This design comes from an exercise in tuning for small area and a short achievable clock period on the open sky130 flow, not from production work.
Where RTL was checked, it was by simulation tests only, not by an equivalence proof against the original.
The series may have gaps, and a smaller design here may also do less where the tests do not look.
For runs 5 to 7, only the layout was checked, not whether the RTL still works.

==> design/flow/run.sh <==
#!/bin/bash
# synth_recipe.tcl (not shown) runs the flow's synth.tcl, then flattens the netlist and writes it again
# the make line also repeats each setting of config.mk as NAME=value (left out here)
make -C /OpenROAD-flow-scripts/flow DESIGN_CONFIG=/design/flow/config.mk WORK_HOME=/design/flow/orfs CLKGATE_MAP_FILE= SYNTH_SCRIPT=/design/flow/synth_recipe.tcl finish
==> design/flow/config.mk <==
export PLATFORM = sky130hd
export DESIGN_NAME = matrix_multiplier
export DESIGN_NICKNAME = matrix_multiplier
export VERILOG_FILES = /design/flow/design.v
export SDC_FILE = /design/flow/constraint.sdc
export NUM_CORES = 4
export LEC_CHECK = 0
export CAP_MARGIN = 20
export CORE_MARGIN = 2
export CORE_UTILIZATION = 40
export SLEW_MARGIN = 20
==> design/flow/constraint.sdc <==
create_clock -name core_clock -period 8.0 [get_ports {clk}]
set_input_delay 1.6000 -clock core_clock [delete_from_list [all_inputs] [get_ports {clk}]]
set_output_delay 1.6000 -clock core_clock [all_outputs]
set_load 0.01 [all_outputs]
==> design/flow/design.v <==
`timescale 1ns / 1ps
module matrix_multiplier (
    input clk,
    input reset,
    input start,
    input [7:0] in,
    output reg [15:0] o, 
    output reg done
);
 localparam
        IDLE = 2'b00,
        LOAD = 2'b01,
        CALC = 2'b10,
        DONE = 2'b11;
    reg [1:0] state, next_state;
    reg [4:0] count;
    reg [7:0] a[8:0];
    reg [7:0] b[8:0];
    reg [15:0] c[8:0]; 
    integer i, j, k;
    always @(posedge clk or posedge reset) begin
        if (reset) 
            state <= IDLE;
        else 
            state <= next_state;
    end
    always @* begin
        case (state)
            IDLE: begin
                if (start == 0)
                    next_state = IDLE;
                else
                    next_state = LOAD;
            end
            LOAD: begin
                if (count < 18)
                    next_state = LOAD;
                else
                    next_state = CALC;
            end
            CALC: begin
                next_state = DONE;
            end
            DONE: begin
                if (count < 9)
                    next_state = DONE;
                else
                    next_state = IDLE;
            end
            default: next_state = IDLE;
        endcase
    end
    always @(posedge clk or posedge reset) begin
        if (reset) begin
            done <= 0;
            count <= 0;
            o <= 0;
            for (i = 0; i < 9; i = i + 1) begin
                a[i] <= 0;
                b[i] <= 0;
                c[i] <= 0;
            end
        end else begin
            case (state)
                IDLE: begin
                    done <= 0;
                    count <= 0;
                    o <= 0;
                end
                LOAD: begin
                    if (count < 9) begin
                        a[count] <= in;
                    end else if (count < 18) begin
                        b[count - 9] <= in;
                    end
                    count <= count + 1;
                end
                CALC: begin
                    for (i = 0; i < 3; i = i + 1) begin
                        for (j = 0; j < 3; j = j + 1) begin
                            c[i * 3 + j] = 0;
                            for (k = 0; k < 3; k = k + 1) begin
                                c[i * 3 + j] = c[i * 3 + j] + (a[i * 3 + k] * b[k * 3 + j]);
                            end
                        end
                    end
                    count <= 0;
                end
                DONE: begin
                    if (count < 9)
                        o <= c[count];
                    else
                        o <= 0;
                    count <= count + 1;
                    if (count >= 8) begin
                        done <= 1;
                    end
                end
                default: begin
                    done <= 0;
                end
            endcase
        end
    end
endmodule
### Supply network, run 1

Scale bar: 100 um. Pins as bars on the die edge. Tap cells in grey.
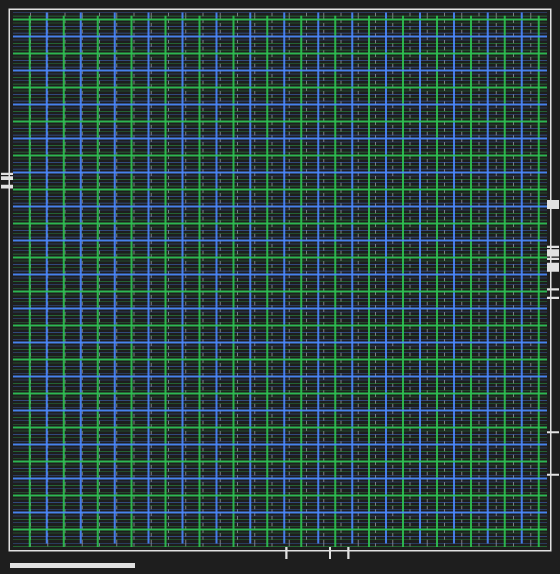
net	colour
VSS	green
VDD	blue
rows	157
signal pins	28
tap cells	2385
met4 straps	31

### Final layout, run 1

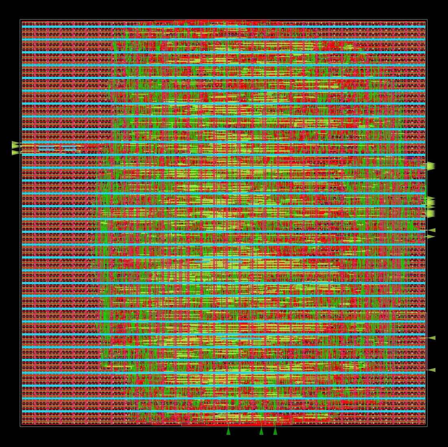
Final Non-Filler Cells: 10.1k
final wirelength: 243000 um

### Where the registers sit, run 1

Scale bar: 100 um. Other sequential cells in the stronger grey, the rest of the logic in the fainter grey.
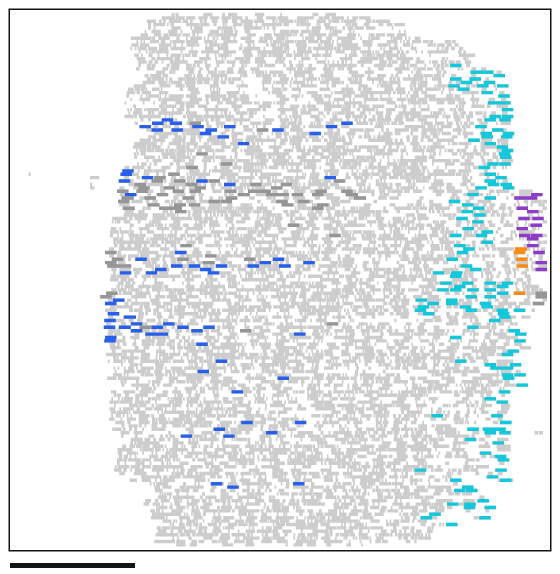
name in the netlist	colour	sequential cells
`o`	purple	16
`a`	blue	72
`count`	orange	5
`c`	cyan	144

### Sizing map, run 1

Scale bar: 100 um.
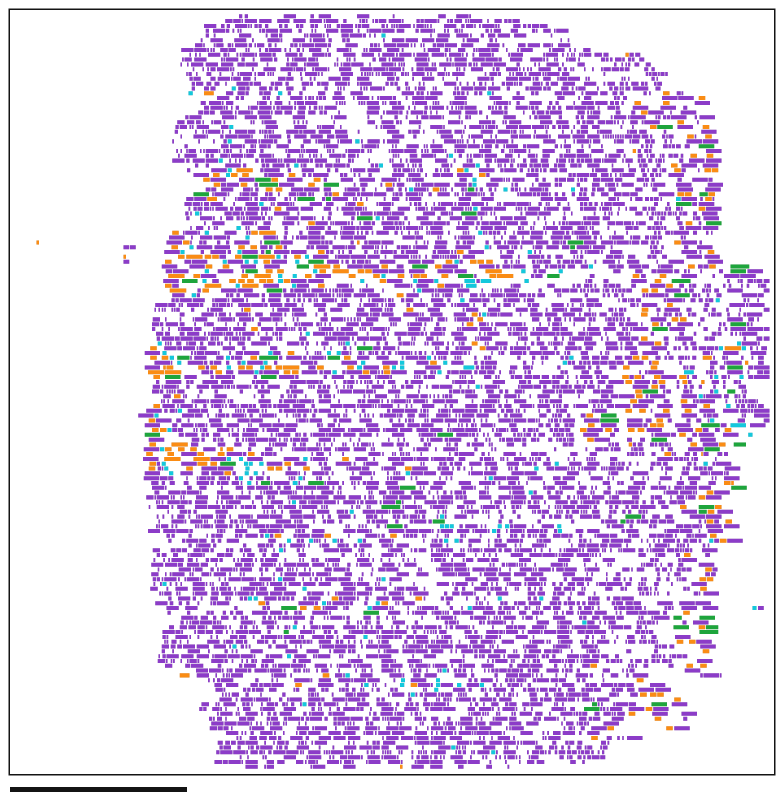
size	colour	cells	share	most used
x3 and x4	cyan	184	2.4%	buf_4
x1 and smaller	purple	7123	93%	inv_1
x6 and larger	green	74	0.96%	clkbuf_16
x2	orange	291	3.8%	mux2_2

==> run summary, run 1 <==
* Status: finished clean
* Postcts setup bufs at 0
* Area growth syn-to-layout at 6.86%
* Synth area leader: fa_1
* RSZ-0062 raised after global routing: false
* Warnings, synthesis at 4
* Sequential element share of the synthesized area at 10.7%
* Hold crit path type: flip-flop to flip-flop
* Fin crit period at 7.22 ns
* Grt total ovfl at 0
* First-pass GRT wire length at 365000 um
* Die H at 432 um
* Std-Cell Rows at 157
* Reg2reg start: a[3][6]
* Gate Count Post-Synth at 7738
* Post-synth EDFFs at 0
* Post-CTS sizing at 0
* Via count at 51.9k
* CP Class: flip-flop to flip-flop
* Placeable Area at 182000 um^2
* Clock Latency Late Sink at 0.66 ns
* IO Port Bufs at 27
* Crit-path most repeated cell: fa_1
* Cts hold-fix bufs at 0
* Hold Crit Endpoint: o[11]
* Synthesized flop and latch total at 312
* Routed wire per std cell at 24.2 um
* Syn avg cell area at 9.47 um^2
* Vias in the first global route at 54.9k
* Fin nets at 9900
* Max_cap viols at 0
* Iter 0 DRT Violations at 4789
* Post-synth top area share at 38.9%
* Placed cells at 9974
* DRC viols at 0
* Worst EP required at 8.56 ns
* Routability cong. at 0.974
* Hold Startpoint: o[11]
* Remaining antenna violation count at 0
* Family with the most delay on the worst path: adder cells
* Critical-path cell list: buf_4, nand2_1, fa_1, fa_1, fa_1, fa_1, inv_1, fa_1, fa_1, inv_1, fa_1, inv_1, ha_1, a2111oi_0, nor3_1, o21ai_0, a31oi_1, or3_1, a31oi_1
* GRT Util Overall at 26.7%
* Synth async-reset ratio at 100%
* CP max stage delay at 0.86 ns
* Clock Pin Slew Worst Setup and Hold Paths at 0.06 ns
* Number of buffers inserted during clock tree synthesis at 44
* Critical Path Fanout Max at 14
* Die ar. at 187000 um^2
* Initial antenna violation count at 9
* Sum Neg Setup Slack at 0 ns
* Post-synthesis cell area at 73300 um^2
* Fmax achieved at 139 MHz
* Die width at 432 um
* R2r worst-path depth at 19
* Via/cell ratio at 5.16
* Ports at 28
* Max Clock Skew at 0.0366 ns
* Main synth FF type: dfrtp_1
* Crit end category: flip-flop
* Synthesized Nets at 10.0k
* H-tree Lvls at 2
* Final Hold Vio Count at 0
* Clock Path Buffers at 3
* DP Wirelength at 189000 um
* CP Launch Type: flip-flop
* Largest cells by area after synthesis: fa_1, ha_1, dfrtp_1
* Sink Count at 312
* Dominant cell by count in the synthesized netlist: inv_1
* Endpoints failing setup at 0
* DRT Pass-1 Iters at 6
* Headroom to the max-slew limit at 18.1%
* TritonCTS clock tree: built
* Synth cell count leaders: inv_1, fa_1, and2_1
* Worst Tran Pin Value at 1.23 ns
* Ratio of cells with drive above 1 in the final layout at 7.16%
* Netlist cell types at 66
* Util after Layout at 42.9%
* Worst Path Arrival at 7.77 ns
* Largest net degree at the start of global routing at 119
* FILL cells at 17.6k
* Starting Density at 40.1%
* Tcrit/Tclk final at 90.2%
* Worst path slowest cell: dfrtp_1
* Slew Limit Fails at 0
* Clk root buf: clkbuf_16
* Hold depth at 2
* Worst path bufs/invs at 4
* Reg2Reg Capture Point: c[3][15]
run 1: registers in the layout, indices dropped and copies added (netlist names):
name	count
c	144
a	72
b	72
o	16
count	5
state	2
done	1
run 1: stage by stage:
| step | setup WS (ns) | hold slack (ns) | area [um^2] |
|---|---|---|---|
| 3_3_place_gp | 1.07 | 0.465 | 76600 |
| 4_1_cts | 0.922 | 0.484 | 78200 |
| 5_1_grt | 0.502 | 0.507 | 78300 |
| 2_1_floorplan | 1.87 | 0.450 | 73300 |
| 6_report | 0.785 | 0.481 | 78300 |
| 3_5_place_dp | 0.975 | 0.471 | 76600 |
run 1: how the worst max path moves through the flow:
stage	cells past startpoint	slack [ns]	start	to
after detailed placement	19	0.98	b[1][0]	c[4][14]
after global placement	18	1.07	a[3][6]	c[3][15]
after floorplan	20	1.87	a[6][5]	c[6][11]
after global routing	18	0.50	b[7][1]	c[4][14]
final	19	0.78	a[3][6]	c[3][15]
after CTS	19	0.92	b[1][0]	c[4][14]
run 1: cell families (layout without fill, tap and decap cells):
kind of cell	after synthesis	after routing	share of synthesized area, %
buffers and inverters	2373	2307	12.2
adders and majority gates	2252	2252	53.0
and+or+nand+nor	1995	1995	14.6
AOI/OAI and AO/OA	408	408	3.86
DFF	312	312	10.7
muxes	257	257	3.94
xor gates and xnor gates	141	141	1.69
other	0	4	0
run 1: cell type report:
class / instances / area, um^2 / share of cell area [%]
Inverter: 2019 / 7580 / 9.69
Clock buffer: 54 / 1180 / 1.51
Tap cell: 2385 / 2980 / 3.81
Clock inverter: 27 / 390 / 0.499
Sequential cell: 312 / 7830 / 10.0
Antenna cell: 4 / 10.0 / 0.0128
Timing Repair Buffer: 207 / 1730 / 2.22
Multi-Input combinational cell: 5053 / 56600 / 72.3
run 1: worst reg2reg max path: cells and delay by family (launching register included):
| kind | cells | cell delay (ns) |
|---|---|---|
| adders and majority gates | 8 | 4.09 |
| DFF | 1 | 0.86 |
| AOI/OAI and AO/OA | 4 | 0.94 |
| and+or+nand+nor | 3 | 0.63 |
| buffers and inverters | 4 | 0.62 |
run 1: layout by cell type, fill, tap and decap left out, drive strengths merged, types with 35 or more instances in the layout:
cell | netlist | final
mux2 | 253 | 253
o21ai | 94 | 94
xnor2 | 106 | 106
a21oi | 61 | 61
fa | 1422 | 1422
xor2 | 35 | 35
and2 | 1156 | 1156
clkbuf | 326 | 54
nand2 | 632 | 632
buf | 28 | 183
ha | 830 | 830
inv | 2018 | 2025
nor2 | 77 | 77
dfrtp | 312 | 312
nand3 | 37 | 37
run 1: layer usage:
metal	vias to the layer above	wire length [um]	global-route usage, %
li1	22700	-	-
met1	26500	110000	39.7
met2	2411	93300	35.7
met5	-	121	0.182
met3	332	28200	8.83
met4	14	11000	9.53
--- run 2 (diff from run 1) ---
==> design/flow/design.v (replaced) <==
module matrix_multiplier (
    input clk,
    input reset,
    input start,
    input [7:0] in,
    output reg [15:0] o,
    output reg done
);
    reg        busy;
    reg [4:0]  cnt;           
    reg [7:0] ra [0:8];       
    reg [7:0] r0 [0:2];       
    reg [7:0] r1 [0:2];
    reg [7:0] r2 [0:2];
    reg [7:0] ha0, ha1, ha2;  
    reg [15:0] p0, p1;
    wire load_a  = busy && cnt >= 5'd1  && cnt <= 5'd9;
    wire load_b0 = busy && cnt >= 5'd10 && cnt <= 5'd12;
    wire load_b1 = busy && cnt >= 5'd13 && cnt <= 5'd15;
    wire load_b2 = busy && cnt >= 5'd16 && cnt <= 5'd18;
    wire cap0 = busy && (cnt == 5'd18 || cnt == 5'd21 || cnt == 5'd24);
    wire cap1 = busy && (cnt == 5'd19 || cnt == 5'd22 || cnt == 5'd25);
    wire cap2 = busy && (cnt == 5'd20 || cnt == 5'd23 || cnt == 5'd26);
    wire valid = busy && cnt >= 5'd21 && cnt <= 5'd29;
    integer p;
    always @(posedge clk) begin
        ra[0] <= load_a ? in : ra[8];
        for (p = 1; p < 9; p = p + 1) ra[p] <= ra[p-1];
        r0[0] <= load_b0 ? in : r0[2];
        r1[0] <= load_b1 ? in : r1[2];
        r2[0] <= load_b2 ? in : r2[2];
        for (p = 1; p < 3; p = p + 1) begin
            r0[p] <= r0[p-1];
            r1[p] <= r1[p-1];
            r2[p] <= r2[p-1];
        end
        if (cap0) ha0 <= ra[7];
        if (cap1) ha1 <= ra[7];
        if (cap2) ha2 <= ra[7];
        p0 <= ha0 * r0[2];
        p1 <= p0 + ha1 * r1[0];
    end
    wire [15:0] sum = p1 + ha2 * r2[1];
    always @(posedge clk or posedge reset) begin
        if (reset) begin
            busy <= 1'b0;
            cnt  <= 5'd0;
            o    <= 16'd0;
            done <= 1'b0;
        end else begin
            o    <= valid ? sum : 16'd0;
            done <= busy && (cnt == 5'd29 || cnt == 5'd30);
            if (busy) begin
                cnt <= cnt + 5'd1;
                if (cnt == 5'd30) busy <= 1'b0;
            end else if (start) begin
                busy <= 1'b1;
                cnt  <= 5'd1;
            end
        end
    end
endmodule
--- a/design/flow/config.mk
+++ b/design/flow/config.mk
@@ -10,2 +10,3 @@
 export CORE_UTILIZATION = 40
+export SETUP_SLACK_MARGIN = 4.5
 export SLEW_MARGIN = 20
### Gate families picked out, run 2

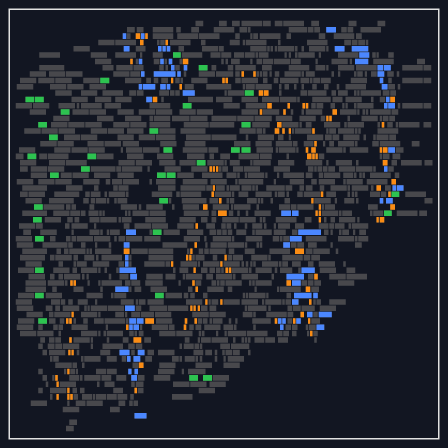
family	colour	cells
aoi and oai cells	blue	77
nand cells	orange	112
mux cells	green	35

### Where the registers sit, run 2

Scale bar: 50 um. Other sequential cells in the stronger grey, the rest of the logic in the fainter grey.
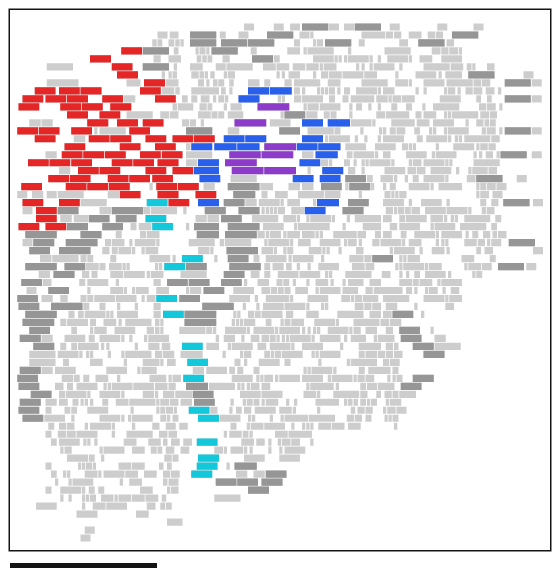
name in the netlist	colour	sequential cells
`p0`	cyan	16
`r2`	blue	24
`ra`	red	72
`ha2`	purple	8

### Supply network, run 2

Scale bar: 50 um. Pins as bars on the die edge. Tap cells in grey.
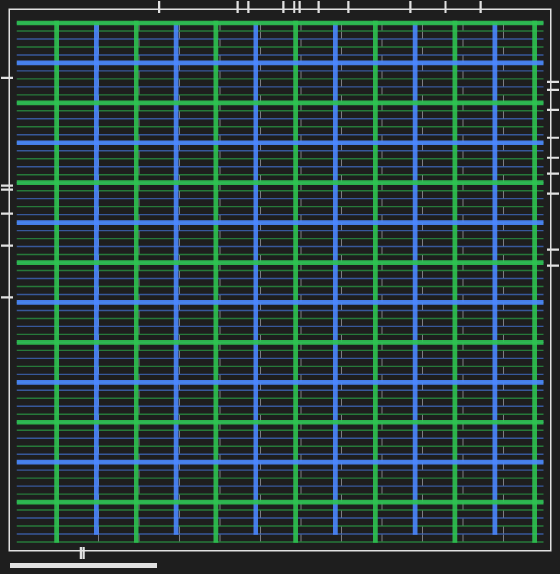
Placeable Area: 31700 um^2

==> run 2 against run 1 <==
Count of clock-buffer cells in the layout down 24. Hold slack worse by 0.16 ns. Sequential share of layout area grew 21 points. Still clean on timing, DRC and antenna.
==> run summary, run 2 <==
* Status: finished clean (unchanged)
* Reg2reg start: ha0[3] (was a[3][6])
* Critical Path Fanout Max at 6 (was 14)
* Worst path bufs/invs at 5 (was 4)
* Synth cell count leaders: inv_1, dfxtp_1, fa_1 (was inv_1, fa_1, and2_1)
* Headroom to the max-slew limit at 40.6% (was 18.1%)
* DRT Pass-1 Iters at 4 (was 6)
* Die width at 184 um (was 432 um)
* TritonCTS clock tree: built (unchanged)
* Number of buffers inserted during clock tree synthesis at 24 (was 44)
* Gate Count Post-Synth at 1216 (was 7738)
* CP Launch Type: flip-flop (unchanged)
* Sum Neg Setup Slack at 0 ns (unchanged)
* Synth Area in Compound Gates at 6.21% (was 3.86%)
* CP Class: flip-flop to flip-flop (unchanged)
* Clock Pin Slew Worst Setup and Hold Paths at 0.06 ns (about the same)
* Clk root buf: clkbuf_16 (unchanged)
* Routed wire per std cell at 14.5 um (was 24.2 um)
* Warnings, synthesis at 5 (was 4)
* Die H at 184 um (was 432 um)
* H-tree Lvls at 1 (was 2)
* Max reg flops at 72 (was 144)
* Clock Latency Late Sink at 0.54 ns (was 0.66 ns)
* Largest family of logic cells by synthesized area: adder cells (unchanged)
* Largest cells by area after synthesis: dfxtp_1, fa_1, ha_1 (was fa_1, ha_1, dfrtp_1)
* Synth area leader: dfxtp_1 (was fa_1)
* Synthesized Nets at 1474 (was 10.0k)
* Reg2Reg Capture Point: p0[15] (was c[3][15])
* Hold crit path type: flip-flop to flip-flop (unchanged)
* Max Clock Skew at 0.0265 ns (was 0.0366 ns)
* Commonest non-fill, non-tap cell in the layout: inv_1 (unchanged)
* Endpoints failing setup at 0 (unchanged)
* Family with the most delay on the worst path: adder cells (unchanged)
* Hold Crit Endpoint: r1[2][7] (was o[11])
* Main synth FF type: dfxtp_1 (was dfrtp_1)
* Post-synthesis adder-cell area fraction at 31.7% (was 53.0%)
* Syn avg cell area at 10.7 um^2 (was 9.47 um^2)
* Max_cap viols at 0 (unchanged)
* Post-synth EDFFs at 24 (was 0)
* Worst path slowest cell: edfxtp_1 (was dfrtp_1)
* R2r worst-path depth at 16 (was 19)
* Netlist cell types at 55 (was 66)
* Hold depth at 0 (was 2)
* Hold slack at 0.321 ns (was 0.481 ns)
* Grt total ovfl at 0 (unchanged)
* Crit end category: flip-flop (unchanged)
* Commonest cells after routing, fill and taps aside: inv_1, dfxtp_1, fa_1 (was inv_1, fa_1, and2_1)
* Area growth syn-to-layout at 21.1% (was 6.86%)
* Post-synth top area share at 27.2% (was 38.9%)
* Dominant cell by count in the synthesized netlist: inv_1 (unchanged)
* Mux contribution to synthesized area at 3.01% (was 3.94%)
* Worst EP required at 8.43 ns (was 8.56 ns)
* Initial antenna violation count at 0 (was 9)
* Std-Cell Rows at 65 (was 157)
* Final Hold Vio Count at 0 (unchanged)
* Util after Layout at 49.4% (was 42.9%)
* Largest net degree at the start of global routing at 24 (was 119)
* Ports at 28 (unchanged)
* Sequential element share of the synthesized area at 37.2% (was 10.7%)
* Worst Path Arrival at 4.51 ns (was 7.77 ns)
* Most flops, register: ra (was c)
* Via/cell ratio at 4.66 (was 5.16)
* Ratio of cells with drive above 1 in the final layout at 21.8% (was 7.16%)
* Hold Startpoint: r1[1][7] (was o[11])
* RSZ-0062 raised after global routing: true (was false)
* Synth Area in Simple Gates at 11.9% (was 14.6%)
* Slew Limit Fails at 0 (unchanged)
* Iter 0 DRT Violations at 265 (was 4789)
* Placed cells at 1629 (was 9974)
* IO Port Bufs at 27 (unchanged)
* DP Area at 14000 um^2 (was 76600 um^2)
* Synthesized flop and latch total at 223 (was 312)
* Final Non-Filler Cells at 1728 (was 10.1k)
* Worst Tran Pin Value at 0.886 ns (was 1.23 ns)
* Starting Density at 40.8% (was 40.1%)
* Post-Layout Inst Area at 15700 um^2 (was 78300 um^2)
* Die ar. at 33800 um^2 (was 187000 um^2)
* Fin nets at 1565 (was 9900)
* Vias in the first global route at 8358 (was 54.9k)
* DP Wirelength at 18700 um (was 189000 um)
* Sink Count at 223 (was 312)
* First-pass GRT wire length at 41800 um (was 365000 um)
* Post-synthesis cell area at 13000 um^2 (was 73300 um^2)
* Crit-path most repeated cell: fa_1 (unchanged)
* Final wirelength at 25000 um (was 243000 um)
* Fmax achieved at 245 MHz (was 139 MHz)
* Remaining antenna violation count at 0 (unchanged)
-- run 2: cell types whose count changed after synthesis, moves of 289 or more --
cell | before | now
ha_1 | 830 | 111
fa_1 | 1422 | 136
clkbuf_1 | 326 | 10
dfrtp_1 | 312 | 23
inv_1 | 2017 | 256
nand2_1 | 632 | 97
and2_1 | 1156 | 123
-- run 2: worst reg2reg max path, delay by kind of cell (launching register included) --
kind	cells	cell delay [ns]
simple gates	1	0.14
flops	1	0.50
compound gates	5	0.85
buf+inv	5	0.37
fa+ha+maj	5	2.10
-- run 2: how the worst max path moves through the flow --
stage / from / endpoint / cells after the start
global placement: ha1[4] / p1[12] / 14
finish: ha0[3] / p0[15] / 16
global route: ha0[3] / p0[15] / 15
detailed placement: r1[0][1] / p1[12] / 14
floorplan: ha1[6] / p1[15] / 15
CTS: ha1[6] / p1[12] / 14
-- run 2: what timing repair did --
| item | CTS | global route |
|---|---|---|
| endpoints found under the setup margin | 26 | 30 |
| gates resized for setup | 58 | 59 |
| pin swaps | 70 | 56 |
| hold buffers | 0 | 0 |
| setup buffers | 32 | 22 |
-- run 2: kinds of logic (layout without fill, tap and decap cells) --
kind of cell	count (synthesis)	after routing
AOI/OAI and AO/OA	114	114
xor gates and xnor gates	29	29
adders and majority gates	247	247
buffers and inverters	272	381
DFF	223	223
muxes	35	35
other	0	1
and+or+nand+nor	296	296
-- run 2: per-stage QoR --
stage / worst slack [ns]
floorplan: 4.02
global placement: 3.80
detailed placement: 3.76
CTS: 3.87
global route: 3.70
finish: 3.92
-- run 2: routing by layer --
layer  global-route usage [%]  up-vias  wire, um
met5                        0        -         0
li1                         -     3980         -
met1                     20.7     3943     11700
met4                     3.42        0       552
met2                     26.4       84     12100
met3                     1.70       42       648
-- run 2: final cells by class --
class,count,area [um^2]
flip-flops and latches,223,4840
repair buffers,81,739
clock buffers,30,686
fillers,2866,16000
diodes,1,2.50
inverters,256,961
multi-input cells,721,7800
clock inverters,14,150
well taps,402,503
### Final layout, run 2

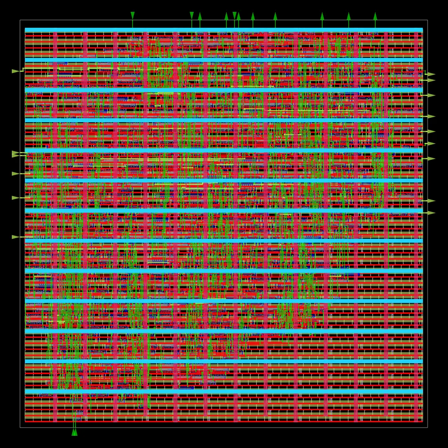

--- run 3 (diff from run 2) ---
--- a/design/flow/config.mk
+++ b/design/flow/config.mk
@@ -10,3 +10,2 @@
 export CORE_UTILIZATION = 40
-export SETUP_SLACK_MARGIN = 4.5
 export SLEW_MARGIN = 20
### Final layout, run 3

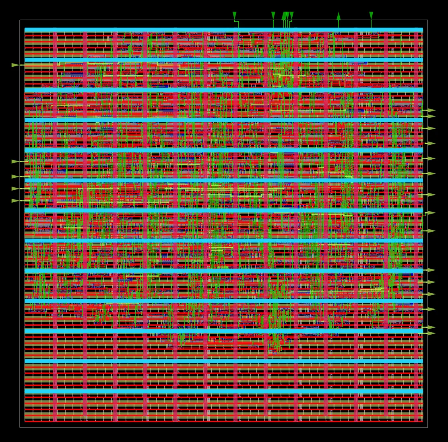
Post-Layout Inst Area: 14500 um^2
Util after Layout: 45.8%
Die ar.: 33800 um^2
Final Non-Filler Cells: 1673

### Sizing map, run 3

Scale bar: 50 um.
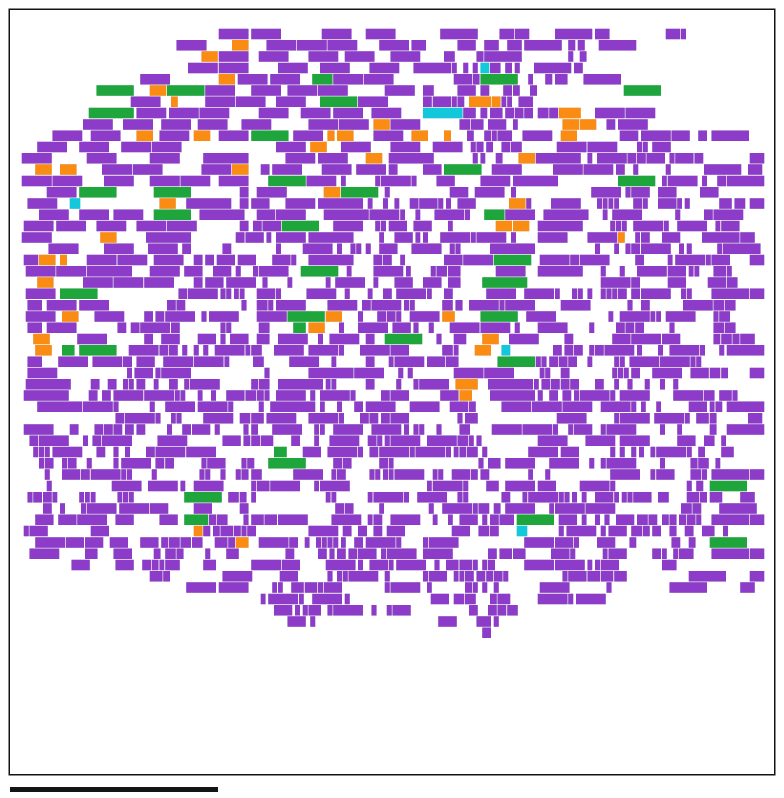
size	colour	cells	share
x6 and larger	green	35	2.8%
x1 and smaller	purple	1185	93%
x3 and x4	cyan	5	0.39%
x2	orange	46	3.6%

==> run 3 against run 2 <==
Critical endpoint is now p1[12]. Hold slack lost 0.0011 ns. Count of clock-buffer cells in the layout fell by 1. Core utilization down 3.7 points. Register-to-register slack got worse by 0.35 ns. Sequential share of layout area rose by 2.3 points. Largest cell class unchanged. Still clean. Critical path depth down 2. Critical path type unchanged.
==> run summary, run 3 <==
* FILL cells at 2968 (was 2866)
* Largest net degree at the start of global routing at 24 (unchanged)
* Tcrit/Tclk final at 55.4% (was 51.0%)
* Remaining antenna violation count at 0 (unchanged)
* Die H at 184 um (unchanged)
* Commonest non-fill, non-tap cell in the layout: inv_1 (unchanged)
* Family with the most delay on the worst path: adder cells (unchanged)
* Netlist cell types at 55 (unchanged)
* Fin crit period at 4.44 ns (was 4.08 ns)
* Placeable Area at 31700 um^2 (unchanged)
* Placed cells at 1629 (unchanged)
* Final wirelength at 23300 um (was 25000 um)
* Routed wire per std cell at 13.9 um (was 14.5 um)
* Hold crit path type: flip-flop to flip-flop (unchanged)
* Synth area leader: dfxtp_1 (unchanged)
* Ratio of cells with drive above 1 in the final layout at 6.77% (was 21.8%)
* Crit-path most repeated cell: fa_1 (unchanged)
* DP Area at 13700 um^2 (was 14000 um^2)
* Most flops, register: ra (unchanged)
* Post-synth EDFFs at 24 (unchanged)
* Largest cells by area after synthesis: dfxtp_1, fa_1, ha_1 (unchanged)
* H-tree Lvls at 1 (unchanged)
* Starting Density at 40.8% (unchanged)
* Vias in the first global route at 7963 (was 8358)
* Headroom to the max-slew limit at 38.9% (was 40.6%)
* CP Launch Type: flip-flop (unchanged)
* Max_cap viols at 0 (unchanged)
* Clock Latency Late Sink at 0.53 ns (was 0.54 ns)
* Area growth syn-to-layout at 12.1% (was 21.1%)
* Max Clock Skew at 0.0251 ns (was 0.0265 ns)
* IO Port Bufs at 27 (unchanged)
* CP Class: flip-flop to flip-flop (unchanged)
* Std-Cell Rows at 65 (unchanged)
* Critical-path cell list: nand2_1, fa_1, inv_1, fa_1, inv_1, fa_1, fa_1, inv_1, ha_1, o21a_2, a2111oi_2, o21bai_1, or4_1, nand3_1 (was buf_6, and2_4, fa_1, inv_1, fa_1, inv_1, fa_1, inv_1, fa_1, inv_2, ha_4, a211oi_4, a21oi_2, o211ai_1, o211ai_1, o211a_1)
* Dominant cell by count in the synthesized netlist: inv_1 (unchanged)
* Cts hold-fix bufs at 0 (unchanged)
* Clock Pin Slew Worst Setup and Hold Paths at 0.06 ns (about the same)
* Max reg flops at 72 (unchanged)
* Slew Limit Fails at 0 (unchanged)
* Fin nets at 1511 (was 1565)
* DRT Pass-1 Iters at 4 (unchanged)
* Sink Count at 223 (unchanged)
* CP max stage delay at 0.51 ns (was 0.50 ns)
* Worst EP required at 8.45 ns (was 8.43 ns)
* Synthesized Nets at 1474 (unchanged)
* RSZ-0062 raised after global routing: false (was true)
* Worst Path Arrival at 4.89 ns (was 4.51 ns)
* Syn avg cell area at 10.7 um^2 (unchanged)
* Warnings, synthesis at 5 (unchanged)
* Synth async-reset ratio at 10.3% (unchanged)
* DP Wirelength at 18600 um (was 18700 um)
* Die width at 184 um (unchanged)
* Clk root buf: clkbuf_16 (unchanged)
* Clock Path Buffers at 3 (unchanged)
* Worst Tran Pin Value at 0.914 ns (was 0.886 ns)
* Synth cell count leaders: inv_1, dfxtp_1, fa_1 (unchanged)
* Fmax achieved at 225 MHz (was 245 MHz)
* First-pass GRT wire length at 38900 um (was 41800 um)
* Number of antenna diodes at 0 (was 1)
* Gate Count Post-Synth at 1216 (unchanged)
* Postcts setup bufs at 0 (was 32)
* Status: finished clean (unchanged)
* Final Hold Vio Count at 0 (unchanged)
* Worst path bufs/invs at 3 (was 5)
* Grt total ovfl at 0 (unchanged)
* Endpoints failing setup at 0 (unchanged)
* Via count at 7799 (was 8049)
* Via/cell ratio at 4.66 (about the same)
* Post-synthesis cell area at 13000 um^2 (unchanged)
* Synthesized flop and latch total at 223 (unchanged)
* DRC viols at 0 (unchanged)
* Sum Neg Setup Slack at 0 ns (unchanged)
* Commonest cells after routing, fill and taps aside: inv_1, dfxtp_1, fa_1 (unchanged)
* Crit end category: flip-flop (unchanged)
* Post-synth top area share at 27.2% (unchanged)
* Post-CTS sizing at 0 (was 58)
* Ports at 28 (unchanged)
* GRT Util Overall at 14.3% (was 15.3%)
* Critical Path Fanout Max at 9 (was 6)
* Main synth FF type: dfxtp_1 (unchanged)
* TritonCTS clock tree: built (unchanged)
* Sequential element share of the synthesized area at 37.2% (unchanged)
* Setup WS post-layout at 3.56 ns (was 3.92 ns)
* Initial antenna violation count at 1 (was 0)
* Routability cong. at 0.834 (was 0.793)
* Iter 0 DRT Violations at 263 (was 265)
* Number of buffers inserted during clock tree synthesis at 24 (unchanged)
* Hold slack at 0.320 ns (was 0.321 ns)
* Post-place setup slack at 3.57 ns (was 3.76 ns)
* Worst path slowest cell: dfxtp_1 (was edfxtp_1)
### Where the registers sit, run 3

Scale bar: 50 um. Other sequential cells in the stronger grey, the rest of the logic in the fainter grey.
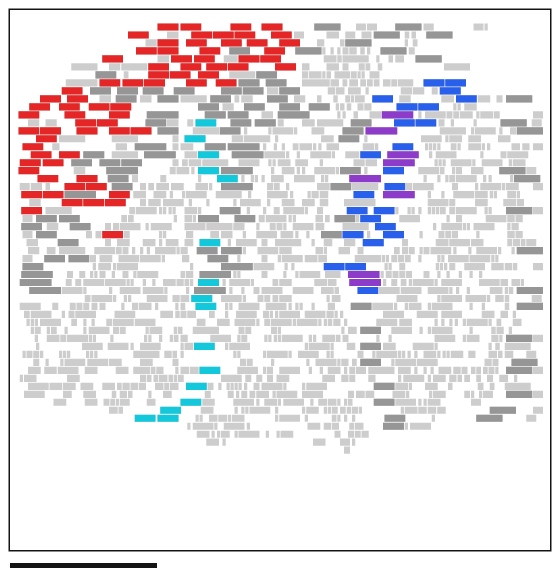
Reg area: 4820 um^2
register share of the cell area: 33.2%

[run 3: changes by cell type in the layout (fill, tap and decap cells not counted), sizes merged]
cell	delta
buf	-54
clkbuf	-1
diode	-1
inv	+1
[run 3: logic make-up after synthesis]
logic type,after synthesis,share of synthesized area (%)
adders and majority gates,247,31.7
muxes,35,3.01
and+or+nand+nor,296,11.9
DFF,223,37.2
xor gates and xnor gates,29,1.96
buffers and inverters,272,7.96
AOI/OAI and AO/OA,114,6.21
[run 3: final timing paths]
check                              start        to  slack [ns]  cells past startpoint
worst max-delay path            r1[0][0]    p1[12]        3.56                     14
worst min-delay path            ra[6][4]  ra[7][4]        0.32                      0
worst max register to register  r1[0][0]    p1[12]        3.56                     14
worst min register to register  ra[6][4]  ra[7][4]        0.32                      0
max in group asynchronous          reset     o[12]        5.85                      2
min in group asynchronous          reset      o[0]        1.58                      2
[run 3: routing by layer]
metal	routed length, um	up-vias	GRT usage [%]
met3	769	33	2.10
met5	0	-	0
li1	-	3868	-
met1	11000	3792	19.0
met2	11100	106	24.7
met4	388	0	3.20
[run 3: stage by stage]
stage	util (%)
6_report	45.8
5_1_grt	45.8
3_5_place_dp	43.1
2_1_floorplan	-
4_1_cts	45.8
3_3_place_gp	43.1
[run 3: area by class of cell]
type	count	area [um^2]	share of cell area [%]
Clock buffer	29	703	4.84
Clock inverter	15	155	1.07
Inverter	256	961	6.62
Multi-Input combinational cell	721	7100	48.9
Sequential cell	223	4820	33.2
Tap cell	402	503	3.47
Timing Repair Buffer	27	270	1.86
### Gate families picked out, run 3

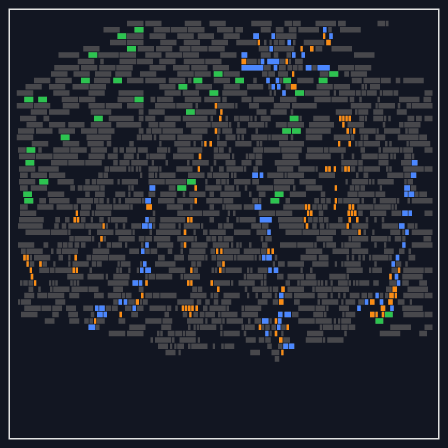

--- run 4 (diff from run 3) ---
--- a/design/flow/config.mk
+++ b/design/flow/config.mk
@@ -7,5 +7,7 @@
 export LEC_CHECK = 0
+export ABC_CLOCK_PERIOD_IN_PS = 3000
 export CAP_MARGIN = 20
 export CORE_MARGIN = 2
-export CORE_UTILIZATION = 40
+export CORE_UTILIZATION = 60
+export SETUP_SLACK_MARGIN = 4.5
 export SLEW_MARGIN = 20
### Gate families picked out, run 4

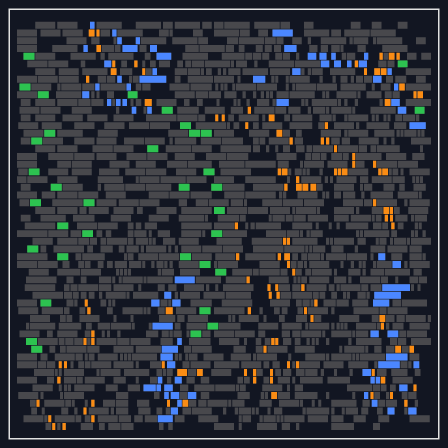
family	colour	cells
aoi and oai cells	blue	77
mux cells	green	35
nand cells	orange	112

### Sizing map, run 4

Scale bar: 50 um.
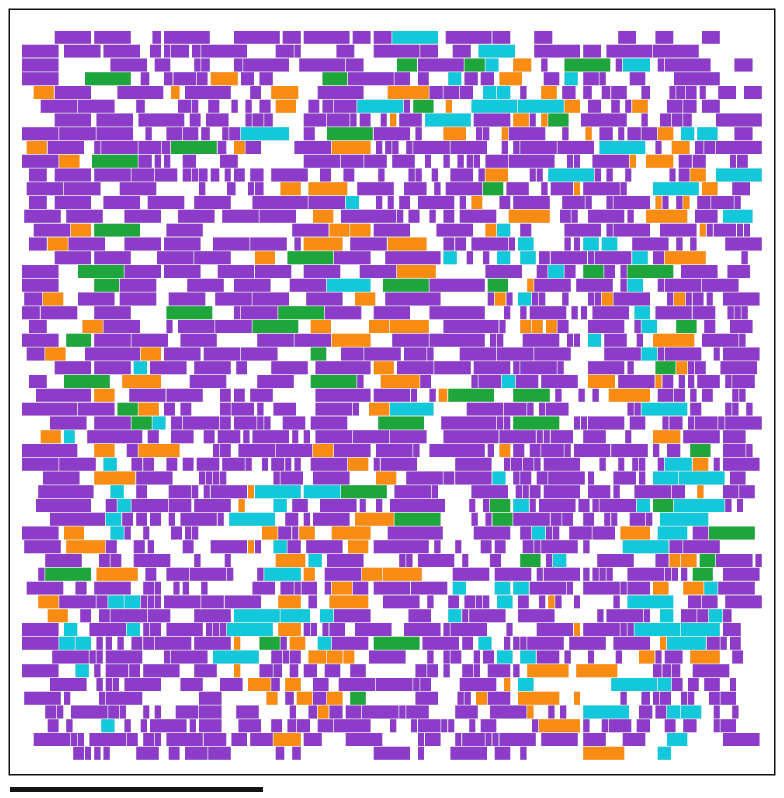
size	colour	cells	share	most used
x3 and x4	cyan	104	7.8%	buf_4
x2	orange	141	11%	mux2_2
x6 and larger	green	48	3.6%	clkbuf_16
x1 and smaller	purple	1034	78%	inv_1

### Supply network, run 4

Scale bar: 50 um. Pins as bars on the die edge. Tap cells in grey.
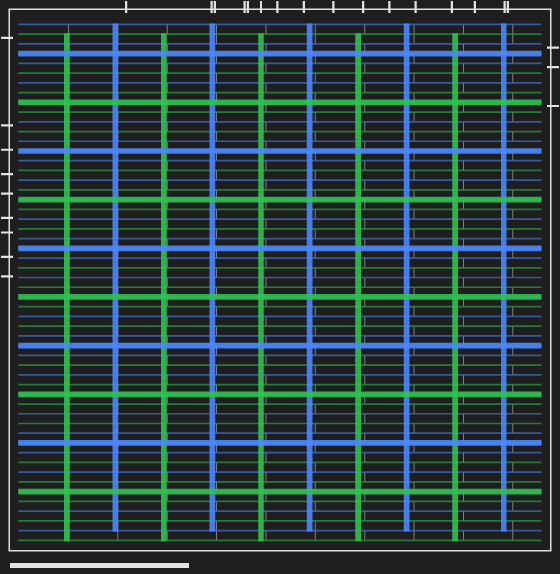
die width: 151 um

==> run 4 against run 3 <==
Still clean. Hold slack hardly changed. First-iteration DRC count is 4.9% lower. Via count is 5.2% higher. Critical path depth stayed put. Sequential cell count stayed put. Die area is 33% lower. Synthesized cell count stayed put. Register-to-register slack better by 0.34 ns. Fmax is 8.4% higher. Sequential share of layout area is 1.9 points lower. Global-route usage is 9.5 points higher. Largest cell class unchanged.
==> run summary, run 4 <==
* Largest net degree at the start of global routing at 24 (unchanged)
* Die ar. at 22800 um^2 (was 33800 um^2)
* Ports at 28 (unchanged)
* Worst Tran Pin Value at 0.929 ns (was 0.914 ns)
* Critical Path Fanout Max at 7 (was 9)
* Reg2Reg Capture Point: p1[12] (unchanged)
* R2r worst-path depth at 14 (unchanged)
* Hold crit path type: flip-flop to flip-flop (unchanged)
* Worst Path Arrival at 4.55 ns (was 4.89 ns)
* Starting Density at 61.4% (was 40.8%)
* DP Wirelength at 18700 um (was 18600 um)
* CP Launch Type: flip-flop (unchanged)
* CP max stage delay at 0.53 ns (was 0.51 ns)
* TritonCTS clock tree: built (unchanged)
* Worst EP required at 8.45 ns (about the same)
* Iter 0 DRT Violations at 250 (was 263)
* Fin nets at 1568 (was 1511)
* Clk root buf: clkbuf_16 (unchanged)
* Number of antenna diodes at 0 (unchanged)
* Netlist cell types at 55 (unchanged)
* FILL cells at 1546 (was 2968)
* Synthesized Nets at 1474 (unchanged)
* Placeable Area at 21100 um^2 (was 31700 um^2)
* Area growth syn-to-layout at 19.3% (was 12.1%)
* Fmax achieved at 244 MHz (was 225 MHz)
* H-tree Lvls at 1 (unchanged)
* Syn avg cell area at 10.7 um^2 (unchanged)
* DP Area at 13800 um^2 (was 13700 um^2)
* DRC viols at 0 (unchanged)
* Util after Layout at 73.3% (was 45.8%)
* Warnings, synthesis at 5 (unchanged)
* Commonest cells after routing, fill and taps aside: inv_1, dfxtp_1, fa_1 (unchanged)
* IO Port Bufs at 27 (unchanged)
* Post-synth top area share at 27.2% (unchanged)
* Synth cell count leaders: inv_1, dfxtp_1, fa_1 (unchanged)
* Std-Cell Rows at 53 (was 65)
* Fin crit period at 4.09 ns (was 4.44 ns)
* Hold depth at 0 (unchanged)
* Gate Count Post-Synth at 1216 (unchanged)
* Max reg flops at 72 (unchanged)
* Largest cells by area after synthesis: dfxtp_1, fa_1, ha_1 (unchanged)
* Commonest non-fill, non-tap cell in the layout: inv_1 (unchanged)
* Family with the most delay on the worst path: adder cells (unchanged)
* Status: finished clean (unchanged)
* GRT Util Overall at 23.8% (was 14.3%)
* Sequential element share of the synthesized area at 37.2% (unchanged)
* Synth async-reset ratio at 10.3% (unchanged)
* First-pass GRT wire length at 42600 um (was 38900 um)
* Crit-path most repeated cell: fa_1 (unchanged)
* Grt total ovfl at 0 (unchanged)
* Clock Latency Late Sink at 0.53 ns (about the same)
* Worst path slowest cell: fa_1 (was dfxtp_1)
* Stages on the worst setup path at 14 (unchanged)
* Worst Setup SP: ha1[3] (was r1[0][0])
* Critical-path cell list: buf_6, and2_4, fa_1, inv_2, fa_1, inv_1, fa_1, fa_1, ha_4, o21a_1, o21ai_2, o21bai_2, or4_1, nand3_1 (was nand2_1, fa_1, inv_1, fa_1, inv_1, fa_1, fa_1, inv_1, ha_1, o21a_2, a2111oi_2, o21bai_1, or4_1, nand3_1)
* Sink Count at 223 (unchanged)
* Synth area leader: dfxtp_1 (unchanged)
* RSZ-0062 raised after global routing: true (was false)
* Remaining antenna violation count at 0 (unchanged)
* Sum Neg Setup Slack at 0 ns (unchanged)
* DRT Pass-1 Iters at 4 (unchanged)
* Routability cong. at 0.817 (was 0.834)
* Vias in the first global route at 8712 (was 7963)
* Via count at 8205 (was 7799)
* Synthesized flop and latch total at 223 (unchanged)
* Post-Layout Inst Area at 15500 um^2 (was 14500 um^2)
* Worst path bufs/invs at 3 (unchanged)
* Max_cap viols at 0 (unchanged)
* Via/cell ratio at 5.12 (was 4.66)
* Placed cells at 1502 (was 1629)
* Final Non-Filler Cells at 1602 (was 1673)
* Reg2reg start: ha1[3] (was r1[0][0])
* Endpoints failing setup at 0 (unchanged)
* Clock Path Buffers at 3 (unchanged)
* Clock Pin Slew Worst Setup and Hold Paths at 0.06 ns (about the same)
* Tcrit/Tclk final at 51.1% (was 55.4%)
* Main synth FF type: dfxtp_1 (unchanged)
* Post-synth EDFFs at 24 (unchanged)
* Max Clock Skew at 0.0200 ns (was 0.0251 ns)
* Initial antenna violation count at 0 (was 1)
* Final wirelength at 25500 um (was 23300 um)
* CP Class: flip-flop to flip-flop (unchanged)
* Hold slack at 0.320 ns (about the same)
* Most flops, register: ra (unchanged)
* Headroom to the max-slew limit at 38.0% (was 38.9%)
* Final Hold Vio Count at 0 (unchanged)
* Crit end category: flip-flop (unchanged)
* Ratio of cells with drive above 1 in the final layout at 22.1% (was 6.77%)
* Slew Limit Fails at 0 (unchanged)
* Routed wire per std cell at 15.9 um (was 13.9 um)
* Dominant cell by count in the synthesized netlist: inv_1 (unchanged)
* Post-synthesis cell area at 13000 um^2 (unchanged)
* Number of buffers inserted during clock tree synthesis at 23 (was 24)
* CP endpoint: p1[12] (unchanged)
## run 4: layer usage
| layer | GRT usage (%) | share of wire, % |
|---|---|---|
| met1 | 32.3 | 46 |
| met2 | 41.2 | 49 |
| met3 | 2.77 | 2.8 |
| met4 | 5.79 | 1.8 |
| met5 | 0 | 0 |
## run 4: worst min-delay path by stage
stage	start	to
CTS	ra[3][4]	ra[4][4]
global route	r0[1][2]	r0[2][2]
detailed placement	r1[1][3]	r1[2][3]
global placement	ra[2][5]	ra[3][5]
finish	r1[1][6]	r1[2][6]
floorplan	r2[0][0]	r2[1][0]
## run 4: cell families after synthesis
logic type | count (synthesis) | synth area share [%]
mux | 35 | 3.01
simple gates | 296 | 11.9
flops | 223 | 37.2
compound gates | 114 | 6.21
buf+inv | 272 | 7.96
xor+xnor | 29 | 1.96
fa+ha+maj | 247 | 31.7
## run 4: stage by stage
step           setup WS [ns]
6_report                3.91
5_1_grt                 3.75
3_5_place_dp            3.78
3_3_place_gp            3.81
2_1_floorplan           4.02
4_1_cts                 3.90
## run 4: worst register-to-register path, cell delays in order, from the launching register on
cell and delay (ns):
edfxtp_1 0.50, buf_6 0.17, and2_4 0.13, fa_1 0.49
inv_2 0.05, fa_1 0.53, inv_1 0.05, fa_1 0.45
fa_1 0.53, ha_4 0.22, o21a_1 0.19, o21ai_2 0.12
o21bai_2 0.10, or4_1 0.41, nand3_1 0.09
## run 4: final cells by class
| class | count | area (um^2) | area share, % |
|---|---|---|---|
| clock buffer | 32 | 639 | 4.14 |
| inverter | 256 | 961 | 6.22 |
| multi-input combinational | 721 | 7810 | 50.5 |
| timing repair buffer | 85 | 773 | 5.00 |
| clock inverter | 10 | 82.6 | 0.534 |
| sequential | 223 | 4840 | 31.4 |
| tap | 275 | 344 | 2.23 |
## run 4: timing repair
item | in CTS | in global routing
hold buffers | 0 | 0
setup buffers | 40 | 18
resized for setup | 58 | 64
endpoints found under the setup margin | 26 | 32
pin swaps | 75 | 66
### Where the registers sit, run 4

Scale bar: 50 um. Other sequential cells in the stronger grey, the rest of the logic in the fainter grey.
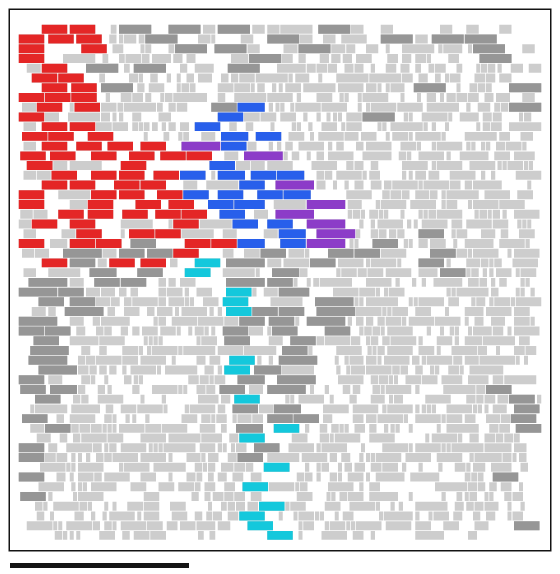

==> run 5: a larger rewrite; changed files in full <==
==> design/flow/design.v <==
module matrix_multiplier (
    input clk,
    input reset,
    input start,
    input [7:0] in,
    output reg [15:0] o,
    output reg done
);
    reg        busy;
    reg [4:0]  cnt;           
    reg [7:0] ra [0:8];       
    reg [7:0] r0 [0:2];       
    reg [7:0] r1 [0:2];
    reg [7:0] r2 [0:2];
    wire load_a  = busy && cnt >= 5'd1  && cnt <= 5'd9;
    wire load_b0 = busy && cnt >= 5'd10 && cnt <= 5'd12;
    wire load_b1 = busy && cnt >= 5'd13 && cnt <= 5'd15;
    wire load_b2 = busy && cnt >= 5'd16 && cnt <= 5'd18;
    wire valid   = busy && cnt >= 5'd21 && cnt <= 5'd29;
    integer p;
    always @(posedge clk) begin
        ra[0] <= load_a ? in : ra[8];
        for (p = 1; p < 9; p = p + 1) ra[p] <= ra[p-1];
        r0[0] <= load_b0 ? in : r0[2];
        r1[0] <= load_b1 ? in : r1[2];
        r2[0] <= load_b2 ? in : r2[2];
        for (p = 1; p < 3; p = p + 1) begin
            r0[p] <= r0[p-1];
            r1[p] <= r1[p-1];
            r2[p] <= r2[p-1];
        end
    end
    reg [7:0] ha0;
    always @(posedge clk)
        if (busy && (cnt == 5'd17 || cnt == 5'd20 || cnt == 5'd23)) ha0 <= ra[6];
    wire [7:0] b0 = r0[1];    
    reg [7:0] ha1;
    always @(posedge clk)
        if (busy && (cnt == 5'd18 || cnt == 5'd21 || cnt == 5'd24)) ha1 <= ra[6];
    wire [7:0] b1 = r1[2];    
    reg [7:0] ha2;
    always @(posedge clk)
        if (busy && (cnt == 5'd19 || cnt == 5'd22 || cnt == 5'd25)) ha2 <= ra[6];
    wire [7:0] b2 = r2[0];    
    wire s0_1 = (ha0[0] & b0[6]) ^ (ha0[1] & b0[5]);
    wire s0_2 = (ha0[0] & b0[6]) & (ha0[1] & b0[5]);
    wire s0_3, s0_4;
    fadd u_s0_3 ((ha0[0] & b0[7]), (ha0[1] & b0[6]), (ha0[2] & b0[5]), s0_3, s0_4);
    wire s0_5 = (ha0[3] & b0[4]) ^ (ha0[4] & b0[3]);
    wire s0_6 = (ha0[3] & b0[4]) & (ha0[4] & b0[3]);
    wire s0_7, s0_8;
    fadd u_s0_7 ((ha0[1] & b0[7]), (ha0[2] & b0[6]), (ha0[3] & b0[5]), s0_7, s0_8);
    wire s0_9 = (ha0[4] & b0[4]) ^ (ha0[5] & b0[3]);
    wire s0_10 = (ha0[4] & b0[4]) & (ha0[5] & b0[3]);
    wire s0_11, s0_12;
    fadd u_s0_11 ((ha0[2] & b0[7]), (ha0[3] & b0[6]), (ha0[4] & b0[5]), s0_11, s0_12);
    wire s0_13 = (ha0[0] & b0[4]) ^ (ha0[1] & b0[3]);
    wire s0_14 = (ha0[0] & b0[4]) & (ha0[1] & b0[3]);
    wire s0_15, s0_16;
    fadd u_s0_15 ((ha0[0] & b0[5]), (ha0[1] & b0[4]), (ha0[2] & b0[3]), s0_15, s0_16);
    wire s0_17 = (ha0[3] & b0[2]) ^ (ha0[4] & b0[1]);
    wire s0_18 = (ha0[3] & b0[2]) & (ha0[4] & b0[1]);
    wire s0_19, s0_20;
    fadd u_s0_19 (s0_1, (ha0[2] & b0[4]), (ha0[3] & b0[3]), s0_19, s0_20);
    wire s0_21, s0_22;
    fadd u_s0_21 ((ha0[4] & b0[2]), (ha0[5] & b0[1]), (ha0[6] & b0[0]), s0_21, s0_22);
    wire s0_23, s0_24;
    fadd u_s0_23 (s0_2, s0_3, s0_5, s0_23, s0_24);
    wire s0_25, s0_26;
    fadd u_s0_25 ((ha0[5] & b0[2]), (ha0[6] & b0[1]), (ha0[7] & b0[0]), s0_25, s0_26);
    wire s0_27, s0_28;
    fadd u_s0_27 (s0_4, s0_6, s0_7, s0_27, s0_28);
    wire s0_29, s0_30;
    fadd u_s0_29 (s0_9, (ha0[6] & b0[2]), (ha0[7] & b0[1]), s0_29, s0_30);
    wire s0_31, s0_32;
    fadd u_s0_31 (s0_8, s0_10, s0_11, s0_31, s0_32);
    wire s0_33, s0_34;
    fadd u_s0_33 ((ha0[5] & b0[4]), (ha0[6] & b0[3]), (ha0[7] & b0[2]), s0_33, s0_34);
    wire s0_35, s0_36;
    fadd u_s0_35 (s0_12, (ha0[3] & b0[7]), (ha0[4] & b0[6]), s0_35, s0_36);
    wire s0_37, s0_38;
    fadd u_s0_37 ((ha0[5] & b0[5]), (ha0[6] & b0[4]), (ha0[7] & b0[3]), s0_37, s0_38);
    wire s0_39, s0_40;
    fadd u_s0_39 ((ha0[4] & b0[7]), (ha0[5] & b0[6]), (ha0[6] & b0[5]), s0_39, s0_40);
    wire s0_41 = (ha0[0] & b0[3]) ^ (ha0[1] & b0[2]);
    wire s0_42 = (ha0[0] & b0[3]) & (ha0[1] & b0[2]);
    wire s0_43, s0_44;
    fadd u_s0_43 (s0_13, (ha0[2] & b0[2]), (ha0[3] & b0[1]), s0_43, s0_44);
    wire s0_45, s0_46;
    fadd u_s0_45 (s0_14, s0_15, s0_17, s0_45, s0_46);
    wire s0_47, s0_48;
    fadd u_s0_47 (s0_16, s0_18, s0_19, s0_47, s0_48);
    wire s0_49, s0_50;
    fadd u_s0_49 (s0_20, s0_22, s0_23, s0_49, s0_50);
    wire s0_51, s0_52;
    fadd u_s0_51 (s0_24, s0_26, s0_27, s0_51, s0_52);
    wire s0_53, s0_54;
    fadd u_s0_53 (s0_28, s0_30, s0_31, s0_53, s0_54);
    wire s0_55, s0_56;
    fadd u_s0_55 (s0_32, s0_34, s0_35, s0_55, s0_56);
    wire s0_57, s0_58;
    fadd u_s0_57 (s0_36, s0_38, s0_39, s0_57, s0_58);
    wire s0_59, s0_60;
    fadd u_s0_59 (s0_40, (ha0[5] & b0[7]), (ha0[6] & b0[6]), s0_59, s0_60);
    wire s0_61 = (ha0[0] & b0[2]) ^ (ha0[1] & b0[1]);
    wire s0_62 = (ha0[0] & b0[2]) & (ha0[1] & b0[1]);
    wire s0_63, s0_64;
    fadd u_s0_63 (s0_41, (ha0[2] & b0[1]), (ha0[3] & b0[0]), s0_63, s0_64);
    wire s0_65, s0_66;
    fadd u_s0_65 (s0_42, s0_43, (ha0[4] & b0[0]), s0_65, s0_66);
    wire s0_67, s0_68;
    fadd u_s0_67 (s0_44, s0_45, (ha0[5] & b0[0]), s0_67, s0_68);
    wire s0_69, s0_70;
    fadd u_s0_69 (s0_46, s0_47, s0_21, s0_69, s0_70);
    wire s0_71, s0_72;
    fadd u_s0_71 (s0_48, s0_49, s0_25, s0_71, s0_72);
    wire s0_73, s0_74;
    fadd u_s0_73 (s0_50, s0_51, s0_29, s0_73, s0_74);
    wire s0_75, s0_76;
    fadd u_s0_75 (s0_52, s0_53, s0_33, s0_75, s0_76);
    wire s0_77, s0_78;
    fadd u_s0_77 (s0_54, s0_55, s0_37, s0_77, s0_78);
    wire s0_79, s0_80;
    fadd u_s0_79 (s0_56, s0_57, (ha0[7] & b0[4]), s0_79, s0_80);
    wire s0_81, s0_82;
    fadd u_s0_81 (s0_58, s0_59, (ha0[7] & b0[5]), s0_81, s0_82);
    wire s0_83, s0_84;
    fadd u_s0_83 (s0_60, (ha0[6] & b0[7]), (ha0[7] & b0[6]), s0_83, s0_84);
    reg q0_s0, q0_s1, q0_c1, q0_s2, q0_c2, q0_s3, q0_c3, q0_s4, q0_c4, q0_s5, q0_c5, q0_s6, q0_c6, q0_s7, q0_c7, q0_s8, q0_c8, q0_s9, q0_c9, q0_s10, q0_c10, q0_s11, q0_c11, q0_s12, q0_c12, q0_s13, q0_c13, q0_s14, q0_c14;
    always @(posedge clk) begin
        q0_s0 <= (ha0[0] & b0[0]);
        q0_s1 <= (ha0[0] & b0[1]);
        q0_c1 <= (ha0[1] & b0[0]);
        q0_s2 <= s0_61;
        q0_c2 <= (ha0[2] & b0[0]);
        q0_s3 <= s0_62;
        q0_c3 <= s0_63;
        q0_s4 <= s0_64;
        q0_c4 <= s0_65;
        q0_s5 <= s0_66;
        q0_c5 <= s0_67;
        q0_s6 <= s0_68;
        q0_c6 <= s0_69;
        q0_s7 <= s0_70;
        q0_c7 <= s0_71;
        q0_s8 <= s0_72;
        q0_c8 <= s0_73;
        q0_s9 <= s0_74;
        q0_c9 <= s0_75;
        q0_s10 <= s0_76;
        q0_c10 <= s0_77;
        q0_s11 <= s0_78;
        q0_c11 <= s0_79;
        q0_s12 <= s0_80;
        q0_c12 <= s0_81;
        q0_s13 <= s0_82;
        q0_c13 <= s0_83;
        q0_s14 <= s0_84;
        q0_c14 <= (ha0[7] & b0[7]);
    end
    wire s1_1 = (ha1[0] & b1[7]) ^ (ha1[1] & b1[6]);
    wire s1_2 = (ha1[0] & b1[7]) & (ha1[1] & b1[6]);
    wire s1_3 = (ha1[1] & b1[7]) ^ (ha1[2] & b1[6]);
    wire s1_4 = (ha1[1] & b1[7]) & (ha1[2] & b1[6]);
    wire s1_5 = (ha1[0] & b1[4]) ^ (ha1[1] & b1[3]);
    wire s1_6 = (ha1[0] & b1[4]) & (ha1[1] & b1[3]);
    wire s1_7, s1_8;
    fadd u_s1_7 ((ha1[0] & b1[5]), (ha1[1] & b1[4]), (ha1[2] & b1[3]), s1_7, s1_8);
    wire s1_9 = (ha1[3] & b1[2]) ^ (ha1[4] & b1[1]);
    wire s1_10 = (ha1[3] & b1[2]) & (ha1[4] & b1[1]);
    wire s1_11, s1_12;
    fadd u_s1_11 ((ha1[0] & b1[6]), (ha1[1] & b1[5]), (ha1[2] & b1[4]), s1_11, s1_12);
    wire s1_13, s1_14;
    fadd u_s1_13 ((ha1[3] & b1[3]), (ha1[4] & b1[2]), (ha1[5] & b1[1]), s1_13, s1_14);
    wire s1_15 = (ha1[6] & b1[0]) ^ q0_s6;
    wire s1_16 = (ha1[6] & b1[0]) & q0_s6;
    wire s1_17, s1_18;
    fadd u_s1_17 (s1_1, (ha1[2] & b1[5]), (ha1[3] & b1[4]), s1_17, s1_18);
    wire s1_19, s1_20;
    fadd u_s1_19 ((ha1[4] & b1[3]), (ha1[5] & b1[2]), (ha1[6] & b1[1]), s1_19, s1_20);
    wire s1_21, s1_22;
    fadd u_s1_21 ((ha1[7] & b1[0]), q0_s7, q0_c7, s1_21, s1_22);
    wire s1_23, s1_24;
    fadd u_s1_23 (s1_2, s1_3, (ha1[3] & b1[5]), s1_23, s1_24);
    wire s1_25, s1_26;
    fadd u_s1_25 ((ha1[4] & b1[4]), (ha1[5] & b1[3]), (ha1[6] & b1[2]), s1_25, s1_26);
    wire s1_27, s1_28;
    fadd u_s1_27 ((ha1[7] & b1[1]), q0_s8, q0_c8, s1_27, s1_28);
    wire s1_29, s1_30;
    fadd u_s1_29 (s1_4, (ha1[2] & b1[7]), (ha1[3] & b1[6]), s1_29, s1_30);
    wire s1_31, s1_32;
    fadd u_s1_31 ((ha1[4] & b1[5]), (ha1[5] & b1[4]), (ha1[6] & b1[3]), s1_31, s1_32);
    wire s1_33, s1_34;
    fadd u_s1_33 ((ha1[7] & b1[2]), q0_s9, q0_c9, s1_33, s1_34);
    wire s1_35, s1_36;
    fadd u_s1_35 ((ha1[3] & b1[7]), (ha1[4] & b1[6]), (ha1[5] & b1[5]), s1_35, s1_36);
    wire s1_37, s1_38;
    fadd u_s1_37 ((ha1[6] & b1[4]), (ha1[7] & b1[3]), q0_s10, s1_37, s1_38);
    wire s1_39, s1_40;
    fadd u_s1_39 ((ha1[4] & b1[7]), (ha1[5] & b1[6]), (ha1[6] & b1[5]), s1_39, s1_40);
    wire s1_41 = (ha1[0] & b1[2]) ^ (ha1[1] & b1[1]);
    wire s1_42 = (ha1[0] & b1[2]) & (ha1[1] & b1[1]);
    wire s1_43, s1_44;
    fadd u_s1_43 ((ha1[0] & b1[3]), (ha1[1] & b1[2]), (ha1[2] & b1[1]), s1_43, s1_44);
    wire s1_45 = (ha1[3] & b1[0]) ^ q0_s3;
    wire s1_46 = (ha1[3] & b1[0]) & q0_s3;
    wire s1_47, s1_48;
    fadd u_s1_47 (s1_5, (ha1[2] & b1[2]), (ha1[3] & b1[1]), s1_47, s1_48);
    wire s1_49, s1_50;
    fadd u_s1_49 ((ha1[4] & b1[0]), q0_s4, q0_c4, s1_49, s1_50);
    wire s1_51, s1_52;
    fadd u_s1_51 (s1_6, s1_7, s1_9, s1_51, s1_52);
    wire s1_53, s1_54;
    fadd u_s1_53 ((ha1[5] & b1[0]), q0_s5, q0_c5, s1_53, s1_54);
    wire s1_55, s1_56;
    fadd u_s1_55 (s1_8, s1_10, s1_11, s1_55, s1_56);
    wire s1_57, s1_58;
    fadd u_s1_57 (s1_13, s1_15, q0_c6, s1_57, s1_58);
    wire s1_59, s1_60;
    fadd u_s1_59 (s1_12, s1_14, s1_16, s1_59, s1_60);
    wire s1_61, s1_62;
    fadd u_s1_61 (s1_17, s1_19, s1_21, s1_61, s1_62);
    wire s1_63, s1_64;
    fadd u_s1_63 (s1_18, s1_20, s1_22, s1_63, s1_64);
    wire s1_65, s1_66;
    fadd u_s1_65 (s1_23, s1_25, s1_27, s1_65, s1_66);
    wire s1_67, s1_68;
    fadd u_s1_67 (s1_24, s1_26, s1_28, s1_67, s1_68);
    wire s1_69, s1_70;
    fadd u_s1_69 (s1_29, s1_31, s1_33, s1_69, s1_70);
    wire s1_71, s1_72;
    fadd u_s1_71 (s1_30, s1_32, s1_34, s1_71, s1_72);
    wire s1_73, s1_74;
    fadd u_s1_73 (s1_35, s1_37, q0_c10, s1_73, s1_74);
    wire s1_75, s1_76;
    fadd u_s1_75 (s1_36, s1_38, s1_39, s1_75, s1_76);
    wire s1_77, s1_78;
    fadd u_s1_77 ((ha1[7] & b1[4]), q0_s11, q0_c11, s1_77, s1_78);
    wire s1_79, s1_80;
    fadd u_s1_79 (s1_40, (ha1[5] & b1[7]), (ha1[6] & b1[6]), s1_79, s1_80);
    wire s1_81, s1_82;
    fadd u_s1_81 ((ha1[7] & b1[5]), q0_s12, q0_c12, s1_81, s1_82);
    wire s1_83, s1_84;
    fadd u_s1_83 ((ha1[6] & b1[7]), (ha1[7] & b1[6]), q0_s13, s1_83, s1_84);
    wire s1_85 = (ha1[0] & b1[1]) ^ (ha1[1] & b1[0]);
    wire s1_86 = (ha1[0] & b1[1]) & (ha1[1] & b1[0]);
    wire s1_87, s1_88;
    fadd u_s1_87 (s1_41, (ha1[2] & b1[0]), q0_s2, s1_87, s1_88);
    wire s1_89, s1_90;
    fadd u_s1_89 (s1_42, s1_43, s1_45, s1_89, s1_90);
    wire s1_91, s1_92;
    fadd u_s1_91 (s1_44, s1_46, s1_47, s1_91, s1_92);
    wire s1_93, s1_94;
    fadd u_s1_93 (s1_48, s1_50, s1_51, s1_93, s1_94);
    wire s1_95, s1_96;
    fadd u_s1_95 (s1_52, s1_54, s1_55, s1_95, s1_96);
    wire s1_97, s1_98;
    fadd u_s1_97 (s1_56, s1_58, s1_59, s1_97, s1_98);
    wire s1_99, s1_100;
    fadd u_s1_99 (s1_60, s1_62, s1_63, s1_99, s1_100);
    wire s1_101, s1_102;
    fadd u_s1_101 (s1_64, s1_66, s1_67, s1_101, s1_102);
    wire s1_103, s1_104;
    fadd u_s1_103 (s1_68, s1_70, s1_71, s1_103, s1_104);
    wire s1_105, s1_106;
    fadd u_s1_105 (s1_72, s1_74, s1_75, s1_105, s1_106);
    wire s1_107, s1_108;
    fadd u_s1_107 (s1_76, s1_78, s1_79, s1_107, s1_108);
    wire s1_109, s1_110;
    fadd u_s1_109 (s1_80, s1_82, s1_83, s1_109, s1_110);
    wire s1_111, s1_112;
    fadd u_s1_111 (s1_84, (ha1[7] & b1[7]), q0_s14, s1_111, s1_112);
    wire s1_113 = s1_85 ^ q0_s1;
    wire s1_114 = s1_85 & q0_s1;
    wire s1_115, s1_116;
    fadd u_s1_115 (s1_86, s1_87, q0_c2, s1_115, s1_116);
    wire s1_117, s1_118;
    fadd u_s1_117 (s1_88, s1_89, q0_c3, s1_117, s1_118);
    wire s1_119, s1_120;
    fadd u_s1_119 (s1_90, s1_91, s1_49, s1_119, s1_120);
    wire s1_121, s1_122;
    fadd u_s1_121 (s1_92, s1_93, s1_53, s1_121, s1_122);
    wire s1_123, s1_124;
    fadd u_s1_123 (s1_94, s1_95, s1_57, s1_123, s1_124);
    wire s1_125, s1_126;
    fadd u_s1_125 (s1_96, s1_97, s1_61, s1_125, s1_126);
    wire s1_127, s1_128;
    fadd u_s1_127 (s1_98, s1_99, s1_65, s1_127, s1_128);
    wire s1_129, s1_130;
    fadd u_s1_129 (s1_100, s1_101, s1_69, s1_129, s1_130);
    wire s1_131, s1_132;
    fadd u_s1_131 (s1_102, s1_103, s1_73, s1_131, s1_132);
    wire s1_133, s1_134;
    fadd u_s1_133 (s1_104, s1_105, s1_77, s1_133, s1_134);
    wire s1_135, s1_136;
    fadd u_s1_135 (s1_106, s1_107, s1_81, s1_135, s1_136);
    wire s1_137, s1_138;
    fadd u_s1_137 (s1_108, s1_109, q0_c13, s1_137, s1_138);
    wire s1_139, s1_140;
    fadd u_s1_139 (s1_110, s1_111, q0_c14, s1_139, s1_140);
    reg q1_s0, q1_c0, q1_s1, q1_c1, q1_s2, q1_c2, q1_s3, q1_c3, q1_s4, q1_c4, q1_s5, q1_c5, q1_s6, q1_c6, q1_s7, q1_c7, q1_s8, q1_c8, q1_s9, q1_c9, q1_s10, q1_c10, q1_s11, q1_c11, q1_s12, q1_c12, q1_s13, q1_c13, q1_s14, q1_c14, q1_s15, q1_c15;
    always @(posedge clk) begin
        q1_s0 <= (ha1[0] & b1[0]);
        q1_c0 <= q0_s0;
        q1_s1 <= s1_113;
        q1_c1 <= q0_c1;
        q1_s2 <= s1_114;
        q1_c2 <= s1_115;
        q1_s3 <= s1_116;
        q1_c3 <= s1_117;
        q1_s4 <= s1_118;
        q1_c4 <= s1_119;
        q1_s5 <= s1_120;
        q1_c5 <= s1_121;
        q1_s6 <= s1_122;
        q1_c6 <= s1_123;
        q1_s7 <= s1_124;
        q1_c7 <= s1_125;
        q1_s8 <= s1_126;
        q1_c8 <= s1_127;
        q1_s9 <= s1_128;
        q1_c9 <= s1_129;
        q1_s10 <= s1_130;
        q1_c10 <= s1_131;
        q1_s11 <= s1_132;
        q1_c11 <= s1_133;
        q1_s12 <= s1_134;
        q1_c12 <= s1_135;
        q1_s13 <= s1_136;
        q1_c13 <= s1_137;
        q1_s14 <= s1_138;
        q1_c14 <= s1_139;
        q1_s15 <= s1_140;
        q1_c15 <= s1_112;
    end
    wire s2_1 = (ha2[0] & b2[7]) ^ (ha2[1] & b2[6]);
    wire s2_2 = (ha2[0] & b2[7]) & (ha2[1] & b2[6]);
    wire s2_3 = (ha2[1] & b2[7]) ^ (ha2[2] & b2[6]);
    wire s2_4 = (ha2[1] & b2[7]) & (ha2[2] & b2[6]);
    wire s2_5 = (ha2[0] & b2[4]) ^ (ha2[1] & b2[3]);
    wire s2_6 = (ha2[0] & b2[4]) & (ha2[1] & b2[3]);
    wire s2_7, s2_8;
    fadd u_s2_7 ((ha2[0] & b2[5]), (ha2[1] & b2[4]), (ha2[2] & b2[3]), s2_7, s2_8);
    wire s2_9 = (ha2[3] & b2[2]) ^ (ha2[4] & b2[1]);
    wire s2_10 = (ha2[3] & b2[2]) & (ha2[4] & b2[1]);
    wire s2_11, s2_12;
    fadd u_s2_11 ((ha2[0] & b2[6]), (ha2[1] & b2[5]), (ha2[2] & b2[4]), s2_11, s2_12);
    wire s2_13, s2_14;
    fadd u_s2_13 ((ha2[3] & b2[3]), (ha2[4] & b2[2]), (ha2[5] & b2[1]), s2_13, s2_14);
    wire s2_15 = (ha2[6] & b2[0]) ^ q1_s6;
    wire s2_16 = (ha2[6] & b2[0]) & q1_s6;
    wire s2_17, s2_18;
    fadd u_s2_17 (s2_1, (ha2[2] & b2[5]), (ha2[3] & b2[4]), s2_17, s2_18);
    wire s2_19, s2_20;
    fadd u_s2_19 ((ha2[4] & b2[3]), (ha2[5] & b2[2]), (ha2[6] & b2[1]), s2_19, s2_20);
    wire s2_21, s2_22;
    fadd u_s2_21 ((ha2[7] & b2[0]), q1_s7, q1_c7, s2_21, s2_22);
    wire s2_23, s2_24;
    fadd u_s2_23 (s2_2, s2_3, (ha2[3] & b2[5]), s2_23, s2_24);
    wire s2_25, s2_26;
    fadd u_s2_25 ((ha2[4] & b2[4]), (ha2[5] & b2[3]), (ha2[6] & b2[2]), s2_25, s2_26);
    wire s2_27, s2_28;
    fadd u_s2_27 ((ha2[7] & b2[1]), q1_s8, q1_c8, s2_27, s2_28);
    wire s2_29, s2_30;
    fadd u_s2_29 (s2_4, (ha2[2] & b2[7]), (ha2[3] & b2[6]), s2_29, s2_30);
    wire s2_31, s2_32;
    fadd u_s2_31 ((ha2[4] & b2[5]), (ha2[5] & b2[4]), (ha2[6] & b2[3]), s2_31, s2_32);
    wire s2_33, s2_34;
    fadd u_s2_33 ((ha2[7] & b2[2]), q1_s9, q1_c9, s2_33, s2_34);
    wire s2_35, s2_36;
    fadd u_s2_35 ((ha2[3] & b2[7]), (ha2[4] & b2[6]), (ha2[5] & b2[5]), s2_35, s2_36);
    wire s2_37, s2_38;
    fadd u_s2_37 ((ha2[6] & b2[4]), (ha2[7] & b2[3]), q1_s10, s2_37, s2_38);
    wire s2_39, s2_40;
    fadd u_s2_39 ((ha2[4] & b2[7]), (ha2[5] & b2[6]), (ha2[6] & b2[5]), s2_39, s2_40);
    wire s2_41 = (ha2[0] & b2[2]) ^ (ha2[1] & b2[1]);
    wire s2_42 = (ha2[0] & b2[2]) & (ha2[1] & b2[1]);
    wire s2_43, s2_44;
    fadd u_s2_43 ((ha2[0] & b2[3]), (ha2[1] & b2[2]), (ha2[2] & b2[1]), s2_43, s2_44);
    wire s2_45 = (ha2[3] & b2[0]) ^ q1_s3;
    wire s2_46 = (ha2[3] & b2[0]) & q1_s3;
    wire s2_47, s2_48;
    fadd u_s2_47 (s2_5, (ha2[2] & b2[2]), (ha2[3] & b2[1]), s2_47, s2_48);
    wire s2_49, s2_50;
    fadd u_s2_49 ((ha2[4] & b2[0]), q1_s4, q1_c4, s2_49, s2_50);
    wire s2_51, s2_52;
    fadd u_s2_51 (s2_6, s2_7, s2_9, s2_51, s2_52);
    wire s2_53, s2_54;
    fadd u_s2_53 ((ha2[5] & b2[0]), q1_s5, q1_c5, s2_53, s2_54);
    wire s2_55, s2_56;
    fadd u_s2_55 (s2_8, s2_10, s2_11, s2_55, s2_56);
    wire s2_57, s2_58;
    fadd u_s2_57 (s2_13, s2_15, q1_c6, s2_57, s2_58);
    wire s2_59, s2_60;
    fadd u_s2_59 (s2_12, s2_14, s2_16, s2_59, s2_60);
    wire s2_61, s2_62;
    fadd u_s2_61 (s2_17, s2_19, s2_21, s2_61, s2_62);
    wire s2_63, s2_64;
    fadd u_s2_63 (s2_18, s2_20, s2_22, s2_63, s2_64);
    wire s2_65, s2_66;
    fadd u_s2_65 (s2_23, s2_25, s2_27, s2_65, s2_66);
    wire s2_67, s2_68;
    fadd u_s2_67 (s2_24, s2_26, s2_28, s2_67, s2_68);
    wire s2_69, s2_70;
    fadd u_s2_69 (s2_29, s2_31, s2_33, s2_69, s2_70);
    wire s2_71, s2_72;
    fadd u_s2_71 (s2_30, s2_32, s2_34, s2_71, s2_72);
    wire s2_73, s2_74;
    fadd u_s2_73 (s2_35, s2_37, q1_c10, s2_73, s2_74);
    wire s2_75, s2_76;
    fadd u_s2_75 (s2_36, s2_38, s2_39, s2_75, s2_76);
    wire s2_77, s2_78;
    fadd u_s2_77 ((ha2[7] & b2[4]), q1_s11, q1_c11, s2_77, s2_78);
    wire s2_79, s2_80;
    fadd u_s2_79 (s2_40, (ha2[5] & b2[7]), (ha2[6] & b2[6]), s2_79, s2_80);
    wire s2_81, s2_82;
    fadd u_s2_81 ((ha2[7] & b2[5]), q1_s12, q1_c12, s2_81, s2_82);
    wire s2_83, s2_84;
    fadd u_s2_83 ((ha2[6] & b2[7]), (ha2[7] & b2[6]), q1_s13, s2_83, s2_84);
    wire s2_85 = (ha2[0] & b2[1]) ^ (ha2[1] & b2[0]);
    wire s2_86 = (ha2[0] & b2[1]) & (ha2[1] & b2[0]);
    wire s2_87, s2_88;
    fadd u_s2_87 (s2_41, (ha2[2] & b2[0]), q1_s2, s2_87, s2_88);
    wire s2_89, s2_90;
    fadd u_s2_89 (s2_42, s2_43, s2_45, s2_89, s2_90);
    wire s2_91, s2_92;
    fadd u_s2_91 (s2_44, s2_46, s2_47, s2_91, s2_92);
    wire s2_93, s2_94;
    fadd u_s2_93 (s2_48, s2_50, s2_51, s2_93, s2_94);
    wire s2_95, s2_96;
    fadd u_s2_95 (s2_52, s2_54, s2_55, s2_95, s2_96);
    wire s2_97, s2_98;
    fadd u_s2_97 (s2_56, s2_58, s2_59, s2_97, s2_98);
    wire s2_99, s2_100;
    fadd u_s2_99 (s2_60, s2_62, s2_63, s2_99, s2_100);
    wire s2_101, s2_102;
    fadd u_s2_101 (s2_64, s2_66, s2_67, s2_101, s2_102);
    wire s2_103, s2_104;
    fadd u_s2_103 (s2_68, s2_70, s2_71, s2_103, s2_104);
    wire s2_105, s2_106;
    fadd u_s2_105 (s2_72, s2_74, s2_75, s2_105, s2_106);
    wire s2_107, s2_108;
    fadd u_s2_107 (s2_76, s2_78, s2_79, s2_107, s2_108);
    wire s2_109, s2_110;
    fadd u_s2_109 (s2_80, s2_82, s2_83, s2_109, s2_110);
    wire s2_111, s2_112;
    fadd u_s2_111 (s2_84, (ha2[7] & b2[7]), q1_s14, s2_111, s2_112);
    wire s2_113 = (ha2[0] & b2[0]) ^ q1_s0;
    wire s2_114 = (ha2[0] & b2[0]) & q1_s0;
    wire s2_115, s2_116;
    fadd u_s2_115 (s2_85, q1_s1, q1_c1, s2_115, s2_116);
    wire s2_117, s2_118;
    fadd u_s2_117 (s2_86, s2_87, q1_c2, s2_117, s2_118);
    wire s2_119, s2_120;
    fadd u_s2_119 (s2_88, s2_89, q1_c3, s2_119, s2_120);
    wire s2_121, s2_122;
    fadd u_s2_121 (s2_90, s2_91, s2_49, s2_121, s2_122);
    wire s2_123, s2_124;
    fadd u_s2_123 (s2_92, s2_93, s2_53, s2_123, s2_124);
    wire s2_125, s2_126;
    fadd u_s2_125 (s2_94, s2_95, s2_57, s2_125, s2_126);
    wire s2_127, s2_128;
    fadd u_s2_127 (s2_96, s2_97, s2_61, s2_127, s2_128);
    wire s2_129, s2_130;
    fadd u_s2_129 (s2_98, s2_99, s2_65, s2_129, s2_130);
    wire s2_131, s2_132;
    fadd u_s2_131 (s2_100, s2_101, s2_69, s2_131, s2_132);
    wire s2_133, s2_134;
    fadd u_s2_133 (s2_102, s2_103, s2_73, s2_133, s2_134);
    wire s2_135, s2_136;
    fadd u_s2_135 (s2_104, s2_105, s2_77, s2_135, s2_136);
    wire s2_137, s2_138;
    fadd u_s2_137 (s2_106, s2_107, s2_81, s2_137, s2_138);
    wire s2_139, s2_140;
    fadd u_s2_139 (s2_108, s2_109, q1_c13, s2_139, s2_140);
    wire s2_141, s2_142;
    fadd u_s2_141 (s2_110, s2_111, q1_c14, s2_141, s2_142);
    wire s2_143, s2_144;
    fadd u_s2_143 (s2_112, q1_s15, q1_c15, s2_143, s2_144);
    reg q2_s0, q2_c0, q2_s1, q2_c1, q2_s2, q2_c2, q2_s3, q2_c3, q2_s4, q2_c4, q2_s5, q2_c5, q2_s6, q2_c6, q2_s7, q2_c7, q2_s8, q2_c8, q2_s9, q2_c9, q2_s10, q2_c10, q2_s11, q2_c11, q2_s12, q2_c12, q2_s13, q2_c13, q2_s14, q2_c14, q2_s15, q2_c15;
    always @(posedge clk) begin
        q2_s0 <= s2_113;
        q2_c0 <= q1_c0;
        q2_s1 <= s2_114;
        q2_c1 <= s2_115;
        q2_s2 <= s2_116;
        q2_c2 <= s2_117;
        q2_s3 <= s2_118;
        q2_c3 <= s2_119;
        q2_s4 <= s2_120;
        q2_c4 <= s2_121;
        q2_s5 <= s2_122;
        q2_c5 <= s2_123;
        q2_s6 <= s2_124;
        q2_c6 <= s2_125;
        q2_s7 <= s2_126;
        q2_c7 <= s2_127;
        q2_s8 <= s2_128;
        q2_c8 <= s2_129;
        q2_s9 <= s2_130;
        q2_c9 <= s2_131;
        q2_s10 <= s2_132;
        q2_c10 <= s2_133;
        q2_s11 <= s2_134;
        q2_c11 <= s2_135;
        q2_s12 <= s2_136;
        q2_c12 <= s2_137;
        q2_s13 <= s2_138;
        q2_c13 <= s2_139;
        q2_s14 <= s2_140;
        q2_c14 <= s2_141;
        q2_s15 <= s2_142;
        q2_c15 <= s2_143;
    end
    wire [15:0] sum_s = {q2_s15, q2_s14, q2_s13, q2_s12, q2_s11, q2_s10, q2_s9, q2_s8, q2_s7, q2_s6, q2_s5, q2_s4, q2_s3, q2_s2, q2_s1, q2_s0};
    wire [15:0] sum_c = {q2_c15, q2_c14, q2_c13, q2_c12, q2_c11, q2_c10, q2_c9, q2_c8, q2_c7, q2_c6, q2_c5, q2_c4, q2_c3, q2_c2, q2_c1, q2_c0};
    wire [15:0] sum = sum_s + sum_c;
    always @(posedge clk or posedge reset) begin
        if (reset) begin
            busy <= 1'b0;
            cnt  <= 5'd0;
            o    <= 16'd0;
            done <= 1'b0;
        end else begin
            o    <= valid ? sum : 16'd0;
            done <= busy && (cnt == 5'd29 || cnt == 5'd30);
            if (busy) begin
                cnt <= cnt + 5'd1;
                if (cnt == 5'd30) busy <= 1'b0;
            end else if (start) begin
                busy <= 1'b1;
                cnt  <= 5'd1;
            end
        end
    end
endmodule
module fadd (input a, input b, input c, output s, output co);
    assign s  = a ^ b ^ c;
    assign co = (a & b) | (a & c) | (b & c);
endmodule
==> design/flow/config.mk <==
export PLATFORM = sky130hd
export DESIGN_NAME = matrix_multiplier
export DESIGN_NICKNAME = matrix_multiplier
export VERILOG_FILES = /design/flow/design.v
export SDC_FILE = /design/flow/constraint.sdc
export NUM_CORES = 4
export LEC_CHECK = 0
export CAP_MARGIN = 20
export CORE_MARGIN = 2
export CORE_UTILIZATION = 40
export SETUP_SLACK_MARGIN = 5
export SLEW_MARGIN = 20
export SYNTH_HIERARCHICAL = 1
export SYNTH_MINIMUM_KEEP_SIZE = 0
### Where the registers sit, run 5

Scale bar: 50 um. Other sequential cells in the stronger grey, the rest of the logic in the fainter grey.
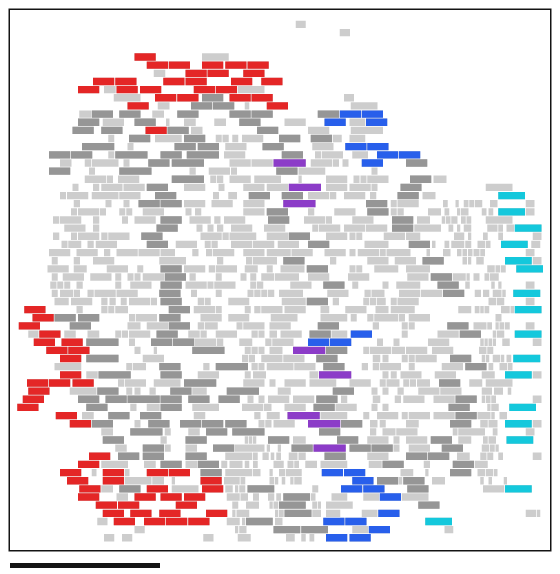
register share of the cell area: 42.5%
Reg area: 6040 um^2
Util after Layout: 46.5%

### Sizing map, run 5

Scale bar: 50 um.
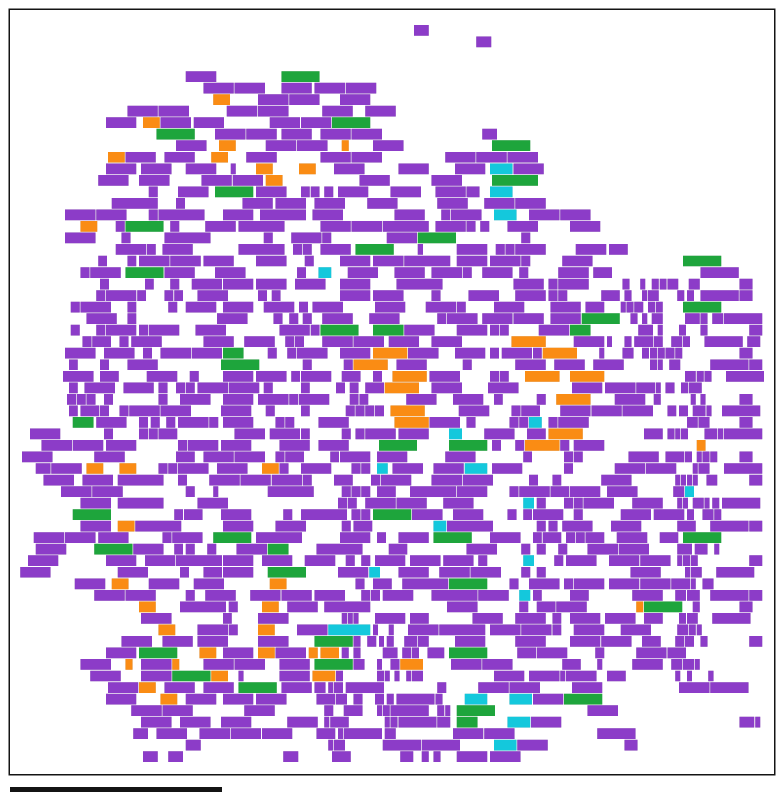
size	colour	cells	share	most used
x6 and larger	green	40	4.1%	clkbuf_16
x2	orange	46	4.8%	mux2_2
x1 and smaller	purple	862	89%	dfxtp_1
x3 and x4	cyan	19	2.0%	mux2_4

### Gate families picked out, run 5

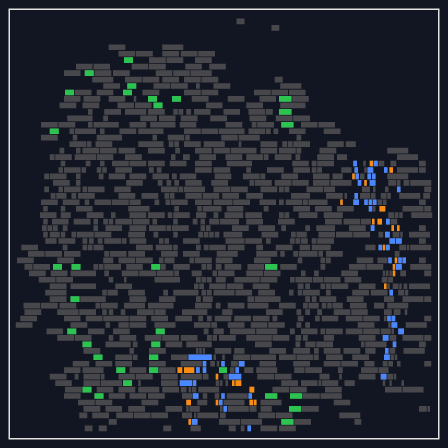
family	colour	cells
aoi and oai cells	blue	55
mux cells	green	33
nand cells	orange	26

==> run 5 against run 4 <==
Sequential cell count up 61. Worst setup slack better by 1.2 ns. Clock skew down 0.0059 ns. Critical path type unchanged. Sequential share of layout area up 11 points. Die area up 43%. Critical path depth down 8.
==> run summary, run 5 <==
* Largest cells by area after synthesis: dfxtp_1, fa_1, and2_1 (was dfxtp_1, fa_1, ha_1)
* Most flops, register: ra (unchanged)
* Number of antenna diodes at 0 (unchanged)
* Sequential element share of the synthesized area at 48.6% (was 37.2%)
* CP Launch Type: flip-flop (unchanged)
* Die H at 180 um (was 151 um)
* Synth async-reset ratio at 8.10% (was 10.3%)
* TritonCTS clock tree: built (unchanged)
* Warnings, synthesis at 11 (was 5)
* Number of buffers inserted during clock tree synthesis at 29 (was 23)
* H-tree Lvls at 1 (unchanged)
* Hold Startpoint: r2[1][3] (was r1[1][6])
* Clock Latency Late Sink at 0.56 ns (was 0.53 ns)
* Worst Path Arrival at 3.36 ns (was 4.55 ns)
* Synth cell count leaders: dfxtp_1, and2_1, fa_1 (was inv_1, dfxtp_1, fa_1)
* Main synth FF type: dfxtp_1 (unchanged)
* Initial antenna violation count at 1 (was 0)
* Worst Setup SP: ha1[2] (was ha1[3])
* Sum Neg Setup Slack at 0 ns (unchanged)
* Status: finished clean (unchanged)
* IO Port Bufs at 27 (unchanged)
* DP Wirelength at 17400 um (was 18700 um)
* Die ar. at 32500 um^2 (was 22800 um^2)
* Fin nets at 1161 (was 1568)
* Ratio of cells with drive above 1 in the final layout at 10.9% (was 22.1%)
* Largest net degree at the start of global routing at 24 (unchanged)
* Synthesized flop and latch total at 284 (was 223)
* Routability cong. at 0.823 (was 0.817)
* CP Class: flip-flop to flip-flop (unchanged)
* Std-Cell Rows at 64 (was 53)
* Reg2reg start: ha1[2] (was ha1[3])
* Worst Tran Pin Value at 0.911 ns (was 0.929 ns)
* Worst EP required at 8.43 ns (was 8.45 ns)
* Placeable Area at 30600 um^2 (was 21100 um^2)
* Cts hold-fix bufs at 0 (unchanged)
* GRT Util Overall at 14.6% (was 23.8%)
* DRC viols at 0 (unchanged)
* Sink Count at 284 (was 223)
* Die width at 180 um (was 151 um)
* DRT Pass-1 Iters at 4 (unchanged)
* Clk root buf: clkbuf_16 (unchanged)
* Hold crit path type: flip-flop to flip-flop (unchanged)
* Area growth syn-to-layout at 14.4% (was 19.3%)
* Max reg flops at 72 (unchanged)
* Slew Limit Fails at 0 (unchanged)
* Final wirelength at 22900 um (was 25500 um)
* Netlist cell types at 50 (was 55)
* Remaining antenna violation count at 0 (unchanged)
* Via/cell ratio at 4.68 (was 5.12)
* Iter 0 DRT Violations at 211 (was 250)
* Fin crit period at 2.92 ns (was 4.09 ns)
* Commonest non-fill, non-tap cell in the layout: dfxtp_1 (was inv_1)
* RSZ-0062 raised after global routing: false (was true)
* Post-synth top area share at 38.2% (was 27.2%)
* Max_cap viols at 0 (unchanged)
* Endpoints failing setup at 0 (unchanged)
* Tcrit/Tclk final at 36.5% (was 51.1%)
* Starting Density at 40.6% (was 61.4%)
* FILL cells at 2735 (was 1546)
* Post-synthesis cell area at 12400 um^2 (was 13000 um^2)
* Synth area leader: dfxtp_1 (unchanged)
* Critical Path Fanout Max at 8 (was 7)
* Post-synth EDFFs at 24 (unchanged)
* Gate Count Post-Synth at 892 (was 1216)
* Crit end category: flip-flop (unchanged)
* Fmax achieved at 342 MHz (was 244 MHz)
* Headroom to the max-slew limit at 39.3% (was 38.0%)
* Max Clock Skew at 0.0141 ns (was 0.0200 ns)
* Via count at 6377 (was 8205)
* Final Hold Vio Count at 0 (unchanged)
* Area of the multi-input gates at 6340 um^2 (was 7810 um^2)
* Clock Pin Slew Worst Setup and Hold Paths at 0.07 ns (was 0.06 ns)
* Clock Path Buffers at 3 (unchanged)
* Dominant cell by count in the synthesized netlist: dfxtp_1 (was inv_1)
* Vias in the first global route at 6931 (was 8712)
* Grt total ovfl at 0 (unchanged)
* First-pass GRT wire length at 37900 um (was 42600 um)
* Routed wire per std cell at 16.8 um (was 15.9 um)
* Syn avg cell area at 13.9 um^2 (was 10.7 um^2)
* Ports at 28 (unchanged)
* Commonest cells after routing, fill and taps aside: dfxtp_1, and2_1, fa_1 (was inv_1, dfxtp_1, fa_1)
* Synthesized Nets at 1108 (was 1474)
==> run 5: cell count changes in the layout (fill, tap and decap cells not counted), sizes merged, moves of 15 or more <==
| cell | delta |
|---|---|
| inv | -248 |
| clkdlybuf4s50 | -17 |
| and2 | +73 |
| fa | +24 |
| nand2 | -80 |
| dlygate4sd2 | +17 |
| a21o | -15 |
| dfxtp | +61 |
| xnor2 | -18 |
| buf | -53 |
| ha | -66 |
==> run 5: final cells by class <==
type	count	area share [%]
Clock buffer	43	6.42
Tap cell	396	3.48
Multi-Input combinational cell	587	44.6
Timing Repair Buffer	32	2.02
Inverter	11	0.290
Sequential cell	284	42.5
Clock inverter	10	0.722
==> run 5: cells by family (layout without fill, tap and decap cells) <==
logic type	count (synthesis)	in the layout	synth area share (%)
AOI/OAI and AO/OA	69	69	3.66
xor gates and xnor gates	5	5	0.352
adders and majority gates	205	205	30.3
buffers and inverters	21	96	0.815
DFF	284	284	48.6
muxes	33	33	3.22
and+or+nand+nor	275	275	13.0
==> run 5: modules after synthesis, one instance, submodules excluded <==
module	flops+latches	cells	area, um^2
matrix_multiplier	284	733	9240
fadd	0	1	20.0
==> run 5: stage by stage <==
stage | setup WS, ns | instance area (um^2) | hold slack [ns] | util, % | instances
floorplan | 5.09 | 12400 | 0.310 | - | 892
global placement | 4.99 | 13200 | 0.310 | 43.0 | 1305
detailed placement | 4.93 | 13200 | 0.312 | 43.0 | 1305
CTS | 4.96 | 14200 | 0.317 | 46.3 | 1360
global route | 5.00 | 14200 | 0.325 | 46.5 | 1363
finish | 5.08 | 14200 | 0.316 | 46.5 | 1363
==> run 5: per-layer routing <==
layer,share of wire [%],vias to the layer above,global-route usage [%],routed length (um)
met5,0,-,0,0
met4,1.8,0,3.90,411
met3,3.0,33,2.10,679
met2,46,94,23.5,10500
met1,49,3215,20.9,11300
li1,-,3035,-,-
==> run 5: what timing repair did <==
action / 4_1_cts / 5_1_grt
setup endpoints to repair: 26 / 14
setup buffers: 2 / 3
pin swaps: 2 / 5
resized for setup: 22 / 9
==> run 5: final timing paths <==
kind | depth (start not counted) | end | slack [ns]
min reg2reg | 0 | r2[2][3] | 0.32
min in group asynchronous | 2 | o[1] | 1.54
max in group asynchronous | 2 | o[2] | 5.90
max reg2reg | 6 | q1_c9 | 5.08
min | 0 | r2[2][3] | 0.32
max | 6 | q1_c9 | 5.08
==> run 5: critical path, cell delays in order, from the launching register on <==
cell	delay, ns
edfxtp_1	0.47
and2_1	0.20
ha_1	0.30
fa_2	0.38
fa_2	0.58
fa_1	0.43
fa_1	0.45
### Supply network, run 5

Scale bar: 50 um. Pins as bars on the die edge. Tap cells in grey.
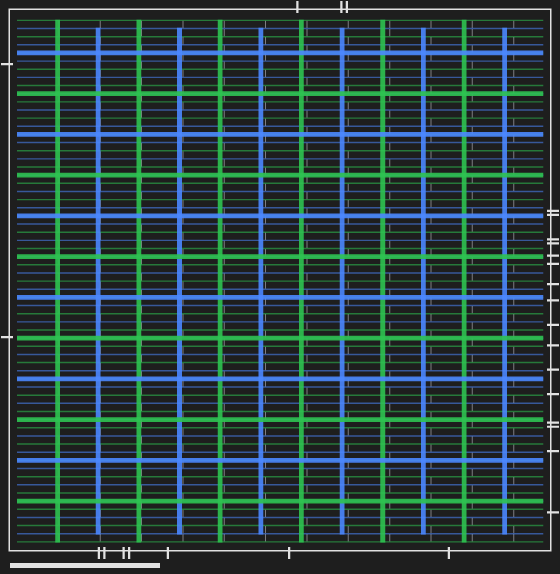

## Run 6: large edit since run 5, in outline
design/flow/design.v: 540 -> 537 lines; modules unchanged: 1
  matrix_multiplier: edited, 536 -> 533 lines
### Supply network, run 6

Scale bar: 50 um. Pins as bars on the die edge. Tap cells in grey.
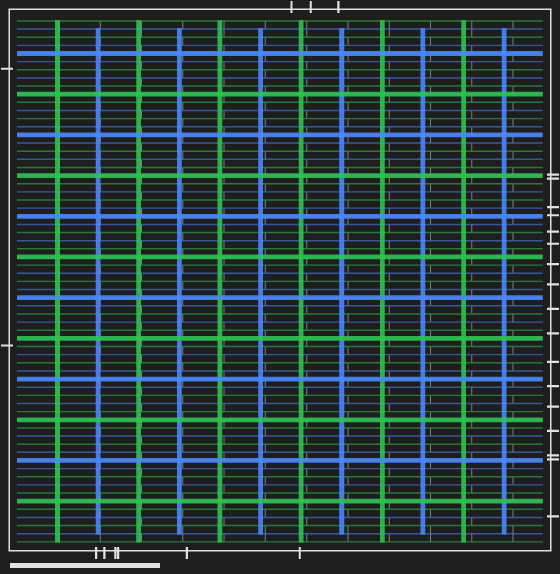
Placeable Area: 30600 um^2
die width: 180 um
Die H: 180 um

### Final layout, run 6

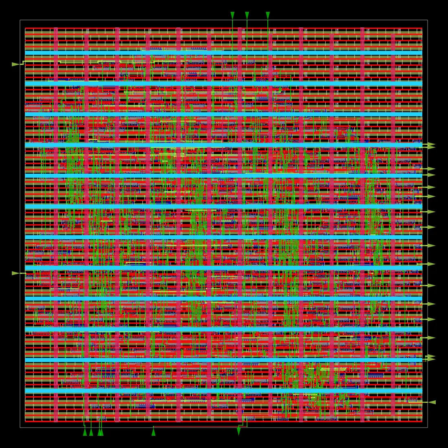
Die ar.: 32600 um^2
Std-Cell Rows: 64
Final Non-Filler Cells: 1355
Post-Layout Inst Area: 14300 um^2
Ports: 28

### Sizing map, run 6

Scale bar: 50 um.
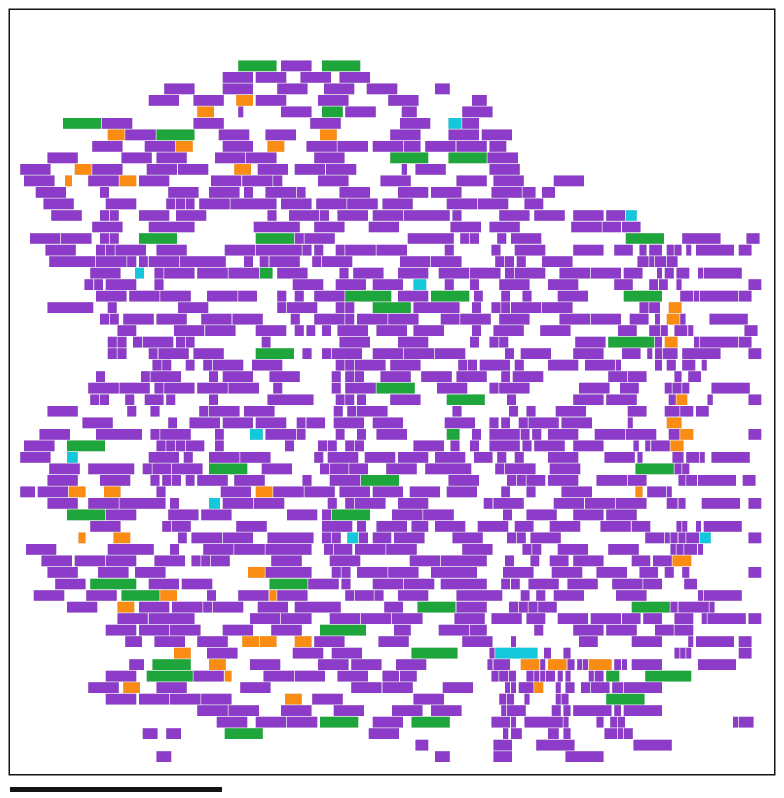
size	colour	cells	share	most used
x1 and smaller	purple	868	91%	dfxtp_1
x6 and larger	green	41	4.3%	clkbuf_16
x3 and x4	cyan	10	1.0%	clkinvlp_4
x2	orange	40	4.2%	mux2_2

==> run 6 against run 5 <==
Final cell count shrank 0.59%. Routed wire length fell by 3.3%. Via count shrank 1.0%. Synthesized area grew 0.22%. Worst setup slack gained 0.083 ns. Clock skew grew 0.023 ns. Still clean.
==> run summary, run 6 <==
* Gate Count Post-Synth at 884 (was 892)
* Headroom to the max-slew limit at 38.0% (was 39.3%)
* Final wirelength at 22200 um (was 22900 um)
* DRC viols at 0 (unchanged)
* Util after Layout at 46.7% (was 46.5%)
* Synth cell count leaders: dfxtp_1, and2_1, fa_1 (unchanged)
* Iter 0 DRT Violations at 201 (was 211)
* Worst EP required at 6.40 ns (was 8.43 ns)
* Tcrit/Tclk final at 35.5% (was 36.5%)
* DP Area at 13200 um^2 (about the same)
* Synthesized Nets at 1110 (was 1108)
* Hold Crit Endpoint: r1[1][5] (was r2[2][3])
* Fin nets at 1161 (unchanged)
* Initial antenna violation count at 0 (was 1)
* Status: finished clean (unchanged)
* IO Port Bufs at 27 (unchanged)
* Main synth FF type: dfxtp_1 (unchanged)
* Max_cap viols at 0 (unchanged)
* Routed wire per std cell at 16.4 um (was 16.8 um)
* Commonest cells after routing, fill and taps aside: dfxtp_1, and2_1, fa_1 (unchanged)
* Worst Tran Pin Value at 0.930 ns (was 0.911 ns)
* R2r worst-path depth at 5 (was 6)
* Fin crit period at 2.84 ns (was 2.92 ns)
* Starting Density at 40.7% (was 40.6%)
* FILL cells at 2724 (was 2735)
* Hold slack at 0.321 ns (was 0.316 ns)
* Critical-path cell list: dlygate4sd2_1 (was and2_1, ha_1, fa_2, fa_2, fa_1, fa_1)
* Commonest non-fill, non-tap cell in the layout: dfxtp_1 (unchanged)
* Post-CTS sizing at 17 (was 22)
* Area growth syn-to-layout at 14.7% (was 14.4%)
* Worst Path Arrival at 1.24 ns (was 3.36 ns)
* Largest net degree at the start of global routing at 24 (unchanged)
* Remaining antenna violation count at 0 (unchanged)
* DRT Pass-1 Iters at 4 (unchanged)
* Max Clock Skew at 0.0366 ns (was 0.0141 ns)
* Warnings, synthesis at 11 (unchanged)
* Reg2reg start: ha1[3] (was ha1[2])
* Routability cong. at 0.838 (was 0.823)
* Clock Pin Slew Worst Setup and Hold Paths at 0.06 ns (was 0.07 ns)
* Post-synth top area share at 38.3% (was 38.2%)
* Setup WS post-layout at 5.16 ns (was 5.08 ns)
* Final Hold Vio Count at 0 (unchanged)
* Reg2Reg Capture Point: q1_c10 (was q1_c9)
* Synth area leader: dfxtp_1 (unchanged)
* Ratio of cells with drive above 1 in the final layout at 9.49% (was 10.9%)
* Grt total ovfl at 0 (unchanged)
* First-pass GRT wire length at 37500 um (was 37900 um)
* Synthesized flop and latch total at 286 (was 284)
* Sequential element share of the synthesized area at 48.9% (was 48.6%)
* Clk root buf: clkbuf_16 (unchanged)
* Sink Count at 286 (was 284)
* CP max stage delay at 0.38 ns (was 0.58 ns)
* Synth async-reset ratio at 8.04% (was 8.10%)
* Via/cell ratio at 4.66 (was 4.68)
* Reg area at 6090 um^2 (was 6040 um^2)
* Hold Startpoint: r1[0][5] (was r2[1][3])
* Endpoints failing setup at 0 (unchanged)
* TritonCTS clock tree: built (unchanged)
* Slew Limit Fails at 0 (unchanged)
* RSZ-0062 raised after global routing: false (unchanged)
* Most flops, register: ra (unchanged)
* Postcts setup bufs at 0 (was 2)
* Via count at 6311 (was 6377)
* Worst path bufs/invs at 1 (was 0)
* Area of the multi-input gates at 6290 um^2 (was 6340 um^2)
* CP Launch Type: flip-flop (unchanged)
* DP Wirelength at 17100 um (was 17400 um)
* CP Class: flip-flop to primary output (was flip-flop to flip-flop)
* Clock Path Buffers at 3 (unchanged)
* Fmax achieved at 352 MHz (was 342 MHz)
* Worst path slowest cell: dfrtp_1 (was fa_2)
* Crit end category: primary output (was flip-flop)
* Post-place setup slack at 5.20 ns (was 4.93 ns)
* Hold depth at 0 (unchanged)
* Clock Latency Late Sink at 0.57 ns (was 0.56 ns)
* Post-synth EDFFs at 25 (was 24)
* Syn avg cell area at 14.1 um^2 (was 13.9 um^2)
* Stages on the worst setup path at 1 (was 6)
* Largest cells by area after synthesis: dfxtp_1, fa_1, and2_1 (unchanged)
* Sum Neg Setup Slack at 0 ns (unchanged)
* Vias in the first global route at 6902 (was 6931)
* H-tree Lvls at 1 (unchanged)
* Cts hold-fix bufs at 0 (unchanged)
* Netlist cell types at 48 (was 50)
* GRT Util Overall at 14.4% (was 14.6%)
* Family with the most delay on the worst path: flip-flops (was adder cells)
* Number of buffers inserted during clock tree synthesis at 30 (was 29)
* Max reg flops at 72 (unchanged)
* Number of antenna diodes at 0 (unchanged)
* Critical Path Fanout Max at 1 (was 8)
* Dominant cell by count in the synthesized netlist: dfxtp_1 (unchanged)
* Hold crit path type: flip-flop to flip-flop (unchanged)
* Post-synthesis cell area at 12500 um^2 (was 12400 um^2)
run 6: metrics by stage:
stage	std cells
final	1355
after floorplan	884
after detailed placement	1299
after CTS	1355
after global placement	1298
after global routing	1355
run 6: cell families after synthesis:
logic type / Yosys count / synth area share (%)
fa+ha+maj: 215 / 31.2
simple gates: 265 / 12.5
xor+xnor: 14 / 0.985
mux: 33 / 2.97
flops: 286 / 48.9
compound gates: 48 / 2.60
buf+inv: 23 / 0.753
run 6: per-module statistics from Yosys, one instance, submodules excluded:
module             times used  cell area (um^2)  flops+latches  cells inside
matrix_multiplier           1              9290            286           726
fadd                      158              20.0              0             1
run 6: worst max path at each step:
stage                       from     end  slack, ns
after floorplan           cnt[1]  ha0[0]       5.31
after global placement    ha2[3]   q2_c7       5.22
after CTS                   done    done       5.12
final                       done    done       5.16
after detailed placement  ha2[3]   q2_c7       5.20
after global routing        done    done       5.10
run 6: area by class of cell:
type	count	area share (%)
repair buffers	28	1.80
inverters	14	0.368
flip-flops and latches	286	42.7
clock inverters	23	2.27
multi-input cells	575	44.0
well taps	396	3.47
clock buffers	33	5.41
run 6: layer usage:
metal | up-vias | wire (um) | global-route usage (%)
met1 | 3202 | 10800 | 20.5
met2 | 95 | 10000 | 23.0
met4 | 0 | 441 | 3.55
li1 | 2982 | - | -
met5 | - | 0 | 0
met3 | 32 | 888 | 2.30
### Gate families picked out, run 6

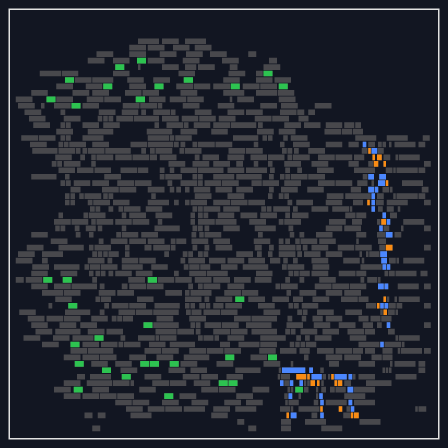

--- run 7 (diff from run 6) ---
--- a/design/flow/config.mk
+++ b/design/flow/config.mk
@@ -10,2 +10,3 @@
 export CORE_UTILIZATION = 40
+export CTS_BUF_LIST = sky130_fd_sc_hd__clkbuf_4 sky130_fd_sc_hd__clkbuf_8
 export SETUP_SLACK_MARGIN = 5
### Gate families picked out, run 7

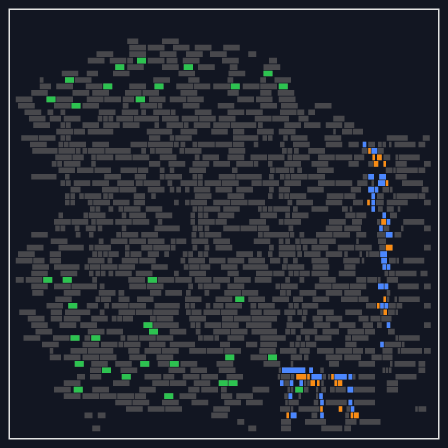
multi-input logic portion of the cell area: 44.3%
commonest non-fill, non-tap cell in the layout: dfxtp_1
Final Non-Filler Cells: 1384

### Sizing map, run 7

Scale bar: 50 um.
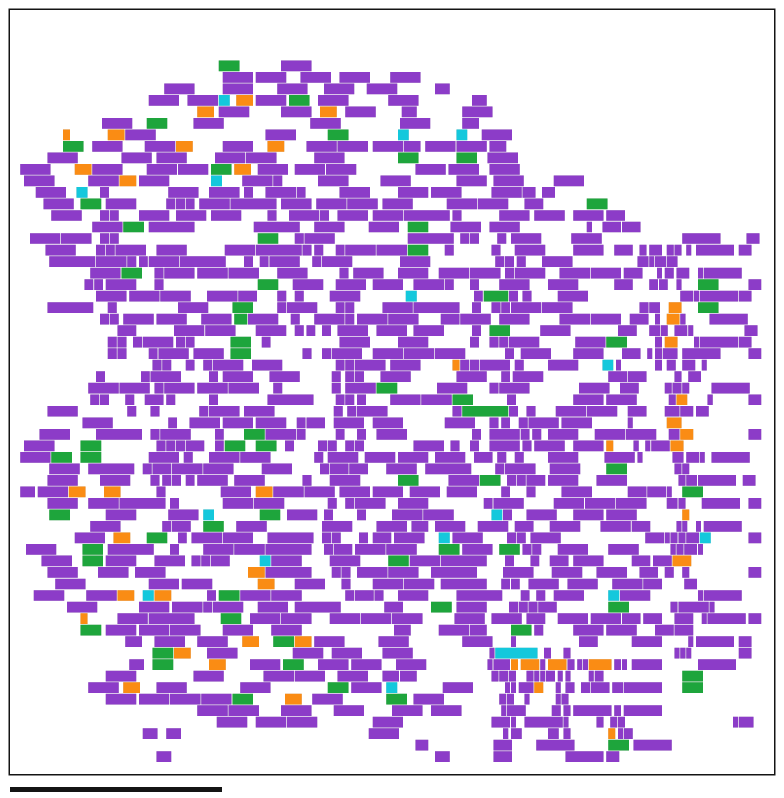
size	colour	cells	share	most used
x3 and x4	cyan	16	1.6%	clkbuf_4
x1 and smaller	purple	867	88%	dfxtp_1
x2	orange	42	4.3%	mux2_2
x6 and larger	green	63	6.4%	clkbuf_8

### Final layout, run 7

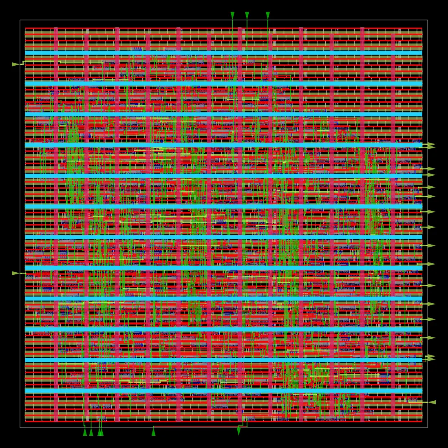
Util after Layout: 46.4%
final wirelength: 22400 um
Post-Layout Inst Area: 14200 um^2

==> run 7 against run 6 <==
Largest cell class unchanged. Register-to-register slack better by 0.02 ns. Routed wire length up 1.2%. Hold slack is essentially flat. Synthesized cell count is the same. Sequential cell count is the same. Fmax up 0.70%. Highest routed layer unchanged.
==> run summary, run 7 <==
* Ratio of cells with drive above 1 in the final layout at 12.2% (was 9.49%)
* Largest cells by area after synthesis: dfxtp_1, fa_1, and2_1 (unchanged)
* Synth cell count leaders: dfxtp_1, and2_1, fa_1 (unchanged)
* CP max stage delay at 0.38 ns (about the same)
* Fin nets at 1178 (was 1161)
* GRT busiest layer: met2 (unchanged)
* Post-synthesis cell area at 12500 um^2 (unchanged)
* Gate Count Post-Synth at 884 (unchanged)
* DP Area at 13200 um^2 (unchanged)
* Sink Count at 286 (unchanged)
* Hold crit path type: flip-flop to flip-flop (unchanged)
* H-tree Lvls at 2 (was 1)
* Headroom to the max-slew limit at 36.7% (was 38.0%)
* Main synth FF type: dfxtp_1 (unchanged)
* Placeable Area at 30600 um^2 (unchanged)
* Synthesized Nets at 1110 (unchanged)
* Commonest cells after routing, fill and taps aside: dfxtp_1, and2_1, fa_1 (unchanged)
* Met2 usage at 23.2% (was 23.0%)
* Routability cong. at 0.838 (unchanged)
* Family with the most delay on the worst path: flip-flops (unchanged)
* Worst Path Arrival at 1.22 ns (was 1.24 ns)
* Sum Neg Setup Slack at 0 ns (unchanged)
* DRT Pass-1 Iters at 4 (unchanged)
* Grt total ovfl at 0 (unchanged)
* Ports at 28 (unchanged)
* Most flops, register: ra (unchanged)
* Synthesized flop and latch total at 286 (unchanged)
* Number of buffers inserted during clock tree synthesis at 47 (was 30)
* Largest net degree at the start of global routing at 24 (unchanged)
* Worst Tran Pin Value at 0.949 ns (was 0.930 ns)
* CP Launch Type: flip-flop (unchanged)
* Die ar. at 32600 um^2 (unchanged)
* Dominant cell by count in the synthesized netlist: dfxtp_1 (unchanged)
* Netlist cell types at 48 (unchanged)
* Slew Limit Fails at 0 (unchanged)
* GRT Util Overall at 14.7% (was 14.4%)
* RSZ-0062 raised after global routing: false (unchanged)
* Endpoints failing setup at 0 (unchanged)
* Post-synth top area share at 38.3% (unchanged)
* Critical Path Fanout Max at 1 (unchanged)
* Warnings, synthesis at 11 (unchanged)
* Clock Pin Slew Worst Setup and Hold Paths at 0.06 ns (about the same)
* Via count at 6392 (was 6311)
* Vias in the first global route at 7123 (was 6902)
* Fin crit period at 2.82 ns (was 2.84 ns)
* Post-synth EDFFs at 25 (unchanged)
* Area growth syn-to-layout at 14.1% (was 14.7%)
* Synth async-reset ratio at 8.04% (unchanged)
* Cts hold-fix bufs at 0 (unchanged)
* Via/cell ratio at 4.62 (was 4.66)
* Sequential element share of the synthesized area at 48.9% (unchanged)
* Critical-path cell list: dlygate4sd2_1 (unchanged)
* Initial antenna violation count at 0 (unchanged)
* Iter 0 DRT Violations at 207 (was 201)
* Fmax achieved at 355 MHz (was 352 MHz)
* IO Port Bufs at 27 (unchanged)
* Clock Path Buffers at 3 (unchanged)
* Number of antenna diodes at 0 (unchanged)
* Routed wire per std cell at 16.2 um (was 16.4 um)
* Worst EP required at 6.40 ns (about the same)
* Die H at 180 um (unchanged)
* Max_cap viols at 0 (unchanged)
* Std-Cell Rows at 64 (unchanged)
* Worst path slowest cell: dfrtp_1 (unchanged)
* Final Hold Vio Count at 0 (unchanged)
* Met3 Usage GRT at 2.91% (was 2.30%)
* Tcrit/Tclk final at 35.3% (was 35.5%)
* Clk root buf: clkbuf_8 (was clkbuf_16)
* Hold slack at 0.321 ns (about the same)
* Status: finished clean (unchanged)
* Crit end category: primary output (unchanged)
* DP Wirelength at 17100 um (unchanged)
* Syn avg cell area at 14.1 um^2 (unchanged)
* Synth area leader: dfxtp_1 (unchanged)
* Met1 global-route usage at 20.5% (about the same)
* Max reg flops at 72 (unchanged)
* Starting Density at 40.7% (unchanged)
* Clock Latency Late Sink at 0.56 ns (was 0.57 ns)
* First-pass GRT wire length at 37900 um (was 37500 um)
* Worst path bufs/invs at 1 (unchanged)
* Max Clock Skew at 0.0208 ns (was 0.0366 ns)
* CP Class: flip-flop to primary output (unchanged)
* TritonCTS clock tree: built (unchanged)
* DRC viols at 0 (unchanged)
* Remaining antenna violation count at 0 (unchanged)
* Die width at 180 um (unchanged)
run 7: modules after synthesis (local to each module, per instance):
module	cell area, um^2	cells
fadd	20.0	1
matrix_multiplier	9290	726
run 7: logic make-up (layout without fill, tap and decap cells):
group | after synthesis | in the layout | synth area share (%)
xor gates and xnor gates | 14 | 14 | 0.985
DFF | 286 | 286 | 48.9
and+or+nand+nor | 265 | 265 | 12.5
AOI/OAI and AO/OA | 48 | 48 | 2.60
muxes | 33 | 33 | 2.97
adders and majority gates | 215 | 215 | 31.2
buffers and inverters | 23 | 127 | 0.753
run 7: cell type report:
type | instances | area (um^2)
Tap cell | 396 | 495
Inverter | 14 | 52.6
Fill cell | 2750 | 16400
Clock buffer | 73 | 923
Multi-Input combinational cell | 575 | 6290
Sequential cell | 286 | 6090
Clock inverter | 12 | 101
Timing Repair Buffer | 28 | 256
run 7: path summary, 6_finish.rpt:
kind                               start        to  slack [ns]  depth (start not counted)
worst max-delay path                done      done        5.18                          1
worst min-delay path            r1[1][7]  r1[2][7]        0.32                          0
worst max register to register    ha2[3]     q2_c7        5.20                          5
worst min register to register  r1[1][7]  r1[2][7]        0.32                          0
max in group asynchronous          reset     o[15]        5.93                          2
min in group asynchronous          reset    cnt[1]        1.52                          2
run 7: through the flow:
| step | setup slack [ns] | cells | utilization, % |
|---|---|---|---|
| 2_1_floorplan | 5.31 | 884 | - |
| 3_3_place_gp | 5.22 | 1298 | 43.1 |
| 3_5_place_dp | 5.20 | 1299 | 43.2 |
| 4_1_cts | 5.13 | 1384 | 46.4 |
| 5_1_grt | 5.10 | 1384 | 46.4 |
| 6_report | 5.18 | 1384 | 46.4 |
run 7: what timing repair did:
| item | CTS | global route |
|---|---|---|
| gates resized for setup | 17 | 0 |
| setup endpoints to repair | 17 | 0 |
| buffers inserted | 0 | 0 |
run 7: layer usage:
metal	share of wire, %	wire, um
met2	46	10200
met4	1.7	378
met3	4.2	948
met5	0	0
met1	49	10900
### Where the registers sit, run 7

Scale bar: 50 um. Other sequential cells in the stronger grey, the rest of the logic in the fainter grey.
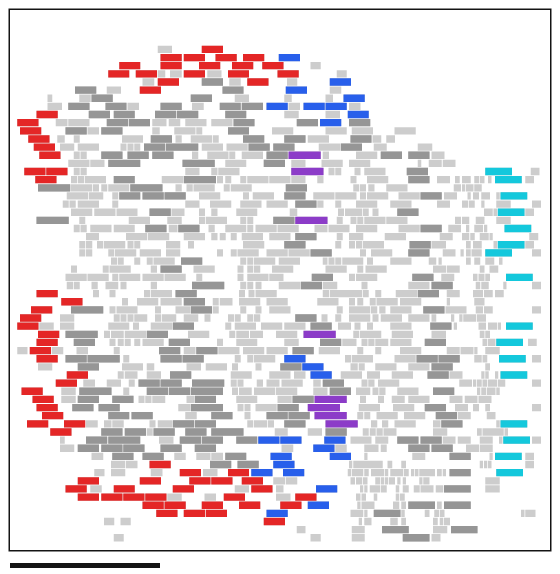

## Run 8: large edit since run 7, in outline
design/flow/design.v: 537 -> 538 lines; modules unchanged: 1
  matrix_multiplier: edited, 533 -> 534 lines
--- a/design/flow/config.mk
+++ b/design/flow/config.mk
@@ -9,5 +9,7 @@
 export CORE_MARGIN = 2
 export CORE_UTILIZATION = 40
-export CTS_BUF_LIST = sky130_fd_sc_hd__clkbuf_4 sky130_fd_sc_hd__clkbuf_8
+export CTS_BUF_LIST = sky130_fd_sc_hd__clkbuf_16
+export CTS_CLUSTER_DIAMETER = 80
+export CTS_CLUSTER_SIZE = 30
 export SETUP_SLACK_MARGIN = 5
 export SLEW_MARGIN = 20
### Where the registers sit, run 8

Scale bar: 50 um. Other sequential cells in the stronger grey, the rest of the logic in the fainter grey.
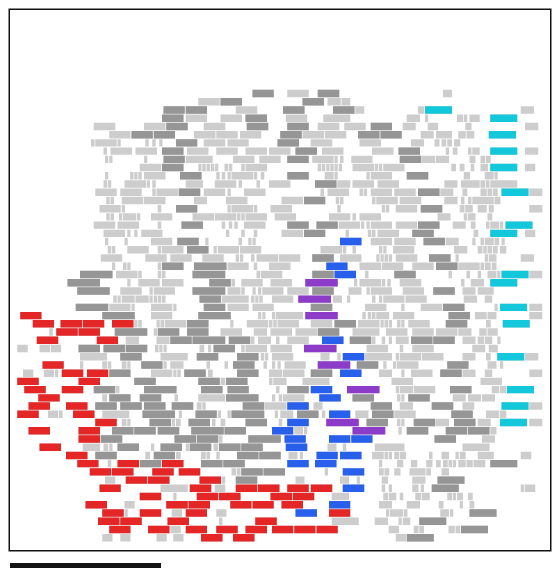
name in the netlist	colour	sequential cells
`ha2`	purple	8
`o`	cyan	16
`ra`	red	72
`r2`	blue	24

### Gate families picked out, run 8

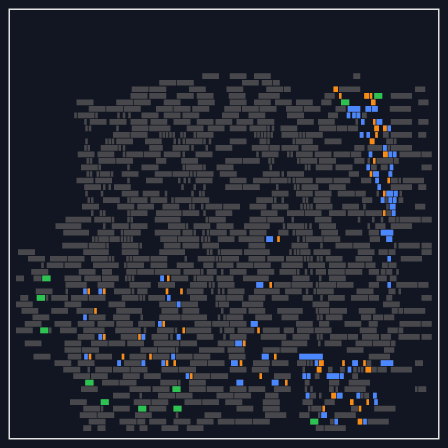
family	colour	cells
aoi and oai cells	blue	73
nand cells	orange	51
mux cells	green	11

### Supply network, run 8

Scale bar: 50 um. Pins as bars on the die edge. Tap cells in grey.
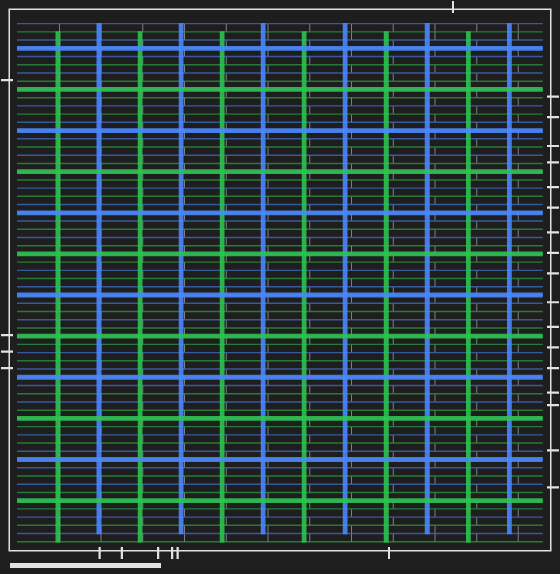
net	colour
VSS	green
VDD	blue
tap cells	390
rows	63
met1 rails	64
signal pins	28

==> run 8 against run 7 <==
Global-route usage is 0.35 points lower. Register-to-register slack hardly changed. Critical endpoint unchanged.
==> run summary, run 8 <==
* Die ar. at 31900 um^2 (was 32600 um^2)
* Fin nets at 1178 (unchanged)
* Via count at 6412 (was 6392)
* Most flops, register: ra (unchanged)
* Setup WS post-layout at 5.05 ns (was 5.18 ns)
* Dominant cell by count in the synthesized netlist: dfxtp_1 (unchanged)
* Crit end category: primary output (unchanged)
* Routability cong. at 0.802 (was 0.838)
* Post-place setup slack at 5.20 ns (about the same)
* Commonest non-fill, non-tap cell in the layout: dfxtp_1 (unchanged)
* Final wirelength at 21500 um (was 22400 um)
* Tcrit/Tclk final at 36.8% (was 35.3%)
* Ratio of cells with drive above 1 in the final layout at 4.27% (was 12.2%)
* Final Hold Vio Count at 0 (unchanged)
* Critical Path Fanout Max at 1 (unchanged)
* CP Class: flip-flop to primary output (unchanged)
* Number of buffers inserted during clock tree synthesis at 15 (was 47)
* Placeable Area at 29800 um^2 (was 30600 um^2)
* Post-synth EDFFs at 25 (unchanged)
* Routed wire per std cell at 15.9 um (was 16.2 um)
* Status: finished clean (unchanged)
* Synthesized flop and latch total at 286 (unchanged)
* DRC viols at 0 (unchanged)
* Worst path bufs/invs at 1 (unchanged)
* Sum Neg Setup Slack at 0 ns (unchanged)
* Util after Layout at 44.5% (was 46.4%)
* Worst path slowest cell: clkdlybuf4s50_1 (was dfrtp_1)
* Via/cell ratio at 4.75 (was 4.62)
* Sequential element share of the synthesized area at 50.0% (was 48.9%)
* Main synth FF type: dfxtp_1 (unchanged)
* Max reg flops at 72 (unchanged)
* Die width at 179 um (was 180 um)
* Largest net degree at the start of global routing at 32 (was 24)
* Max Clock Skew at 0.0262 ns (was 0.0208 ns)
* Area of the multi-input gates at 5820 um^2 (was 6290 um^2)
* Commonest cells after routing, fill and taps aside: dfxtp_1, nor2_1, fa_1 (was dfxtp_1, and2_1, fa_1)
* Ports at 28 (unchanged)
* Die H at 179 um (was 180 um)
* Cts hold-fix bufs at 0 (unchanged)
* DRT Pass-1 Iters at 4 (unchanged)
* Grt total ovfl at 0 (unchanged)
* Std-Cell Rows at 63 (was 64)
* Headroom to the max-slew limit at 41.7% (was 36.7%)
* Clock Pin Slew Worst Setup and Hold Paths at 0.10 ns (was 0.06 ns)
* Postcts setup bufs at 0 (unchanged)
* Vias in the first global route at 6896 (was 7123)
* Critical-path cell list: clkdlybuf4s50_1 (was dlygate4sd2_1)
* TritonCTS clock tree: built (unchanged)
* Synth async-reset ratio at 8.04% (unchanged)
* Clock Latency Late Sink at 0.50 ns (was 0.56 ns)
* Clock Path Buffers at 3 (unchanged)
* Reg area at 6090 um^2 (unchanged)
* Worst Tran Pin Value at 0.873 ns (was 0.949 ns)
* Synthesized Nets at 1189 (was 1110)
* First-pass GRT wire length at 35700 um (was 37900 um)
* Post-synth top area share at 39.1% (was 38.3%)
* Clk root buf: clkbuf_16 (was clkbuf_8)
* Iter 0 DRT Violations at 371 (was 207)
* Family with the most delay on the worst path: buffers and inverters (was flip-flops)
* Netlist cell types at 50 (was 48)
* Number of antenna diodes at 0 (unchanged)
* Synth area leader: dfxtp_1 (unchanged)
* Slew Limit Fails at 0 (unchanged)
* Fin crit period at 2.95 ns (was 2.82 ns)
* FILL cells at 2698 (was 2750)
* RSZ-0062 raised after global routing: false (unchanged)
* Initial antenna violation count at 0 (unchanged)
* Gate Count Post-Synth at 963 (was 884)
* GRT Util Overall at 14.3% (was 14.7%)
* DP Wirelength at 16500 um (was 17100 um)
* CP max stage delay at 0.52 ns (was 0.38 ns)
* Starting Density at 40.9% (was 40.7%)
* Max_cap viols at 0 (unchanged)
* Largest cells by area after synthesis: dfxtp_1, fa_1, nor2_1 (was dfxtp_1, fa_1, and2_1)
* Worst EP required at 6.40 ns (about the same)
* Area growth syn-to-layout at 8.70% (was 14.1%)
* Synth cell count leaders: dfxtp_1, nor2_1, fa_1 (was dfxtp_1, and2_1, fa_1)
* Warnings, synthesis at 11 (unchanged)
* Post-synthesis cell area at 12200 um^2 (was 12500 um^2)
* Fmax achieved at 339 MHz (was 355 MHz)
* IO Port Bufs at 27 (unchanged)
* Syn avg cell area at 12.7 um^2 (was 14.1 um^2)
* H-tree Lvls at 1 (was 2)
* Sink Count at 286 (unchanged)
* Worst Path Arrival at 1.35 ns (was 1.22 ns)
* Endpoints failing setup at 0 (unchanged)
* Hold crit path type: flip-flop to flip-flop (unchanged)
* Remaining antenna violation count at 0 (unchanged)
* CP Launch Type: flip-flop (unchanged)
## run 8: timing repair
item / CTS / global route
endpoints found under the hold margin: 0 / 0
setup endpoints to repair: 1 / 13
resized for setup: 1 / 13
## run 8: per-stage QoR
step,hold slack (ns),area (um^2),instances
CTS,0.317,13200,1350
detailed placement,0.312,12700,1325
global placement,0.310,12700,1325
finish,0.315,13300,1350
floorplan,0.310,12200,963
global route,0.326,13300,1350
## run 8: worst paths after layout
check                      depth (start not counted)  startpoint  slack [ns]        to
max                                                1        done        5.05      done
min                                                0    ra[5][5]        0.32  ra[6][5]
max reg2reg                                        5    r1[2][4]        5.20     q1_c8
min reg2reg                                        0    ra[5][5]        0.32  ra[6][5]
max in group asynchronous                          2       reset        5.87     o[10]
min in group asynchronous                          2       reset        1.57      o[5]
## run 8: modules after synthesis, one instance, submodules excluded
module             flip-flops and latches  cells inside  times used
matrix_multiplier                     286           805           1
fadd                                    0             1         158
## run 8: final cells by class
cell class	instances	area share, %
well taps	390	3.68
multi-input cells	602	43.9
clock inverters	10	0.784
inverters	20	0.566
flip-flops and latches	286	46.0
clock buffers	15	2.83
repair buffers	27	2.28
## run 8: logic make-up after synthesis
group,share of synthesized area (%)
flip-flops,50.0
AND/OR/NAND/NOR,9.51
adder cells (fa/ha/maj),31.9
AO/OA/AOI/OAI,4.60
buffers and inverters,2.47
multiplexers,0.903
XOR/XNOR,0.647
## run 8: layer usage
layer	wire length, um	global-route usage (%)
met1	10300	19.7
met2	9870	23.7
met3	815	2.07
met4	477	4.00
met5	0	0

## re-timing with driven ports
The flow's constraints put no driver on any port. The routed layouts listed below were extracted and timed again, unchanged, in two steps.
Step 1 (the two cells are an assumption about what drives the block):
set clk [get_ports {clk}]
set_driving_cell -lib_cell sky130_fd_sc_hd__clkbuf_16 $clk
set_driving_cell -lib_cell sky130_fd_sc_hd__buf_2 [delete_from_list [all_inputs] $clk]
Step 2, shift: input delay + t, output delay - t, t = (earliest + latest rising clock arrival at the registers) / 2. This alone moves slack from input paths to output paths.
Slacks: no drivers / after step 1 / after step 2; pairs: no drivers / after step 1.
| run | t (ns) | setup slack, ns | clock arrival spread, ns |
|---|---|---|---|
| run 1 | 0.718 | 0.785 / 0.785 / 0.785 | 0.036 / 0.036 |
| run 2 | 0.571 | 3.918 / 3.918 / 3.918 | 0.027 / 0.027 |
| run 3 | 0.569 | 3.564 / 3.564 / 3.564 | 0.026 / 0.026 |
| run 4 | 0.567 | 3.909 / 3.909 / 3.909 | 0.020 / 0.020 |
| run 5 | 0.599 | 5.077 / 5.077 / 5.077 | 0.015 / 0.015 |
| run 6 | 0.601 | 5.160 / 5.111 / 5.182 | 0.037 / 0.037 |
| run 7 | 0.591 | 5.180 / 5.136 / 5.199 | 0.021 / 0.021 |
| run 8 | 0.532 | 5.052 / 5.005 / 5.200 | 0.040 / 0.040 |
After both steps setup and hold are still met in every run listed.
